What follows belongs to an exercise in optimizing a design on an open flow for small area; a production flow would make more cautious choices.
In this exercise RTL edits were held to simulation tests only and were not proved equivalent to the original.
The series may have gaps, and a smaller design here may also do less where the tests do not look.
Power figures rest on the tool's default switching activity, not on a simulated workload.

==> flow/design.v <==
package param;
    parameter CREDIT_VAL_SIZE = 25 ;
    parameter UP_LIMIT_SIZE = 15 ;
    parameter ATM_CAP_SIZE=        18 ;
    parameter PASSWORD_SIZE = 16 ;
    parameter DEPTH = 64 ;
    parameter PINCARD_SIZE = 6 ;
    parameter WITHDRAW_SIZE=		15;
    parameter TRANSFER_SIZE=		15;
    parameter DEPOSITE_SIZE=		15;
    parameter OP_CHOICE_SIZE=		2;
    parameter WAITING_TIMER_SIZE = 8;
    parameter SLOW_CLK_COUNTER_SIZE=5 ;
    parameter DIVISOR=16;
    parameter RAM_DATA_WIDTH=UP_LIMIT_SIZE+CREDIT_VAL_SIZE;
    parameter ROM_DATA_WIDTH=PASSWORD_SIZE+1;
    parameter WAITING_TIME=5;
endpackage 
module rom #(parameter ROM_DATA_WIDTH = 17,
                       ROM_MEM_SIZE   = 64)
(
	input  wire                             clk,
	input  wire                             read_enable,
	input  wire  [$clog2(ROM_MEM_SIZE)-1:0] address,
	output wire  [ROM_DATA_WIDTH-1:0]       data_out
);
(*rom_style = "block" *) reg [ROM_DATA_WIDTH-1:0] data;  
always  @(posedge clk) begin
    if(read_enable) begin
        case (address)
			'd0:  data <= 'b1000010000100011_1;		'd1:  data <= 'b0001100001000111_1;
			'd2:  data <= 'b0100001001001001_1;		'd3:  data <= 'b0001001100011001_0;
			'd4:  data <= 'b0101100100010111_0;		'd5:  data <= 'b1000000101100101_1;
			'd6:  data <= 'b0001010001100000_1;		'd7:  data <= 'b0010011010011000_1;
			'd8:  data <= 'b0100001010001001_1;		'd9:  data <= 'b0011000110011000_1;
			'd10: data <= 'b1000000101010101_1;		'd11: data <= 'b0100000101101000_1;
			'd12: data <= 'b0110011101001001_1;		'd13: data <= 'b0101010001000000_1;
			'd14: data <= 'b0110001001010001_1;		'd15: data <= 'b1001010001010011_0;
			'd16: data <= 'b1001010010010001_0;		'd17: data <= 'b0010000000000101_1;
			'd18: data <= 'b1000010110010001_1;		'd19: data <= 'b0100000100010100_1;
			'd20: data <= 'b0001100100000111_1;		'd21: data <= 'b0100010001010000_1;
			'd22: data <= 'b0101010110010011_1;		'd23: data <= 'b1001011001001001_0;
			'd24: data <= 'b0100001101000011_1;		'd25: data <= 'b0001000100010001_1;
			'd26: data <= 'b1000011100110111_1;		'd27: data <= 'b0001100110011001_1;
			'd28: data <= 'b0101001100000101_0;		'd29: data <= 'b1000011001001001_1;
			'd30: data <= 'b0101011000110010_1;		'd31: data <= 'b0101000000011001_1;
			'd32: data <= 'b1000001000000100_1;		'd33: data <= 'b0001000110000011_1;
			'd34: data <= 'b0110000101010011_1;		'd35: data <= 'b0100011100000010_1;
			'd36: data <= 'b1001100001100110_1;		'd37: data <= 'b1000001000010010_1;
			'd38: data <= 'b0001010010000101_1;		'd39: data <= 'b0010011100010100_1;
			'd40: data <= 'b0101000001110001_1;		'd41: data <= 'b0111001100100110_1;
			'd42: data <= 'b0011100110001000_1;		'd43: data <= 'b0100001000111001_1;
			'd44: data <= 'b1001001010010011_1;		'd45: data <= 'b1001010110000010_1;
			'd46: data <= 'b0100011001101001_1;		'd47: data <= 'b1001000010000111_1;
			'd48: data <= 'b0011100101110010_1;		'd49: data <= 'b0001011101000100_1;
			'd50: data <= 'b0101011101000000_1;		'd51: data <= 'b0110100101000111_0;
			'd52: data <= 'b1001000000110110_0;		'd53: data <= 'b1001011010000110_1;
			'd54: data <= 'b0111100100101001_1;		'd55: data <= 'b0111100000110001_1;
			'd56: data <= 'b0111001110010000_1;		'd57: data <= 'b0111001100010011_1;
			'd58: data <= 'b0111100100000101_1;		'd59: data <= 'b1001011101101001_1;
			'd60: data <= 'b0100001101100011_1;		'd61: data <= 'b0001011101000111_1;
			'd62: data <= 'b0011000101010110_1;		'd63: data <= 'b0010100110010011_1;
        endcase
    end
end
assign data_out = data;
endmodule
module single_port_ram #(parameter  FINAL_UP_LIMIT_WIDTH   = 15,
                                    AVAILABLE_CREDIT_WIDTH = 25,
                                    RAM_DATA_WIDTH         = FINAL_UP_LIMIT_WIDTH + AVAILABLE_CREDIT_WIDTH,
                                    RAM_MEM_SIZE           = 64)
(
	input  wire                             clk,
	input  wire                             rst_n,
	input  wire                             write_enable,
	input  wire  [$clog2(RAM_MEM_SIZE)-1:0] address,
	input  wire  [RAM_DATA_WIDTH-1:0]       data_in,
	output wire   [RAM_DATA_WIDTH-1:0]       data_out
);
localparam [64*40-1:0] RAM_INIT = {
    40'hea61e098d5,
    40'hea61e5a61b,
    40'hea61bc653c,
    40'hea617cf14f,
    40'hea61640b6c,
    40'hea61be1b00,
    40'hea617ba6fb,
    40'hea61f363e0,
    40'hea60f2e370,
    40'hea60c0a54f,
    40'hea60b7afaf,
    40'hea60a30d0a,
    40'hea6146e0c4,
    40'hea61ada466,
    40'hea615cfdb0,
    40'hea61bd0d9f,
    40'hea6127f936,
    40'hea61f956f3,
    40'hea614153e4,
    40'hea6099623a,
    40'hea61e43c3b,
    40'hea61d17337,
    40'hea61b903d7,
    40'hea60f5b5f0,
    40'hea61fad54f,
    40'hea617e89bc,
    40'hea6151dae1,
    40'hea60992d98,
    40'hea616834f9,
    40'hea60a0d48f,
    40'hea61b0c140,
    40'hea61941ec3,
    40'hea60e21b8d,
    40'hea60a152ef,
    40'hea60dc4e70,
    40'hea61f1b47b,
    40'hea61f30945,
    40'hea60d41c75,
    40'hea60cc66fc,
    40'hea610e517f,
    40'hea60f3bb06,
    40'hea60fee84e,
    40'hea60f82062,
    40'hea617035b0,
    40'hea6168fd16,
    40'hea617a94f6,
    40'hea610300aa,
    40'hea612d780f,
    40'hea60fb190f,
    40'hea61d4d911,
    40'hea60d17c83,
    40'hea61373324,
    40'hea61a1fe06,
    40'hea60b59b76,
    40'hea60dc0ea3,
    40'hea610342f7,
    40'hea6152e9e1,
    40'hea61abdd4d,
    40'hea617474bf,
    40'hea614820f8,
    40'hea61e2bf6f,
    40'hea60e2e2a0,
    40'hea61d18a25,
    40'hea60e85ffb
};
reg [RAM_MEM_SIZE*RAM_DATA_WIDTH-1:0] memory;  
genvar i;
generate
for (i = 0; i < RAM_MEM_SIZE; i = i + 1) begin : g_word
    always  @(posedge clk or negedge rst_n) begin
        if (!rst_n) begin
            memory[i*RAM_DATA_WIDTH +: RAM_DATA_WIDTH] <= RAM_INIT[i*40 +: RAM_DATA_WIDTH];
        end
        else if (write_enable && (address == i)) begin
            memory[i*RAM_DATA_WIDTH +: RAM_DATA_WIDTH] <= data_in;
        end
    end
end
endgenerate
assign data_out=memory[address*RAM_DATA_WIDTH +: RAM_DATA_WIDTH];
endmodule
module card_handling #(parameter  FINAL_UP_LIMIT_WIDTH   = 15,
                                  AVAILABLE_CREDIT_WIDTH = 25,
                                  TRANSFER_SIZE          = 15,
                                  RAM_DATA_WIDTH         = FINAL_UP_LIMIT_WIDTH + AVAILABLE_CREDIT_WIDTH,
                                  ROM_DATA_WIDTH         = 17,
                                  MEM_SIZE               = 64)
(
    input  wire                        clk,
    input  wire                        rst_n,
    input  wire [$clog2(MEM_SIZE)-1:0] input_card_pin,
    input  wire                        insert,
    input  wire                                        ram_write_enable,
    input  wire [$clog2(MEM_SIZE)-1:0]                 transfer_card_pin,
    input  wire                                        transfer_enable,
    input  wire [TRANSFER_SIZE-1:0]                    transfer_value,
    input  wire  [AVAILABLE_CREDIT_WIDTH-1:0]          final_credit,
    input  wire  [FINAL_UP_LIMIT_WIDTH-1:0]            final_up_limit,
    output wire [AVAILABLE_CREDIT_WIDTH-1:0] available_credit,
    output wire [FINAL_UP_LIMIT_WIDTH-1:0]   up_limit,
    output wire [ROM_DATA_WIDTH-2:0]   ref_password,
    output wire                        valid
);
wire [ROM_DATA_WIDTH-1:0]   rom_data_out;
wire [$clog2(MEM_SIZE)-1:0] ram_addr;
wire [RAM_DATA_WIDTH-1:0]   ram_data_in;
wire [RAM_DATA_WIDTH-1:0]   ram_data_out;
wire [AVAILABLE_CREDIT_WIDTH-1:0] final_transfered_available_credit;
rom #(.ROM_DATA_WIDTH(ROM_DATA_WIDTH),
      .ROM_MEM_SIZE(MEM_SIZE))
card_handling_rom (
	.clk(clk),
	.read_enable(insert),
	.address(input_card_pin),
	.data_out(rom_data_out)
);
assign ref_password = rom_data_out[ROM_DATA_WIDTH-1:1];
assign valid        = rom_data_out[0];
single_port_ram #(.FINAL_UP_LIMIT_WIDTH(FINAL_UP_LIMIT_WIDTH),
                  .AVAILABLE_CREDIT_WIDTH(AVAILABLE_CREDIT_WIDTH),
                  .RAM_MEM_SIZE(MEM_SIZE))
card_handling_ram(
	.clk(clk),
	.rst_n(rst_n),
	.write_enable(ram_write_enable),
	.address(ram_addr),
	.data_in(ram_data_in),
	.data_out(ram_data_out)
);
assign final_transfered_available_credit = available_credit + transfer_value;
assign available_credit = ram_data_out[AVAILABLE_CREDIT_WIDTH-1:0];
assign up_limit         = ram_data_out[RAM_DATA_WIDTH-1:AVAILABLE_CREDIT_WIDTH];
assign ram_data_in = transfer_enable ? {up_limit, final_transfered_available_credit} : {final_up_limit, final_credit};
assign ram_addr    = transfer_enable ? transfer_card_pin : input_card_pin;
endmodule
module clock_divider
    #(parameter SLOW_CLK_COUNTER_SIZE=5,DIVISOR=16)
     (
    input clk,
    input rst_n,
    output  slow_clk,
    output  slow_tick    
);
reg [SLOW_CLK_COUNTER_SIZE-1:0] counter;
    always @( posedge clk,negedge rst_n ) begin : blockName
        if(!rst_n)begin
            counter<=1'b0; 
        end
        else begin
            counter<=counter+1;
        end
    end
    assign slow_clk=counter[$clog2(DIVISOR)-1];
    assign slow_tick=(counter[$clog2(DIVISOR)-1:0]==(DIVISOR/2-1));
endmodule
import  param::*;
module atm 
     (
        input  clk,
        input  rst_n,
        output logic [CREDIT_VAL_SIZE-1:0] available_credit_out,
        output logic    abort,
        output logic    done,
        output logic    card_spell_out,
        output logic [CREDIT_VAL_SIZE-1:0] final_credit,
        output logic [UP_LIMIT_SIZE-1:0] final_up_limit,
        output logic    transfer_en,
        output logic    wr_en,
        input logic atm_init,
        input logic insert,
        input logic [ATM_CAP_SIZE-1:0] atm_capacity,
        input logic [OP_CHOICE_SIZE-1:0] op_choice,
        input logic language_choice,
        input logic [PASSWORD_SIZE-1:0]input_password,
        input logic [DEPOSITE_SIZE-1:0]deposite_value,
        input logic [WITHDRAW_SIZE-1:0]withdrawal_value,
        input logic [TRANSFER_SIZE-1:0]transfer_value,
        input logic enter,
        input logic cancel,
        input logic [CREDIT_VAL_SIZE-1:0]available_credit,
        input logic [PASSWORD_SIZE-1:0] ref_password,
        input logic valid,
        input logic [UP_LIMIT_SIZE-1:0] up_limit
);
enum bit [3:0] {IDLE,CHECK_CARD,LANGUAGE_CHOICE,OPERATION_CHOICE,DEPOSITE,WITHDRAWAL,BALANCE_SERVICE,TRANSFER,ABORT} current_state,next_state;
localparam [OP_CHOICE_SIZE-1:0] DEPOSITE_OP =2'd0 ;
localparam [OP_CHOICE_SIZE-1:0] WITHDRAWAL_OP =2'd1 ;
localparam [OP_CHOICE_SIZE-1:0] BALANCE_SERVICE_OP =2'd2 ;
localparam [OP_CHOICE_SIZE-1:0] TRANSFER_OP =2'd3 ;
 logic [CREDIT_VAL_SIZE-1:0] available_credit_out_nx,available_credit_out_r;
 logic abort_nx,abort_r;
 logic done_nx,done_r;
 logic card_spell_out_nx,card_spell_out_r;
 logic [CREDIT_VAL_SIZE-1:0] final_credit_nx,final_credit_r;
 logic [UP_LIMIT_SIZE-1:0] final_up_limit_nx,final_up_limit_r;
 logic transfer_en_nx,transfer_en_r;
 logic wr_en_nx,wr_en_r;
 logic dead_lock_nx,dead_lock_r;
 logic no_feedthrough_nx,no_feedthrough_r;
 logic [2:0] transfer_seq_count_nx, transfer_seq_count_r;
logic [ATM_CAP_SIZE-1:0] atm_capacity_nx,atm_capacity_r;
logic  language_choice_nx,language_choice_r;
  logic enter_r,enter_pe;
  logic cancel_r,cancel_pe;
  logic [WAITING_TIMER_SIZE-1:0] waiting_timer;      
  logic timer_en_nx,timer_en_r;                      
  logic [$clog2(DIVISOR)-1:0] last_cycle_timer_nx,last_cycle_timer_r;   
always_ff @( posedge clk, negedge rst_n ) begin : posedge_detector
    if(!rst_n)begin
        enter_r<=1'b0; 
        cancel_r<=1'b0;
    end
    else begin
        enter_r<=enter; 
        cancel_r<=cancel;
    end
end
assign enter_pe= (enter && ~enter_r);
assign cancel_pe= (cancel && ~cancel_r);
logic  slow_clk;
logic  slow_tick;
 clock_divider  #(.SLOW_CLK_COUNTER_SIZE(SLOW_CLK_COUNTER_SIZE),.DIVISOR(DIVISOR)) clk_divider_inst
     (
     .clk(clk),
     .rst_n(rst_n),
      .slow_clk(slow_clk),
      .slow_tick(slow_tick)
);
always_ff @( posedge clk, negedge rst_n ) begin : wating_timer
    if(!rst_n) begin
        waiting_timer<='0; 
    end
    else if(slow_tick==1'b0) begin
        waiting_timer<=waiting_timer; 
    end
    else if(timer_en_nx==1'b1) begin
        waiting_timer<=waiting_timer+1; 
    end
    else begin
        waiting_timer<='0; 
    end
end
always_ff @( posedge clk, negedge rst_n ) begin : Transition_Always_block
    if(!rst_n)begin
        current_state<=IDLE;
        available_credit_out_r<='0;
        abort_r<='0;
        done_r<='0;
        card_spell_out_r<='0;
        final_credit_r<='0;
        final_up_limit_r<='0;
        transfer_en_r<='0;
        atm_capacity_r<='0;
        language_choice_r<='0;
        transfer_seq_count_r<='0;
        wr_en_r<='0;
        timer_en_r<='0;
        dead_lock_r<=1'b1;
        no_feedthrough_r<=1'b0;
        last_cycle_timer_r<='0;
    end
    else begin
        current_state<=next_state;
        available_credit_out_r<=available_credit_out_nx;
        abort_r<=abort_nx;
        done_r<=done_nx;
        card_spell_out_r<=card_spell_out_nx;
        final_credit_r<=final_credit_nx;
        final_up_limit_r<=final_up_limit_nx;
        transfer_en_r<=transfer_en_nx;
        atm_capacity_r<=atm_capacity_nx;
        language_choice_r<=language_choice_nx;
        transfer_seq_count_r<=transfer_seq_count_nx;
        wr_en_r<=wr_en_nx;
        timer_en_r<=timer_en_nx;
        dead_lock_r<=dead_lock_nx;
        no_feedthrough_r<=no_feedthrough_nx;
        last_cycle_timer_r<=last_cycle_timer_nx;
    end
end
always@(*)begin
  next_state=current_state;
  available_credit_out_nx=available_credit_out_r;
  abort_nx=1'b0;
  done_nx=1'b0;
  wr_en_nx=1'b0;
  card_spell_out_nx=1'b0;
  final_credit_nx=final_credit_r;
  final_up_limit_nx=final_up_limit_r;
  transfer_en_nx=transfer_en_r; 
  timer_en_nx=timer_en_r;
  transfer_seq_count_nx=transfer_seq_count_r;
  atm_capacity_nx=atm_capacity_r;
  dead_lock_nx=dead_lock_r;
  no_feedthrough_nx=no_feedthrough_r;
  last_cycle_timer_nx=last_cycle_timer_r;
  language_choice_nx=language_choice_r;
  case(current_state)
    IDLE:begin
        if(atm_init==1'b1)begin
            atm_capacity_nx=atm_capacity;
        end
       else if(insert==1'b1)begin
        next_state=CHECK_CARD;
        end
    end  
    CHECK_CARD:begin
        if(cancel_pe==1'b1)begin
            next_state=IDLE;
            card_spell_out_nx=1'b1;
        end
        else if(enter_pe==1'b1)begin
           if((input_password==ref_password)&&(valid==1'b1) )begin
            next_state=LANGUAGE_CHOICE;
            final_credit_nx=available_credit;
            final_up_limit_nx=up_limit;
           end
        else begin
          next_state=IDLE;
          card_spell_out_nx=1'b1;
        end
        end
    end  
    LANGUAGE_CHOICE:begin
        if(cancel_pe==1'b1)begin
            next_state=IDLE;
            card_spell_out_nx=1'b1;
        end
        else if(enter_pe==1'b1)begin
        language_choice_nx=language_choice;
        next_state=OPERATION_CHOICE;
        end
    end
    OPERATION_CHOICE:begin
        transfer_seq_count_nx='0;
        dead_lock_nx=1'b1;
        if(cancel_pe==1'b1)begin
            next_state=IDLE;
            card_spell_out_nx=1'b1;
        end
        else if(enter_pe==1'b1)begin
           case(op_choice)
            DEPOSITE_OP:begin
                next_state=DEPOSITE;
            end
            WITHDRAWAL_OP:begin
                next_state=WITHDRAWAL;
            end
            BALANCE_SERVICE_OP:begin
                next_state=BALANCE_SERVICE;
            end
            TRANSFER_OP:begin
                next_state=TRANSFER;
            end
           endcase
            end
    end
    DEPOSITE:begin
        if((cancel_pe==1'b1)&&(timer_en_r==1'b0) && (last_cycle_timer_r == 0))begin
            next_state=OPERATION_CHOICE;
        end
        else if (no_feedthrough_r==1'b0)begin
            no_feedthrough_nx=1'b1;
        end
        else if((enter_pe==1'b1)&&(dead_lock_r==1'b1)&&(no_feedthrough_r==1'b1))begin
            final_credit_nx=final_credit_r+deposite_value;
            atm_capacity_nx=atm_capacity_r+deposite_value;
            wr_en_nx=1'b1;
            timer_en_nx=1;
            dead_lock_nx=1'b0;
        end
       else if((waiting_timer==WAITING_TIME) )begin
            timer_en_nx=1'b0;
            last_cycle_timer_nx=last_cycle_timer_r+1;
            if(last_cycle_timer_r==(DIVISOR-1))begin
            done_nx=1'b1;
            next_state=OPERATION_CHOICE;
            dead_lock_nx=1'b1;
            no_feedthrough_nx=1'b0;
            last_cycle_timer_nx='0;
       end
        end
    end
    WITHDRAWAL:begin
        if((cancel_pe==1'b1)&&(timer_en_r==1'b0) && (last_cycle_timer_r == 0))begin
            next_state=OPERATION_CHOICE;
        end
        else if (no_feedthrough_r==1'b0)begin
            no_feedthrough_nx=1'b1;
        end
        else if((enter_pe==1'b1)&&(dead_lock_r==1'b1)&&(no_feedthrough_r==1'b1))begin
            if((withdrawal_value<=atm_capacity_r)&&(withdrawal_value<=final_credit_r)&&(withdrawal_value<=final_up_limit_r))begin
                final_credit_nx=final_credit_r-withdrawal_value;
                final_up_limit_nx=final_up_limit_r-withdrawal_value;
                atm_capacity_nx=atm_capacity_r-withdrawal_value;
                timer_en_nx=1'b1;
                wr_en_nx=1'b1;
                dead_lock_nx=1'b0;
            end
            else begin
                abort_nx=1'b1;
                next_state=ABORT;
                card_spell_out_nx=1'b1;
                dead_lock_nx=1'b1;
                no_feedthrough_nx=1'b0;
            end
        end
        else if(waiting_timer==WAITING_TIME )begin
            timer_en_nx=1'b0;
            last_cycle_timer_nx=last_cycle_timer_r+1;
            if(last_cycle_timer_r==(DIVISOR-1))begin
            done_nx=1'b1;
            next_state=OPERATION_CHOICE;
            dead_lock_nx=1'b1;
            no_feedthrough_nx=1'b0;
            last_cycle_timer_nx='0;
       end
        end
    end
    BALANCE_SERVICE:begin
    done_nx=1'b1;
    next_state=OPERATION_CHOICE;
    available_credit_out_nx=final_credit_r;
    end
    TRANSFER:begin
        if(cancel_pe==1'b1)begin
            next_state=OPERATION_CHOICE;
        end
        else if (no_feedthrough_r==1'b0)begin
            no_feedthrough_nx=1'b1;
        end
        else if((enter_pe==1'b1)&&(dead_lock_r==1'b1)&&(no_feedthrough_r==1'b1))begin
            if((transfer_value<=final_credit_r)&&(transfer_value<=final_up_limit_r))begin
                final_credit_nx=final_credit_r-transfer_value;
                final_up_limit_nx=final_up_limit_r-transfer_value;
                dead_lock_nx=1'b0;
            end
            else begin
                abort_nx=1'b1;
                next_state=ABORT;
                card_spell_out_nx=1'b1;
                dead_lock_nx=1'b1;
                no_feedthrough_nx=1'b0;
            end
        end
        else if(transfer_seq_count_r!=3'd4 && (dead_lock_r==1'b0))begin
            transfer_seq_count_nx=transfer_seq_count_r+1;  
                    case(transfer_seq_count_r)
                        3'b000:begin
                            wr_en_nx=1'b1;                          
                        end
                        3'b001:begin
                            transfer_en_nx=1'b1;
                        end
                        3'b010:begin
                            wr_en_nx=1'b1;
                        end
                        3'b011:begin
                            transfer_en_nx=1'b0;
                            next_state=OPERATION_CHOICE;
                            done_nx=1'b1;
                            dead_lock_nx=1'b1;
                            no_feedthrough_nx=1'b0;
                        end
                    endcase 
         end
    end
    ABORT:begin
        next_state=IDLE;
    end
endcase
end
assign   available_credit_out=available_credit_out_r;
assign   abort=abort_r;
assign   done=done_r;
assign   card_spell_out=card_spell_out_r;
assign   final_credit=final_credit_r;
assign   final_up_limit=final_up_limit_r;
assign   transfer_en=transfer_en_r;
assign   wr_en=wr_en_r;
endmodule
import param::*;
module atm_top 
    (
       input  clk,
       input  rst_n,
       output logic [CREDIT_VAL_SIZE-1:0] available_credit_out,
       output logic abort,
       output logic done,
       output logic card_spell_out,
       input logic atm_init,
       input logic insert,    
       input logic [ATM_CAP_SIZE-1:0] atm_capacity,
       input logic [OP_CHOICE_SIZE-1:0] op_choice,
       input logic language_choice,
       input logic [PASSWORD_SIZE-1:0]input_password,
       input logic [DEPOSITE_SIZE-1:0]deposite_value,
       input logic [WITHDRAW_SIZE-1:0]withdrawal_value,
       input logic enter,
       input logic cancel,
input logic [PINCARD_SIZE-1:0] input_card_pin,
input logic [PINCARD_SIZE-1:0] transfer_card_pin,
input logic [TRANSFER_SIZE-1:0] transfer_value
);
 logic [CREDIT_VAL_SIZE-1:0] ch_available_credit_sm;
 logic [PASSWORD_SIZE-1:0]  ch_ref_password_sm;
 logic                      ch_valid_cm;
 logic [UP_LIMIT_SIZE-1:0]  ch_up_limit_sm;
logic [CREDIT_VAL_SIZE-1:0] sm_final_credit_ch;
logic [UP_LIMIT_SIZE-1:0]   sm_final_up_limit_ch;
logic                       sm_transfer_en_ch;
logic                       sm_wr_en_ch;
 atm  atm_inst
    (
         .clk(clk),
         .rst_n(rst_n),
        .available_credit_out(available_credit_out),
        .abort(abort),
        .done(done),
        .card_spell_out(card_spell_out),
        .final_credit(sm_final_credit_ch),
        .final_up_limit(sm_final_up_limit_ch),
        .transfer_en(sm_transfer_en_ch),
        .wr_en(sm_wr_en_ch),
        .atm_init(atm_init),
        .insert(insert),
        .atm_capacity(atm_capacity),
        .op_choice(op_choice),
        .language_choice(language_choice),
        .input_password(input_password),
        .deposite_value(deposite_value),
        .withdrawal_value(withdrawal_value),
        .transfer_value(transfer_value),
        .enter(enter),
        .cancel(cancel), 
        .available_credit(ch_available_credit_sm),
        .ref_password(ch_ref_password_sm),
        .valid(ch_valid_cm),
        .up_limit(ch_up_limit_sm)
);
 card_handling #(  .FINAL_UP_LIMIT_WIDTH(UP_LIMIT_SIZE) ,
       .AVAILABLE_CREDIT_WIDTH (CREDIT_VAL_SIZE),
       .TRANSFER_SIZE(TRANSFER_SIZE),
       .RAM_DATA_WIDTH         (RAM_DATA_WIDTH),
       .ROM_DATA_WIDTH          (ROM_DATA_WIDTH),
       .MEM_SIZE                (DEPTH)
 ) 
 card_handler 
(
 .clk(clk),
 .rst_n(rst_n),
.input_card_pin(input_card_pin),
.insert(insert),
.ram_write_enable(sm_wr_en_ch),
 .transfer_card_pin(transfer_card_pin),
 .transfer_enable(sm_transfer_en_ch),
 .transfer_value(transfer_value),
.final_credit(sm_final_credit_ch),
.final_up_limit(sm_final_up_limit_ch),
 .available_credit(ch_available_credit_sm),
 .up_limit(ch_up_limit_sm),
    .ref_password(ch_ref_password_sm),
    .valid(ch_valid_cm)
);
endmodule 
==> flow/run.sh <==
#!/bin/bash
# synth_recipe.tcl (not shown) runs the flow's synth.tcl, then flattens the netlist and writes it again
# the make line also repeats each setting of config.mk as NAME=value (left out here)
make -C /OpenROAD-flow-scripts/flow DESIGN_CONFIG=/design/flow/config.mk WORK_HOME=/design/flow/orfs CLKGATE_MAP_FILE= SYNTH_SCRIPT=/design/flow/synth_recipe.tcl finish
==> flow/config.mk <==
export PLATFORM = sky130hd
export DESIGN_NAME = atm_top
export DESIGN_NICKNAME = atm_top
export VERILOG_FILES = /design/flow/design.v
export SDC_FILE = /design/flow/constraint.sdc
export NUM_CORES = 4
export LEC_CHECK = 0
export CAP_MARGIN = 20
export CORE_MARGIN = 2
export CORE_UTILIZATION = 50
export PLACE_DENSITY = 0.6
export SLEW_MARGIN = 20
==> flow/constraint.sdc <==
create_clock -name core_clock -period 10.0 [get_ports {clk}]
set_input_delay 2.0000 -clock core_clock [delete_from_list [all_inputs] [get_ports {clk}]]
set_output_delay 2.0000 -clock core_clock [all_outputs]
set_load 0.01 [all_outputs]
==> run_1/clocks.png <==
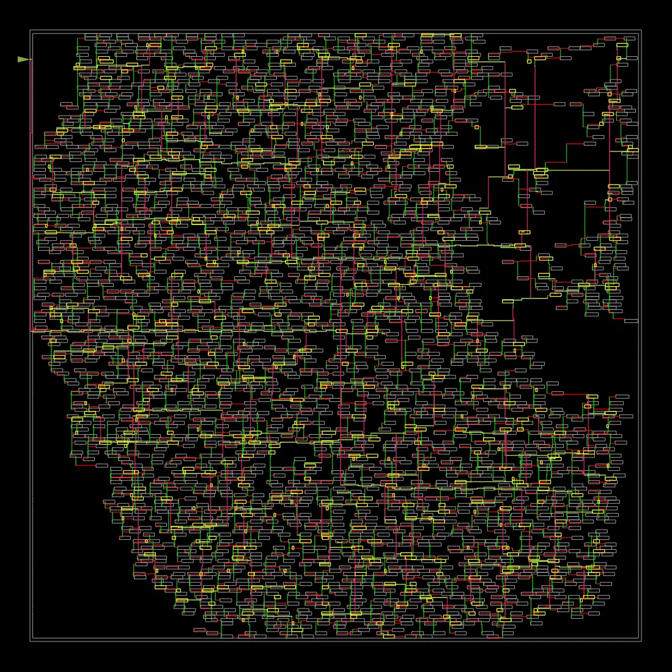
CTS Buf Count: 302
clock group total power: 11100 uW

==> run_1/io_fan.png <==
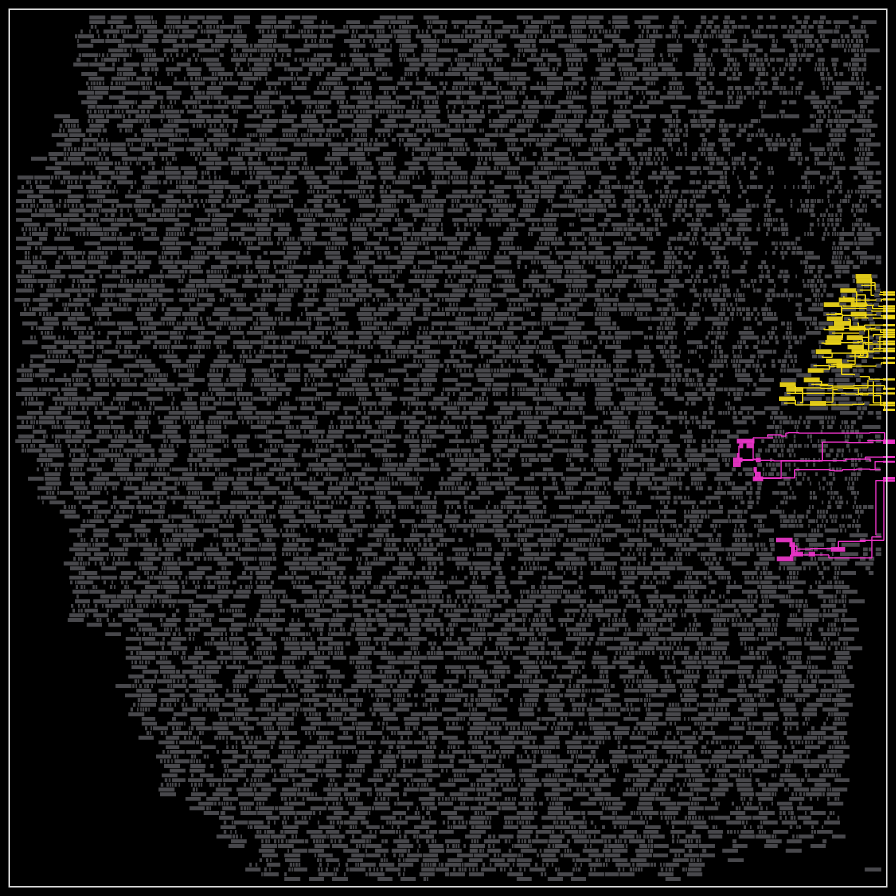
port	color	direction	edge	end cells	buffers	wire
transfer_card_pin	magenta	input	right	19	6	657 um
available_credit_out	yellow	output	right	25	25	860 um

==> run_1/placement_by_type.png <==
Fill, decap, tap and diode cells in gray.
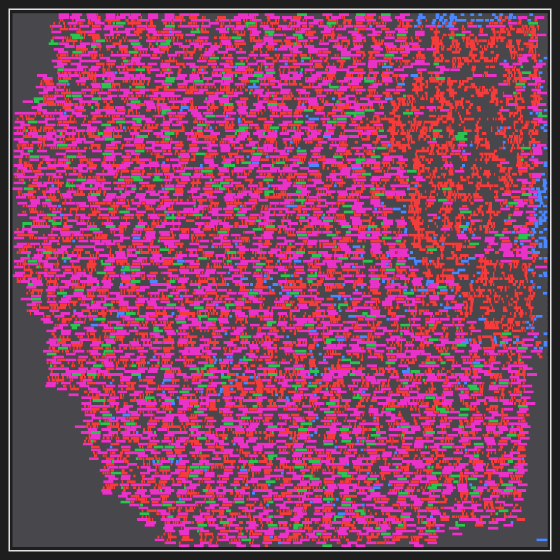
class	color	cells
combinational and other logic	red	8360
clock drivers and dummy loads	green	535
sequential cells	magenta	2693
remaining buffers and delay cells	blue	418

==> results.json, run 1 <==
{
  "run_status": "complete, no violations",
  "peakVddDrop_mv": 0.203,
  "power.leakage_uw": 0.0545,
  "seqAreaFraction_pct": 49.0,
  "ys_async_sr_fraction_pct": 99.4,
  "final-max-slew-violation-count": 0,
  "reg2regPathDepth": 16,
  "synth-seq-cells": 2693,
  "detailedRoute.firstPassIterationCount": 6,
  "utilization_pct": 56.2,
  "worstPathRequired_ps": 10760,
  "timing.hold.worst_path_depth": 2,
  "cts_tree": "built",
  "synth.cells.most_frequent": "sky130_fd_sc_hd__nand2_1, sky130_fd_sc_hd__o21ai_0, sky130_fd_sc_hd__dfrtp_1, sky130_fd_sc_hd__dfstp_2, sky130_fd_sc_hd__clkbuf_1",
  "reg2reg_slack_ps": 2610,
  "synth_cell_types": 97,
  "first_pass_grt_wire_length_um": 610000,
  "worstHoldPathType": "flip-flop to flip-flop",
  "cts_resized": 0,
  "yosys.cell_count.top_type": "sky130_fd_sc_hd__nand2_1",
  "design.die.area_sq_um": 256000,
  "synthesis.area_sq_um": 126000,
  "post-cts-setup-buffers": 0,
  "setup.worst_path.end": "card_handler.card_handling_ram.memory[1981]$_DFFE_PN0P_",
  "worst_slew_slack_as_a_fraction_of_its_limit_pct": 21.7,
  "nWellTaps": 3348,
  "worstReg2RegEnd": "card_handler.card_handling_ram.memory[1981]$_DFFE_PN0P_",
  "place_ws_ps": 984,
  "number_of_antenna_violations_at_the_first_check_in_global_routing": 14,
  "holdPathEnd": "card_handler.card_handling_ram.memory[1304]$_DFFE_PN1P_",
  "clkTransAtPathRegs_ps": 60,
  "max_cap_violation_count": 0,
  "area_of_the_multi_input_gates_sq_um": 53500,
  "arrival_time_of_data_at_the_critical_path_endpoint_ps": 8980,
  "multi_input_gate_share_of_total_cell_area_pct": 37.9,
  "detail_route.drc_violations": 0,
  "clock-sinks": 2693,
  "routed-via-count": 94600,
  "signal_buffer_area_fraction_pct": 2.89,
  "layout_clock_area_share_pct": 6.96,
  "power.switching_fraction_pct": 23.1,
  "ys_dominant_reg_cell": "sky130_fd_sc_hd__dfrtp_1",
  "root_buffer": "sky130_fd_sc_hd__clkbuf_16",
  "cts_hold_buf": 0,
  "critPathCaptureType": "flip-flop",
  "synth.largest_area_cell": "sky130_fd_sc_hd__dfrtp_1",
  "setup_viol": 0,
  "ios": 128,
  "power.share.combinational_pct": 4.9,
  "timing.final.hold_violations": 0,
  "grt_pass1_vias": 93500,
  "critical_path.startpoint": "input_card_pin[0]",
  "area.sequential_sq_um": 69100,
  "drtAntennaViolNets": 0,
  "fin_tns_setup_ps": 0,
  "detailedPlacementHpwl_um": 248000,
  "filler_instances": 21500,
  "yosysWarningCount": 4,
  "power-per-cell-area_nw_per_um2": 164,
  "criticalPathCategory": "input port to flip-flop",
  "finClkSkew_ps": 111,
  "insertion_delay_ps": 970,
  "routedWlPerCell_um": 26.3,
  "switchingPower_uw": 5340,
  "synth_enable_flop_cells": 17,
  "post_synth_main_area_contributors": "sky130_fd_sc_hd__dfrtp_1, sky130_fd_sc_hd__dfstp_2, sky130_fd_sc_hd__o21ai_0, sky130_fd_sc_hd__mux4_2, sky130_fd_sc_hd__nand2_1",
  "synth_cells": 12200,
  "postSynthAreaPerCell_sq_um": 10.3,
  "route.detailed.vias_per_inst": 6.16,
  "port-buffer-count": 126,
  "seq_power_share_pct": 47.3,
  "fin_crit_period_ps": 8220,
  "p_int_uw": 17800,
  "n_antenna_cell": 10,
  "layout.nets": 12000,
  "slack_of_the_critical_path_ps": 1780,
  "transition_time_at_the_pin_with_the_least_slew_margin_ps": 1170,
  "power.share.clock_pct": 47.8,
  "synth_top_area_share_pct": 27.5,
  "drive_above_1_share_pct": 23.4,
  "maximum_level_of_the_cts_h_tree": 5,
  "buffers_excl_clock": 418,
  "coreArea_sq_um": 251000,
  "gp_congestion": 0.906,
  "numSequentialCells": 2693,
  "postSynthNetCount": 12400,
  "initial_utilization_pct": 50.2,
  "worst_hold_startpoint": "card_handler.card_handling_ram.memory[1304]$_DFFE_PN1P_",
  "multi_input_comb_cells": 8275,
  "grt_use_total_pct": 31.5,
  "detailedRoute.firstIterationViolations": 8749,
  "yosysSeqAreaShare_pct": 54.8,
  "rr_startpoint": "atm_inst.transfer_en_r$_DFFE_PN0P_",
  "die_x_um": 506,
  "non_clock_inverter_count": 85,
  "syn2layout_area_growth_pct": 11.8,
  "worst_slack_on_hold_paths_ps": 463,
  "rsz0062_at_grt": "no",
  "clockBufferCount": 472,
  "fmaxAchievable_mhz": 122,
  "placementRows": 184,
  "route.final.wire_length_um": 404000,
  "grt_start_max_net_pins": 181,
  "cts-root-to-sink-buffers": 4,
  "cp_max_fo": 64,
  "area_dominant_cell_class_after_layout": "sequential cells",
  "floorplan.die.height_um": 506,
  "overflow": 0,
  "worstSetupStartpointType": "input port",
  "finalCritPeriodShare_pct": 82.2
}
-- run 1: critical path, cell delays in order --
cell	delay [ps]
sky130_fd_sc_hd__clkdlybuf4s50_1	460
sky130_fd_sc_hd__buf_4	270
sky130_fd_sc_hd__mux2_8	560
sky130_fd_sc_hd__buf_12	350
sky130_fd_sc_hd__buf_4	450
sky130_fd_sc_hd__mux4_2	580
sky130_fd_sc_hd__o22ai_1	180
sky130_fd_sc_hd__o21ai_0	110
sky130_fd_sc_hd__nand4_1	220
sky130_fd_sc_hd__buf_4	260
sky130_fd_sc_hd__inv_1	60
sky130_fd_sc_hd__ha_1	280
sky130_fd_sc_hd__a21o_1	180
sky130_fd_sc_hd__a21oi_1	240
sky130_fd_sc_hd__o21ai_0	170
sky130_fd_sc_hd__o22a_1	260
sky130_fd_sc_hd__o41a_1	480
sky130_fd_sc_hd__a211oi_1	540
sky130_fd_sc_hd__o41ai_1	190
sky130_fd_sc_hd__a31oi_4	230
sky130_fd_sc_hd__buf_4	520
sky130_fd_sc_hd__o21ai_0	200
-- run 1: sequential cells by signal, summed over array words and instances, names as in the netlist, 3 cells and up --
signal,cells
card_handler.card_handling_ram.memory,2560
atm_inst.final_credit_r,25
atm_inst.atm_capacity_r,18
atm_inst.clk_divider_inst.counter,4
atm_inst.transfer_seq_count_r,3
atm_inst.current_state,4
atm_inst.available_credit_out_r,25
card_handler.card_handling_rom.data,17
atm_inst.last_cycle_timer_r,4
atm_inst.waiting_timer,8
atm_inst.final_up_limit_r,15
-- run 1: placed cells by master (no fill, tap or decap), types with 19 or more instances in the layout --
cell                                 n
sky130_fd_sc_hd__a211oi_1           37
sky130_fd_sc_hd__mux2_2             50
sky130_fd_sc_hd__a41oi_1            20
sky130_fd_sc_hd__nor3_1             43
sky130_fd_sc_hd__o21ai_1           129
sky130_fd_sc_hd__xnor2_1            81
sky130_fd_sc_hd__o21ai_0          2729
sky130_fd_sc_hd__a31oi_1            21
sky130_fd_sc_hd__clkbuf_1           86
sky130_fd_sc_hd__clkbuf_8           79
sky130_fd_sc_hd__nand3_4            64
sky130_fd_sc_hd__nor2b_1            31
sky130_fd_sc_hd__mux2i_1            20
sky130_fd_sc_hd__and4_1             19
sky130_fd_sc_hd__o22ai_1           145
sky130_fd_sc_hd__xor2_1             41
sky130_fd_sc_hd__a22oi_1           226
sky130_fd_sc_hd__o31ai_1            19
sky130_fd_sc_hd__or3_1              21
sky130_fd_sc_hd__buf_12             38
sky130_fd_sc_hd__buf_4             246
sky130_fd_sc_hd__o211ai_1           20
sky130_fd_sc_hd__nand4_1            47
sky130_fd_sc_hd__nand3_1            63
sky130_fd_sc_hd__inv_1              83
sky130_fd_sc_hd__a21oi_1           263
sky130_fd_sc_hd__clkbuf_16         307
sky130_fd_sc_hd__nand2_1          2836
sky130_fd_sc_hd__dfrtp_1          1384
sky130_fd_sc_hd__and3_1             35
sky130_fd_sc_hd__nor4_1             48
sky130_fd_sc_hd__o21a_1             69
sky130_fd_sc_hd__dfstp_2          1291
sky130_fd_sc_hd__clkdlybuf4s50_1   123
sky130_fd_sc_hd__mux4_2            555
sky130_fd_sc_hd__nor2_1            133
sky130_fd_sc_hd__clkinv_2           28
sky130_fd_sc_hd__ha_1              145
sky130_fd_sc_hd__or4_1              23
sky130_fd_sc_hd__a21o_1             55
-- run 1: metal layers --
metal	share of wire, %	vias up	global-route usage [%]
met3	7.8	760	6.40
li1	-	42300	-
met5	0.021	-	0
met2	46	3425	48.9
met1	43	48100	44.2
met4	3.8	12	11.3
-- run 1: cells by family after synthesis --
logic type	after synthesis	share of synthesized area, %
fa+ha+maj	153	1.57
xor+xnor	122	0.848
compound gates	3915	17.1
flops	2693	54.8
simple gates	3448	11.2
buf+inv	1216	3.88
mux	637	10.6
-- run 1: power groups by stage --
stage          Combinational (uW)  Sequential (uW)  Clock, uW
5_1_grt                      1220            10900      11600
3_3_place_gp                 1130            11100          0
2_1_floorplan                 524            11100          0
6_report                     1140            10900      11100
4_1_cts                      1140            10900      11200
3_5_place_dp                 1140            11100          0
-- run 1: stage by stage --
stage	std cells	power (uW)	instance area (sq um)
after CTS	15300	23300	141000
after detailed placement	14800	12300	131000
after floorplan	12200	11700	126000
after global routing	15400	23800	141000
final	15400	23100	141000
after global placement	14800	12300	131000
==> run_1/io_placement.png <==
Pins as bars across the die edge, other pins in gray.
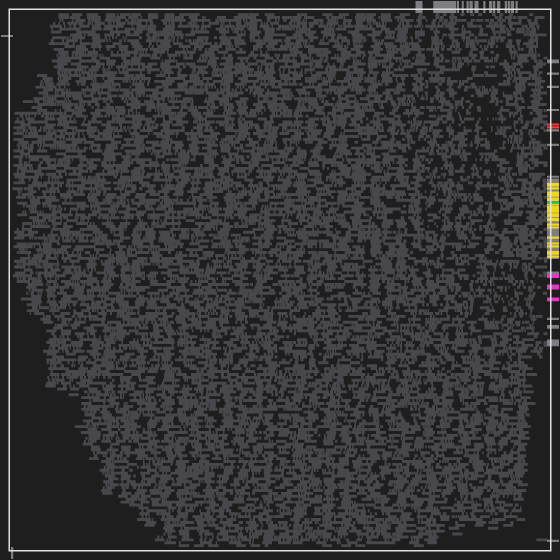

--- run 2 (changed files replaced; the others as in run 1) ---
==> flow/design.v <==
package param;
    parameter CREDIT_VAL_SIZE = 25 ;
    parameter UP_LIMIT_SIZE = 15 ;
    parameter ATM_CAP_SIZE=        18 ;
    parameter PASSWORD_SIZE = 16 ;
    parameter DEPTH = 64 ;
    parameter PINCARD_SIZE = 6 ;
    parameter WITHDRAW_SIZE=		15;
    parameter TRANSFER_SIZE=		15;
    parameter DEPOSITE_SIZE=		15;
    parameter OP_CHOICE_SIZE=		2;
    parameter WAITING_TIMER_SIZE = 8;
    parameter SLOW_CLK_COUNTER_SIZE=5 ;
    parameter DIVISOR=16;
    parameter RAM_DATA_WIDTH=UP_LIMIT_SIZE+CREDIT_VAL_SIZE;
    parameter ROM_DATA_WIDTH=PASSWORD_SIZE+1;
    parameter WAITING_TIME=5;
endpackage 
module rom (
    input  wire        clk,
    input  wire        read_enable,
    input  wire [5:0]  address,
    input  wire [15:0] password,
    output wire        pwd_ok
);
reg [5:0] addr_r;
always @(posedge clk) begin
    if (read_enable)
        addr_r <= address;
end
function [16:0] rom_word;
    input [5:0] a;
    begin
        case (a)
        6'd0: rom_word = 17'b1000010000100011_1;
        6'd1: rom_word = 17'b0001100001000111_1;
        6'd2: rom_word = 17'b0100001001001001_1;
        6'd3: rom_word = 17'b0001001100011001_0;
        6'd4: rom_word = 17'b0101100100010111_0;
        6'd5: rom_word = 17'b1000000101100101_1;
        6'd6: rom_word = 17'b0001010001100000_1;
        6'd7: rom_word = 17'b0010011010011000_1;
        6'd8: rom_word = 17'b0100001010001001_1;
        6'd9: rom_word = 17'b0011000110011000_1;
        6'd10: rom_word = 17'b1000000101010101_1;
        6'd11: rom_word = 17'b0100000101101000_1;
        6'd12: rom_word = 17'b0110011101001001_1;
        6'd13: rom_word = 17'b0101010001000000_1;
        6'd14: rom_word = 17'b0110001001010001_1;
        6'd15: rom_word = 17'b1001010001010011_0;
        6'd16: rom_word = 17'b1001010010010001_0;
        6'd17: rom_word = 17'b0010000000000101_1;
        6'd18: rom_word = 17'b1000010110010001_1;
        6'd19: rom_word = 17'b0100000100010100_1;
        6'd20: rom_word = 17'b0001100100000111_1;
        6'd21: rom_word = 17'b0100010001010000_1;
        6'd22: rom_word = 17'b0101010110010011_1;
        6'd23: rom_word = 17'b1001011001001001_0;
        6'd24: rom_word = 17'b0100001101000011_1;
        6'd25: rom_word = 17'b0001000100010001_1;
        6'd26: rom_word = 17'b1000011100110111_1;
        6'd27: rom_word = 17'b0001100110011001_1;
        6'd28: rom_word = 17'b0101001100000101_0;
        6'd29: rom_word = 17'b1000011001001001_1;
        6'd30: rom_word = 17'b0101011000110010_1;
        6'd31: rom_word = 17'b0101000000011001_1;
        6'd32: rom_word = 17'b1000001000000100_1;
        6'd33: rom_word = 17'b0001000110000011_1;
        6'd34: rom_word = 17'b0110000101010011_1;
        6'd35: rom_word = 17'b0100011100000010_1;
        6'd36: rom_word = 17'b1001100001100110_1;
        6'd37: rom_word = 17'b1000001000010010_1;
        6'd38: rom_word = 17'b0001010010000101_1;
        6'd39: rom_word = 17'b0010011100010100_1;
        6'd40: rom_word = 17'b0101000001110001_1;
        6'd41: rom_word = 17'b0111001100100110_1;
        6'd42: rom_word = 17'b0011100110001000_1;
        6'd43: rom_word = 17'b0100001000111001_1;
        6'd44: rom_word = 17'b1001001010010011_1;
        6'd45: rom_word = 17'b1001010110000010_1;
        6'd46: rom_word = 17'b0100011001101001_1;
        6'd47: rom_word = 17'b1001000010000111_1;
        6'd48: rom_word = 17'b0011100101110010_1;
        6'd49: rom_word = 17'b0001011101000100_1;
        6'd50: rom_word = 17'b0101011101000000_1;
        6'd51: rom_word = 17'b0110100101000111_0;
        6'd52: rom_word = 17'b1001000000110110_0;
        6'd53: rom_word = 17'b1001011010000110_1;
        6'd54: rom_word = 17'b0111100100101001_1;
        6'd55: rom_word = 17'b0111100000110001_1;
        6'd56: rom_word = 17'b0111001110010000_1;
        6'd57: rom_word = 17'b0111001100010011_1;
        6'd58: rom_word = 17'b0111100100000101_1;
        6'd59: rom_word = 17'b1001011101101001_1;
        6'd60: rom_word = 17'b0100001101100011_1;
        6'd61: rom_word = 17'b0001011101000111_1;
        6'd62: rom_word = 17'b0011000101010110_1;
        6'd63: rom_word = 17'b0010100110010011_1;
        default: rom_word = 17'b0;
        endcase
    end
endfunction
wire [16:0] data = rom_word(addr_r);
assign pwd_ok = data[0] && (password == data[16:1]);
endmodule
module single_port_ram (
    input  wire        clk,
    input  wire        rst_n,
    input  wire        wr_en,
    input  wire        transfer_en,
    input  wire        rd_req,
    input  wire [5:0]  addr,
    input  wire [14:0] tv,
    input  wire [14:0] fu,
    input  wire [24:0] fc,
    output wire        cap_en,
    output wire [14:0] cap_up,
    output wire [24:0] cap_credit
);
localparam [14:0] INIT_UP = 15'd30000;
function [24:0] init_credit;
    input [5:0] a;
    begin
        case (a)
        6'd0: init_credit = 25'h0e85ffb;
        6'd1: init_credit = 25'h1d18a25;
        6'd2: init_credit = 25'h0e2e2a0;
        6'd3: init_credit = 25'h1e2bf6f;
        6'd4: init_credit = 25'h14820f8;
        6'd5: init_credit = 25'h17474bf;
        6'd6: init_credit = 25'h1abdd4d;
        6'd7: init_credit = 25'h152e9e1;
        6'd8: init_credit = 25'h10342f7;
        6'd9: init_credit = 25'h0dc0ea3;
        6'd10: init_credit = 25'h0b59b76;
        6'd11: init_credit = 25'h1a1fe06;
        6'd12: init_credit = 25'h1373324;
        6'd13: init_credit = 25'h0d17c83;
        6'd14: init_credit = 25'h1d4d911;
        6'd15: init_credit = 25'h0fb190f;
        6'd16: init_credit = 25'h12d780f;
        6'd17: init_credit = 25'h10300aa;
        6'd18: init_credit = 25'h17a94f6;
        6'd19: init_credit = 25'h168fd16;
        6'd20: init_credit = 25'h17035b0;
        6'd21: init_credit = 25'h0f82062;
        6'd22: init_credit = 25'h0fee84e;
        6'd23: init_credit = 25'h0f3bb06;
        6'd24: init_credit = 25'h10e517f;
        6'd25: init_credit = 25'h0cc66fc;
        6'd26: init_credit = 25'h0d41c75;
        6'd27: init_credit = 25'h1f30945;
        6'd28: init_credit = 25'h1f1b47b;
        6'd29: init_credit = 25'h0dc4e70;
        6'd30: init_credit = 25'h0a152ef;
        6'd31: init_credit = 25'h0e21b8d;
        6'd32: init_credit = 25'h1941ec3;
        6'd33: init_credit = 25'h1b0c140;
        6'd34: init_credit = 25'h0a0d48f;
        6'd35: init_credit = 25'h16834f9;
        6'd36: init_credit = 25'h0992d98;
        6'd37: init_credit = 25'h151dae1;
        6'd38: init_credit = 25'h17e89bc;
        6'd39: init_credit = 25'h1fad54f;
        6'd40: init_credit = 25'h0f5b5f0;
        6'd41: init_credit = 25'h1b903d7;
        6'd42: init_credit = 25'h1d17337;
        6'd43: init_credit = 25'h1e43c3b;
        6'd44: init_credit = 25'h099623a;
        6'd45: init_credit = 25'h14153e4;
        6'd46: init_credit = 25'h1f956f3;
        6'd47: init_credit = 25'h127f936;
        6'd48: init_credit = 25'h1bd0d9f;
        6'd49: init_credit = 25'h15cfdb0;
        6'd50: init_credit = 25'h1ada466;
        6'd51: init_credit = 25'h146e0c4;
        6'd52: init_credit = 25'h0a30d0a;
        6'd53: init_credit = 25'h0b7afaf;
        6'd54: init_credit = 25'h0c0a54f;
        6'd55: init_credit = 25'h0f2e370;
        6'd56: init_credit = 25'h1f363e0;
        6'd57: init_credit = 25'h17ba6fb;
        6'd58: init_credit = 25'h1be1b00;
        6'd59: init_credit = 25'h1640b6c;
        6'd60: init_credit = 25'h17cf14f;
        6'd61: init_credit = 25'h1bc653c;
        6'd62: init_credit = 25'h1e5a61b;
        6'd63: init_credit = 25'h1e098d5;
        default: init_credit = 25'h0;
        endcase
    end
endfunction
reg [1:0] ph;
always @(posedge clk or negedge rst_n) begin
    if (!rst_n) ph <= 2'd0;
    else        ph <= ph + 2'd1;
end
wire [1:0] sp = ~ph;
reg  [16*40-1:0] p0, p1, p2, p3;
reg  [15:0]      d0, d1, d2, d3;
wire [16*40-1:0] p0_nx;
wire [15:0]      d0_nx;
always @(posedge clk) begin
    p0 <= p0_nx;
    p1 <= p0;
    p2 <= p1;
    p3 <= p2;
end
always @(posedge clk or negedge rst_n) begin
    if (!rst_n) begin
        d0 <= 16'd0; d1 <= 16'd0; d2 <= 16'd0; d3 <= 16'd0;
    end else begin
        d0 <= d0_nx;
        d1 <= d0;
        d2 <= d1;
        d3 <= d2;
    end
end
reg        r_v;
reg  [5:0] r_a;
reg        s0_v, s1_v;
reg  [5:0] s0_a, s1_a;
reg        s0_p, s1_p;
reg [24:0] s0_add, s1_add;
reg        old1;             
wire i_plain = wr_en & ~transfer_en;
wire c_r  = r_v  & (r_a[1:0]  == sp);
wire c_i  = i_plain & (addr[1:0] == sp);
wire c_s0 = s0_v & (s0_a[1:0] == sp);
wire c_s1 = s1_v & (s1_a[1:0] == sp);
reg [5:0] t;
always @(*) begin
    if (c_r)                      t = r_a;
    else if (c_i)                 t = addr;
    else if (c_s0 & s0_p)         t = s0_a;
    else if (c_s1 & s1_p)         t = s1_a;
    else if (c_s1 & (old1 | ~c_s0)) t = s1_a;
    else                          t = s0_a;
end
wire t_v = c_r | c_i | c_s0 | c_s1;
wire m_i  = c_i  & (addr == t);
wire m_s0 = c_s0 & (s0_a == t);
wire m_s1 = c_s1 & (s1_a == t);
wire w_any = m_i | m_s0 | m_s1;
wire        plain_c = m_i | (m_s0 & s0_p) | (m_s1 & s1_p);
wire [24:0] add_c   = m_i ? 25'd0 : m_s0 ? s0_add : m_s1 ? s1_add : 25'd0;
wire [39:0] q   = p3[t[5:2]*40 +: 40];
wire        dq  = d3[t[5:2]];
wire [39:0] base = dq ? q : {INIT_UP, init_credit(t)};
wire [14:0] up_in = plain_c ? fu : base[39:25];
wire [24:0] cr_in = plain_c ? fc : base[24:0];
wire [39:0] res   = {up_in, cr_in + add_c};
genvar r;
generate
for (r = 0; r < 16; r = r + 1) begin : g_ring
    wire wen = w_any & (t[5:2] == r);
    assign p0_nx[r*40 +: 40] = wen ? res : p3[r*40 +: 40];
    assign d0_nx[r] = wen | d3[r];
end
endgenerate
assign cap_en     = c_r;
assign cap_up     = res[39:25];
assign cap_credit = res[24:0];
wire st   = wr_en & ~m_i;
wire mg0  = s0_v & ~m_s0 & (s0_a == addr);
wire mg1  = s1_v & ~m_s1 & (s1_a == addr);
wire free0 = ~s0_v | m_s0;
wire free1 = ~s1_v | m_s1;
wire [24:0] tv25 = {10'd0, tv};
always @(posedge clk or negedge rst_n) begin
    if (!rst_n) begin
        r_v <= 1'b0;
        r_a <= 6'd0;
        s0_v <= 1'b0; s0_a <= 6'd0; s0_p <= 1'b0; s0_add <= 25'd0;
        s1_v <= 1'b0; s1_a <= 6'd0; s1_p <= 1'b0; s1_add <= 25'd0;
        old1 <= 1'b0;
    end else begin
        if (rd_req) begin
            r_v <= 1'b1;
            r_a <= addr;
        end else if (c_r) begin
            r_v <= 1'b0;
        end
        if (m_s0) s0_v <= 1'b0;
        if (m_s1) s1_v <= 1'b0;
        if (st & mg0) begin
            s0_p   <= s0_p | ~transfer_en;
            s0_add <= transfer_en ? s0_add + tv25 : 25'd0;
        end else if (st & mg1) begin
            s1_p   <= s1_p | ~transfer_en;
            s1_add <= transfer_en ? s1_add + tv25 : 25'd0;
        end else if (st & free0) begin
            s0_v   <= 1'b1;
            s0_a   <= addr;
            s0_p   <= ~transfer_en;
            s0_add <= transfer_en ? tv25 : 25'd0;
            old1   <= s1_v & ~m_s1;
        end else if (st & free1) begin
            s1_v   <= 1'b1;
            s1_a   <= addr;
            s1_p   <= ~transfer_en;
            s1_add <= transfer_en ? tv25 : 25'd0;
            old1   <= 1'b0;
        end
    end
end
endmodule
module clock_divider
    #(parameter SLOW_CLK_COUNTER_SIZE=5,DIVISOR=16)
     (
    input clk,
    input rst_n,
    output  slow_clk,
    output  slow_tick    
);
reg [SLOW_CLK_COUNTER_SIZE-1:0] counter;
    always @( posedge clk,negedge rst_n ) begin : blockName
        if(!rst_n)begin
            counter<=1'b0; 
        end
        else begin
            counter<=counter+1;
        end
    end
    assign slow_clk=counter[$clog2(DIVISOR)-1];
    assign slow_tick=(counter[$clog2(DIVISOR)-1:0]==(DIVISOR/2-1));
endmodule
import  param::*;
module atm 
     (
        input  clk,
        input  rst_n,
        output logic [CREDIT_VAL_SIZE-1:0] available_credit_out,
        output logic    abort,
        output logic    done,
        output logic    card_spell_out,
        output logic [CREDIT_VAL_SIZE-1:0] final_credit,
        output logic [UP_LIMIT_SIZE-1:0] final_up_limit,
        output logic    transfer_en,
        output logic    wr_en,
        output logic    rd_req,
        input logic atm_init,
        input logic insert,
        input logic [ATM_CAP_SIZE-1:0] atm_capacity,
        input logic [OP_CHOICE_SIZE-1:0] op_choice,
        input logic language_choice,
        input logic [PASSWORD_SIZE-1:0]input_password,
        input logic [DEPOSITE_SIZE-1:0]deposite_value,
        input logic [WITHDRAW_SIZE-1:0]withdrawal_value,
        input logic [TRANSFER_SIZE-1:0]transfer_value,
        input logic enter,
        input logic cancel,
        input logic cap_en,
        input logic [CREDIT_VAL_SIZE-1:0]available_credit,
        input logic pwd_ok,
        input logic [UP_LIMIT_SIZE-1:0] up_limit
);
enum bit [3:0] {IDLE,CHECK_CARD,LANGUAGE_CHOICE,OPERATION_CHOICE,DEPOSITE,WITHDRAWAL,BALANCE_SERVICE,TRANSFER,ABORT} current_state,next_state;
localparam [OP_CHOICE_SIZE-1:0] DEPOSITE_OP =2'd0 ;
localparam [OP_CHOICE_SIZE-1:0] WITHDRAWAL_OP =2'd1 ;
localparam [OP_CHOICE_SIZE-1:0] BALANCE_SERVICE_OP =2'd2 ;
localparam [OP_CHOICE_SIZE-1:0] TRANSFER_OP =2'd3 ;
 logic [CREDIT_VAL_SIZE-1:0] available_credit_out_nx,available_credit_out_r;
 logic abort_nx,abort_r;
 logic done_nx,done_r;
 logic card_spell_out_nx,card_spell_out_r;
 logic [CREDIT_VAL_SIZE-1:0] final_credit_nx,final_credit_r;
 logic [UP_LIMIT_SIZE-1:0] final_up_limit_nx,final_up_limit_r;
 logic transfer_en_nx,transfer_en_r;
 logic wr_en_nx,wr_en_r;
 logic dead_lock_nx,dead_lock_r;
 logic no_feedthrough_nx,no_feedthrough_r;
 logic [2:0] transfer_seq_count_nx, transfer_seq_count_r;
logic [ATM_CAP_SIZE-1:0] atm_capacity_nx,atm_capacity_r;
logic  language_choice_nx,language_choice_r;
  logic enter_r,enter_pe;
  logic cancel_r,cancel_pe;
  logic [WAITING_TIMER_SIZE-1:0] waiting_timer;      
  logic timer_en_nx,timer_en_r;                      
  logic [$clog2(DIVISOR)-1:0] last_cycle_timer_nx,last_cycle_timer_r;   
always_ff @( posedge clk, negedge rst_n ) begin : posedge_detector
    if(!rst_n)begin
        enter_r<=1'b0; 
        cancel_r<=1'b0;
    end
    else begin
        enter_r<=enter; 
        cancel_r<=cancel;
    end
end
assign enter_pe= (enter && ~enter_r);
assign cancel_pe= (cancel && ~cancel_r);
logic  slow_clk;
logic  slow_tick;
 clock_divider  #(.SLOW_CLK_COUNTER_SIZE(SLOW_CLK_COUNTER_SIZE),.DIVISOR(DIVISOR)) clk_divider_inst
     (
     .clk(clk),
     .rst_n(rst_n),
      .slow_clk(slow_clk),
      .slow_tick(slow_tick)
);
always_ff @( posedge clk, negedge rst_n ) begin : wating_timer
    if(!rst_n) begin
        waiting_timer<='0; 
    end
    else if(slow_tick==1'b0) begin
        waiting_timer<=waiting_timer; 
    end
    else if(timer_en_nx==1'b1) begin
        waiting_timer<=waiting_timer+1; 
    end
    else begin
        waiting_timer<='0; 
    end
end
always_ff @( posedge clk, negedge rst_n ) begin : Transition_Always_block
    if(!rst_n)begin
        current_state<=IDLE;
        available_credit_out_r<='0;
        abort_r<='0;
        done_r<='0;
        card_spell_out_r<='0;
        final_credit_r<='0;
        final_up_limit_r<='0;
        transfer_en_r<='0;
        atm_capacity_r<='0;
        language_choice_r<='0;
        transfer_seq_count_r<='0;
        wr_en_r<='0;
        timer_en_r<='0;
        dead_lock_r<=1'b1;
        no_feedthrough_r<=1'b0;
        last_cycle_timer_r<='0;
    end
    else begin
        current_state<=next_state;
        available_credit_out_r<=available_credit_out_nx;
        abort_r<=abort_nx;
        done_r<=done_nx;
        card_spell_out_r<=card_spell_out_nx;
        final_credit_r<=cap_en ? available_credit : final_credit_nx;
        final_up_limit_r<=cap_en ? up_limit : final_up_limit_nx;
        transfer_en_r<=transfer_en_nx;
        atm_capacity_r<=atm_capacity_nx;
        language_choice_r<=language_choice_nx;
        transfer_seq_count_r<=transfer_seq_count_nx;
        wr_en_r<=wr_en_nx;
        timer_en_r<=timer_en_nx;
        dead_lock_r<=dead_lock_nx;
        no_feedthrough_r<=no_feedthrough_nx;
        last_cycle_timer_r<=last_cycle_timer_nx;
    end
end
always@(*)begin
  next_state=current_state;
  available_credit_out_nx=available_credit_out_r;
  abort_nx=1'b0;
  done_nx=1'b0;
  wr_en_nx=1'b0;
  card_spell_out_nx=1'b0;
  final_credit_nx=final_credit_r;
  final_up_limit_nx=final_up_limit_r;
  transfer_en_nx=transfer_en_r; 
  timer_en_nx=timer_en_r;
  transfer_seq_count_nx=transfer_seq_count_r;
  atm_capacity_nx=atm_capacity_r;
  dead_lock_nx=dead_lock_r;
  no_feedthrough_nx=no_feedthrough_r;
  last_cycle_timer_nx=last_cycle_timer_r;
  language_choice_nx=language_choice_r;
  rd_req=1'b0;
  case(current_state)
    IDLE:begin
        if(atm_init==1'b1)begin
            atm_capacity_nx=atm_capacity;
        end
       else if(insert==1'b1)begin
        next_state=CHECK_CARD;
        end
    end  
    CHECK_CARD:begin
        if(cancel_pe==1'b1)begin
            next_state=IDLE;
            card_spell_out_nx=1'b1;
        end
        else if(enter_pe==1'b1)begin
           if(pwd_ok)begin
            next_state=LANGUAGE_CHOICE;
            rd_req=1'b1;
           end
        else begin
          next_state=IDLE;
          card_spell_out_nx=1'b1;
        end
        end
    end  
    LANGUAGE_CHOICE:begin
        if(cancel_pe==1'b1)begin
            next_state=IDLE;
            card_spell_out_nx=1'b1;
        end
        else if(enter_pe==1'b1)begin
        language_choice_nx=language_choice;
        next_state=OPERATION_CHOICE;
        end
    end
    OPERATION_CHOICE:begin
        transfer_seq_count_nx='0;
        dead_lock_nx=1'b1;
        if(cancel_pe==1'b1)begin
            next_state=IDLE;
            card_spell_out_nx=1'b1;
        end
        else if(enter_pe==1'b1)begin
           case(op_choice)
            DEPOSITE_OP:begin
                next_state=DEPOSITE;
            end
            WITHDRAWAL_OP:begin
                next_state=WITHDRAWAL;
            end
            BALANCE_SERVICE_OP:begin
                next_state=BALANCE_SERVICE;
            end
            TRANSFER_OP:begin
                next_state=TRANSFER;
            end
           endcase
            end
    end
    DEPOSITE:begin
        if((cancel_pe==1'b1)&&(timer_en_r==1'b0) && (last_cycle_timer_r == 0))begin
            next_state=OPERATION_CHOICE;
        end
        else if (no_feedthrough_r==1'b0)begin
            no_feedthrough_nx=1'b1;
        end
        else if((enter_pe==1'b1)&&(dead_lock_r==1'b1)&&(no_feedthrough_r==1'b1))begin
            final_credit_nx=final_credit_r+deposite_value;
            atm_capacity_nx=atm_capacity_r+deposite_value;
            wr_en_nx=1'b1;
            timer_en_nx=1;
            dead_lock_nx=1'b0;
        end
       else if((waiting_timer==WAITING_TIME) )begin
            timer_en_nx=1'b0;
            last_cycle_timer_nx=last_cycle_timer_r+1;
            if(last_cycle_timer_r==(DIVISOR-1))begin
            done_nx=1'b1;
            next_state=OPERATION_CHOICE;
            dead_lock_nx=1'b1;
            no_feedthrough_nx=1'b0;
            last_cycle_timer_nx='0;
       end
        end
    end
    WITHDRAWAL:begin
        if((cancel_pe==1'b1)&&(timer_en_r==1'b0) && (last_cycle_timer_r == 0))begin
            next_state=OPERATION_CHOICE;
        end
        else if (no_feedthrough_r==1'b0)begin
            no_feedthrough_nx=1'b1;
        end
        else if((enter_pe==1'b1)&&(dead_lock_r==1'b1)&&(no_feedthrough_r==1'b1))begin
            if((withdrawal_value<=atm_capacity_r)&&(withdrawal_value<=final_credit_r)&&(withdrawal_value<=final_up_limit_r))begin
                final_credit_nx=final_credit_r-withdrawal_value;
                final_up_limit_nx=final_up_limit_r-withdrawal_value;
                atm_capacity_nx=atm_capacity_r-withdrawal_value;
                timer_en_nx=1'b1;
                wr_en_nx=1'b1;
                dead_lock_nx=1'b0;
            end
            else begin
                abort_nx=1'b1;
                next_state=ABORT;
                card_spell_out_nx=1'b1;
                dead_lock_nx=1'b1;
                no_feedthrough_nx=1'b0;
            end
        end
        else if(waiting_timer==WAITING_TIME )begin
            timer_en_nx=1'b0;
            last_cycle_timer_nx=last_cycle_timer_r+1;
            if(last_cycle_timer_r==(DIVISOR-1))begin
            done_nx=1'b1;
            next_state=OPERATION_CHOICE;
            dead_lock_nx=1'b1;
            no_feedthrough_nx=1'b0;
            last_cycle_timer_nx='0;
       end
        end
    end
    BALANCE_SERVICE:begin
    done_nx=1'b1;
    next_state=OPERATION_CHOICE;
    available_credit_out_nx=final_credit_r;
    end
    TRANSFER:begin
        if(cancel_pe==1'b1)begin
            next_state=OPERATION_CHOICE;
        end
        else if (no_feedthrough_r==1'b0)begin
            no_feedthrough_nx=1'b1;
        end
        else if((enter_pe==1'b1)&&(dead_lock_r==1'b1)&&(no_feedthrough_r==1'b1))begin
            if((transfer_value<=final_credit_r)&&(transfer_value<=final_up_limit_r))begin
                final_credit_nx=final_credit_r-transfer_value;
                final_up_limit_nx=final_up_limit_r-transfer_value;
                dead_lock_nx=1'b0;
            end
            else begin
                abort_nx=1'b1;
                next_state=ABORT;
                card_spell_out_nx=1'b1;
                dead_lock_nx=1'b1;
                no_feedthrough_nx=1'b0;
            end
        end
        else if(transfer_seq_count_r!=3'd4 && (dead_lock_r==1'b0))begin
            transfer_seq_count_nx=transfer_seq_count_r+1;  
                    case(transfer_seq_count_r)
                        3'b000:begin
                            wr_en_nx=1'b1;                          
                        end
                        3'b001:begin
                            transfer_en_nx=1'b1;
                        end
                        3'b010:begin
                            wr_en_nx=1'b1;
                        end
                        3'b011:begin
                            transfer_en_nx=1'b0;
                            next_state=OPERATION_CHOICE;
                            done_nx=1'b1;
                            dead_lock_nx=1'b1;
                            no_feedthrough_nx=1'b0;
                        end
                    endcase 
         end
    end
    ABORT:begin
        next_state=IDLE;
    end
endcase
end
assign   available_credit_out=available_credit_out_r;
assign   abort=abort_r;
assign   done=done_r;
assign   card_spell_out=card_spell_out_r;
assign   final_credit=final_credit_r;
assign   final_up_limit=final_up_limit_r;
assign   transfer_en=transfer_en_r;
assign   wr_en=wr_en_r;
endmodule
import param::*;
module atm_top 
    (
       input  clk,
       input  rst_n,
       output logic [CREDIT_VAL_SIZE-1:0] available_credit_out,
       output logic abort,
       output logic done,
       output logic card_spell_out,
       input logic atm_init,
       input logic insert,    
       input logic [ATM_CAP_SIZE-1:0] atm_capacity,
       input logic [OP_CHOICE_SIZE-1:0] op_choice,
       input logic language_choice,
       input logic [PASSWORD_SIZE-1:0]input_password,
       input logic [DEPOSITE_SIZE-1:0]deposite_value,
       input logic [WITHDRAW_SIZE-1:0]withdrawal_value,
       input logic enter,
       input logic cancel,
input logic [PINCARD_SIZE-1:0] input_card_pin,
input logic [PINCARD_SIZE-1:0] transfer_card_pin,
input logic [TRANSFER_SIZE-1:0] transfer_value
);
logic [CREDIT_VAL_SIZE-1:0] fc, cap_credit;
logic [UP_LIMIT_SIZE-1:0]   fu, cap_up;
logic transfer_en, wr_en, rd_req, cap_en, pwd_ok;
logic [PINCARD_SIZE-1:0] ram_addr;
atm atm_inst (
    .clk(clk), .rst_n(rst_n),
    .available_credit_out(available_credit_out),
    .abort(abort), .done(done), .card_spell_out(card_spell_out),
    .final_credit(fc), .final_up_limit(fu),
    .transfer_en(transfer_en), .wr_en(wr_en), .rd_req(rd_req),
    .atm_init(atm_init), .insert(insert), .atm_capacity(atm_capacity),
    .op_choice(op_choice), .language_choice(language_choice),
    .input_password(input_password), .deposite_value(deposite_value),
    .withdrawal_value(withdrawal_value), .transfer_value(transfer_value),
    .enter(enter), .cancel(cancel),
    .cap_en(cap_en), .available_credit(cap_credit), .pwd_ok(pwd_ok),
    .up_limit(cap_up)
);
rom card_rom (
    .clk(clk), .read_enable(insert), .address(input_card_pin),
    .password(input_password), .pwd_ok(pwd_ok)
);
assign ram_addr = transfer_en ? transfer_card_pin : input_card_pin;
single_port_ram account_ram (
    .clk(clk), .rst_n(rst_n),
    .wr_en(wr_en), .transfer_en(transfer_en), .rd_req(rd_req),
    .addr(ram_addr), .tv(transfer_value), .fu(fu), .fc(fc),
    .cap_en(cap_en), .cap_up(cap_up), .cap_credit(cap_credit)
);
endmodule
==> run_2/io_placement.png <==
Pins as bars across the die edge, other pins in gray.
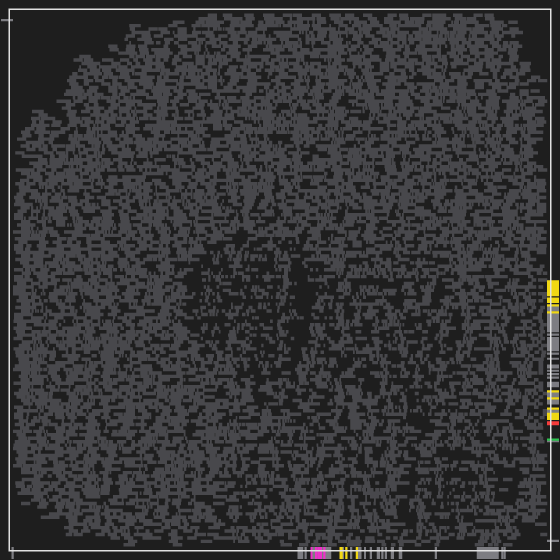
port	color	pins	direction	edge
done	green	1	output	right
available_credit_out	yellow	25	output	21 right, 4 bottom
op_choice	red	2	input	right
transfer_card_pin	magenta	6	input	bottom
all pins by edge	67 right, 60 bottom, 1 left

==> run_2/clocks.png <==
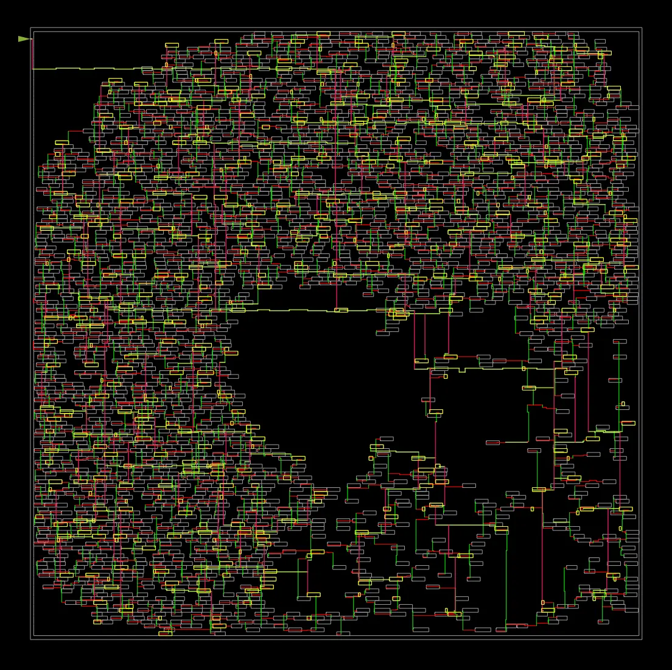
Seq cells: 2839
Worst-Skew Late Latency: 940 ps
clock group total power: 10600 uW
clk_skew: 67.5 ps

==> run 2 against run 1 <==
Via count decreased by 37%. Power decreased by 3.0%. Clock skew decreased by 43 ps. Combinational power decreased by 53%. Hold slack got worse by 190 ps. Non-clock buffer count decreased by 88. Sequential power increased by 5%. Area after synthesis decreased by 29%. Sequential cell count increased by 146. Critical path depth increased by 4. Global-route usage decreased by 5.2 points. Critical endpoint is now account_ram.p0[623]$_DFF_P_.
==> results.json, run 2 <==
{
  "run_status": "complete, no violations",
  "port-buffer-count": 126,
  "postSynthAreaPerCell_sq_um": 11.0,
  "syn2layout_area_growth_pct": 15.3,
  "synth-seq-cells": 2839,
  "post-cts-setup-buffers": 0,
  "grt_pass1_vias": 58600,
  "die_x_um": 427,
  "top_family_by_delay_on_critical_path": "compound AO/OA/AOI/OAI gates",
  "clock-sinks": 2839,
  "yosysSeqAreaShare_pct": 65.0,
  "maximum_level_of_the_cts_h_tree": 5,
  "synth_cell_types": 104,
  "yosysWarningCount": 4,
  "cp_max_fo": 16,
  "postSynthNetCount": 8485,
  "design.die.area_sq_um": 182000,
  "final_cell_mix": "sky130_fd_sc_hd__dfxtp_1, sky130_fd_sc_hd__nand2_1, sky130_fd_sc_hd__o21ai_0",
  "yosys.cell_count.top_type": "sky130_fd_sc_hd__dfxtp_1",
  "cts_resized": 0,
  "worst_slack_on_hold_paths_ps": 272,
  "overflow": 0,
  "worstPathRequired_ps": 10750,
  "placementRows": 155,
  "grt_start_max_net_pins": 159,
  "layout_commonest_cell": "sky130_fd_sc_hd__dfxtp_1",
  "ys_dominant_reg_cell": "sky130_fd_sc_hd__dfxtp_1",
  "synth_cells": 8175,
  "arrival_time_of_data_at_the_critical_path_endpoint_ps": 9810,
  "floorplan.die.height_um": 427,
  "worst_slew_slack_as_a_fraction_of_its_limit_pct": 25.6,
  "root_buffer": "sky130_fd_sc_hd__clkbuf_16",
  "criticalPathCategory": "input port to flip-flop",
  "final-max-slew-violation-count": 0,
  "drive_above_1_share_pct": 11.3,
  "worstHoldPathType": "flip-flop to flip-flop",
  "critical-path-max-stage-delay_ps": 720,
  "worstSetupStartpointType": "input port",
  "ys_async_sr_fraction_pct": 9.02,
  "drtAntennaViolNets": 0,
  "initial_utilization_pct": 50.2,
  "power.leakage_uw": 0.0419,
  "setup_viol": 0,
  "route.final.wire_length_um": 242000,
  "route.detailed.vias_per_inst": 5.47,
  "routedWlPerCell_um": 22.2,
  "grt_use_total_pct": 26.3,
  "number_of_antenna_violations_at_the_first_check_in_global_routing": 4,
  "cts_tree": "built",
  "timing.final.hold_violations": 0,
  "synth_top_area_share_pct": 57.6,
  "synthesis.area_sq_um": 89500,
  "synth_enable_flop_cells": 6,
  "ios": 128,
  "worstPathBufferInverterCount": 3,
  "first_pass_grt_wire_length_um": 365000,
  "coreArea_sq_um": 178000,
  "fmaxAchievable_mhz": 110,
  "rsz0062_at_grt": "no",
  "cts_hold_buf": 0,
  "gp_congestion": 0.964,
  "cts_buffers": 292,
  "peakVddDrop_mv": 0.167,
  "detailedRoute.firstIterationViolations": 4643,
  "power-per-cell-area_nw_per_um2": 218,
  "detailedPlacementHpwl_um": 152000,
  "cts-root-to-sink-buffers": 4,
  "post_synth_main_area_contributors": "sky130_fd_sc_hd__dfxtp_1, sky130_fd_sc_hd__dfrtp_1, sky130_fd_sc_hd__nand2_1, sky130_fd_sc_hd__o21ai_0, sky130_fd_sc_hd__mux2_2",
  "transition_time_at_the_pin_with_the_least_slew_margin_ps": 1120
}
[run 2: cell types whose count changed after synthesis, moves of 129 or more]
cell,change
sky130_fd_sc_hd__nand3_1,+251
sky130_fd_sc_hd__dfrtp_1,-1130
sky130_fd_sc_hd__o22ai_1,-129
sky130_fd_sc_hd__dfstp_2,-1290
sky130_fd_sc_hd__a22oi_1,-186
sky130_fd_sc_hd__nand2_1,-1449
sky130_fd_sc_hd__clkbuf_1,-665
sky130_fd_sc_hd__o21ai_0,-2037
sky130_fd_sc_hd__mux4_2,-554
sky130_fd_sc_hd__mux2_2,+178
sky130_fd_sc_hd__dfxtp_1,+2577
[run 2: cells by family after synthesis]
kind of cell               after synthesis  share of synthesized area, %
xor gates and xnor gates               170                          1.73
AOI/OAI and AO/OA                     1674                          11.7
and+or+nand+nor                       2354                          11.4
buffers and inverters                  562                          2.68
muxes                                  366                          4.48
DFF                                   2839                          65.0
adders and majority gates              210                          3.02
[run 2: path summary, 6_finish.rpt]
kind | endpoint | slack [ps] | start | depth (start not counted)
setup / recovery | account_ram.p0[623]$_DFF_P_ | 940 | input_card_pin[0] | 26
hold / removal | account_ram.p3[30]$_DFF_P_ | 270 | account_ram.p2[30]$_DFF_P_ | 0
max in group asynchronous | account_ram.d0[1]$_DFF_PN0_ | 7440 | rst_n | 2
hold reg to reg | account_ram.p3[30]$_DFF_P_ | 270 | account_ram.p2[30]$_DFF_P_ | 0
min in group asynchronous | atm_inst.clk_divider_inst.counter[3]$_DFF_PN0_ | 1140 | rst_n | 1
setup reg to reg | account_ram.p0[623]$_DFF_P_ | 1390 | account_ram.ph[1]$_DFF_PN0_ | 25
[run 2: worst reg2reg max path: stages, from the launching register on]
cell and delay (ps):
sky130_fd_sc_hd__dfrtp_1 650, sky130_fd_sc_hd__xor2_4 270, sky130_fd_sc_hd__and3_2 860, sky130_fd_sc_hd__nand2_1 340, sky130_fd_sc_hd__a32oi_4 710, sky130_fd_sc_hd__nor2_1 150
sky130_fd_sc_hd__a32oi_1 340, sky130_fd_sc_hd__nand3_1 150, sky130_fd_sc_hd__or2_2 430, sky130_fd_sc_hd__a311oi_1 710, sky130_fd_sc_hd__a31oi_1 240, sky130_fd_sc_hd__o21ai_0 220
sky130_fd_sc_hd__ha_1 260, sky130_fd_sc_hd__a21o_1 190, sky130_fd_sc_hd__a21oi_1 240, sky130_fd_sc_hd__o21bai_1 120, sky130_fd_sc_hd__a211o_1 330, sky130_fd_sc_hd__a21o_1 190
sky130_fd_sc_hd__a221o_1 350, sky130_fd_sc_hd__a311oi_1 310, sky130_fd_sc_hd__buf_4 170, sky130_fd_sc_hd__nor2_1 60, sky130_fd_sc_hd__a311oi_1 330, sky130_fd_sc_hd__xor2_1 540
sky130_fd_sc_hd__buf_12 230, sky130_fd_sc_hd__o21ai_0 120
[run 2: final cells by class]
type | instances | area (sq um)
fill | 15000 | 75000
sequential | 2839 | 58200
multi-input combinational | 4774 | 29300
clock buffer | 430 | 8650
timing repair buffer | 330 | 3110
tap | 2355 | 2950
clock inverter | 71 | 703
inverter | 103 | 403
antenna | 4 | 10.0
[run 2: metrics by stage]
stage	worst slack [ps]	utilization [%]	std cells	instance area, sq um	power, uW
2_1_floorplan	1760	-	8175	89500	11900
3_3_place_gp	215	52.7	10400	93900	12100
3_5_place_dp	308	52.7	10400	93900	12100
4_1_cts	1190	57.9	10900	103000	22600
5_1_grt	645	57.9	10900	103000	23200
6_report	937	57.9	10900	103000	22500
[run 2: power by group]
part	leakage (uW)	switching (uW)	internal, uW	total, uW
logic	0.0131	324	208	532
clock network	0.00463	4280	6280	10600
registers	0.0242	14.0	11300	11400
total	0.0419	4620	17800	22500
[run 2: routing by layer]
layer	vias to the layer above	global-route usage, %	wire length, um	share of wire (%)
met5	-	0	13	0.0054
met4	2	10.1	8860	3.7
met3	502	3.82	12000	4.9
met2	1653	40.7	107000	44
met1	29100	37.4	114000	47
li1	28500	-	-	-

-- separate check: timing with driven ports --
The results above use ideal ports. As a check the final layouts listed here were re-extracted and re-timed, cells and wires unchanged. Step 1 assumes that a clkbuf_16 drives the clock port and a buf_2 every other input. Step 2 times the ports against the registers' clock, not the clock port: input delays grow and output delays shrink by t, the midpoint of the rising clock arrivals with the driver on. Three values: no drivers, after step 1, after step 2; two values: the first two.
run	shift t [ns]	setup WS [ns]	slew at the worst register clock pin (ns)	pins driven straight from the clock port
run 1	1.004	1.782 / 1.847 / 0.843	0.07 / 0.07	1
run 2	0.990	0.937 / 1.000 / 0.010	0.07 / 0.07	1
After both steps setup and hold are still met in every run listed. For run 1, which loses most, drivers alone change the setup slack by +0.065 ns; drivers and shift together by -0.939 ns.
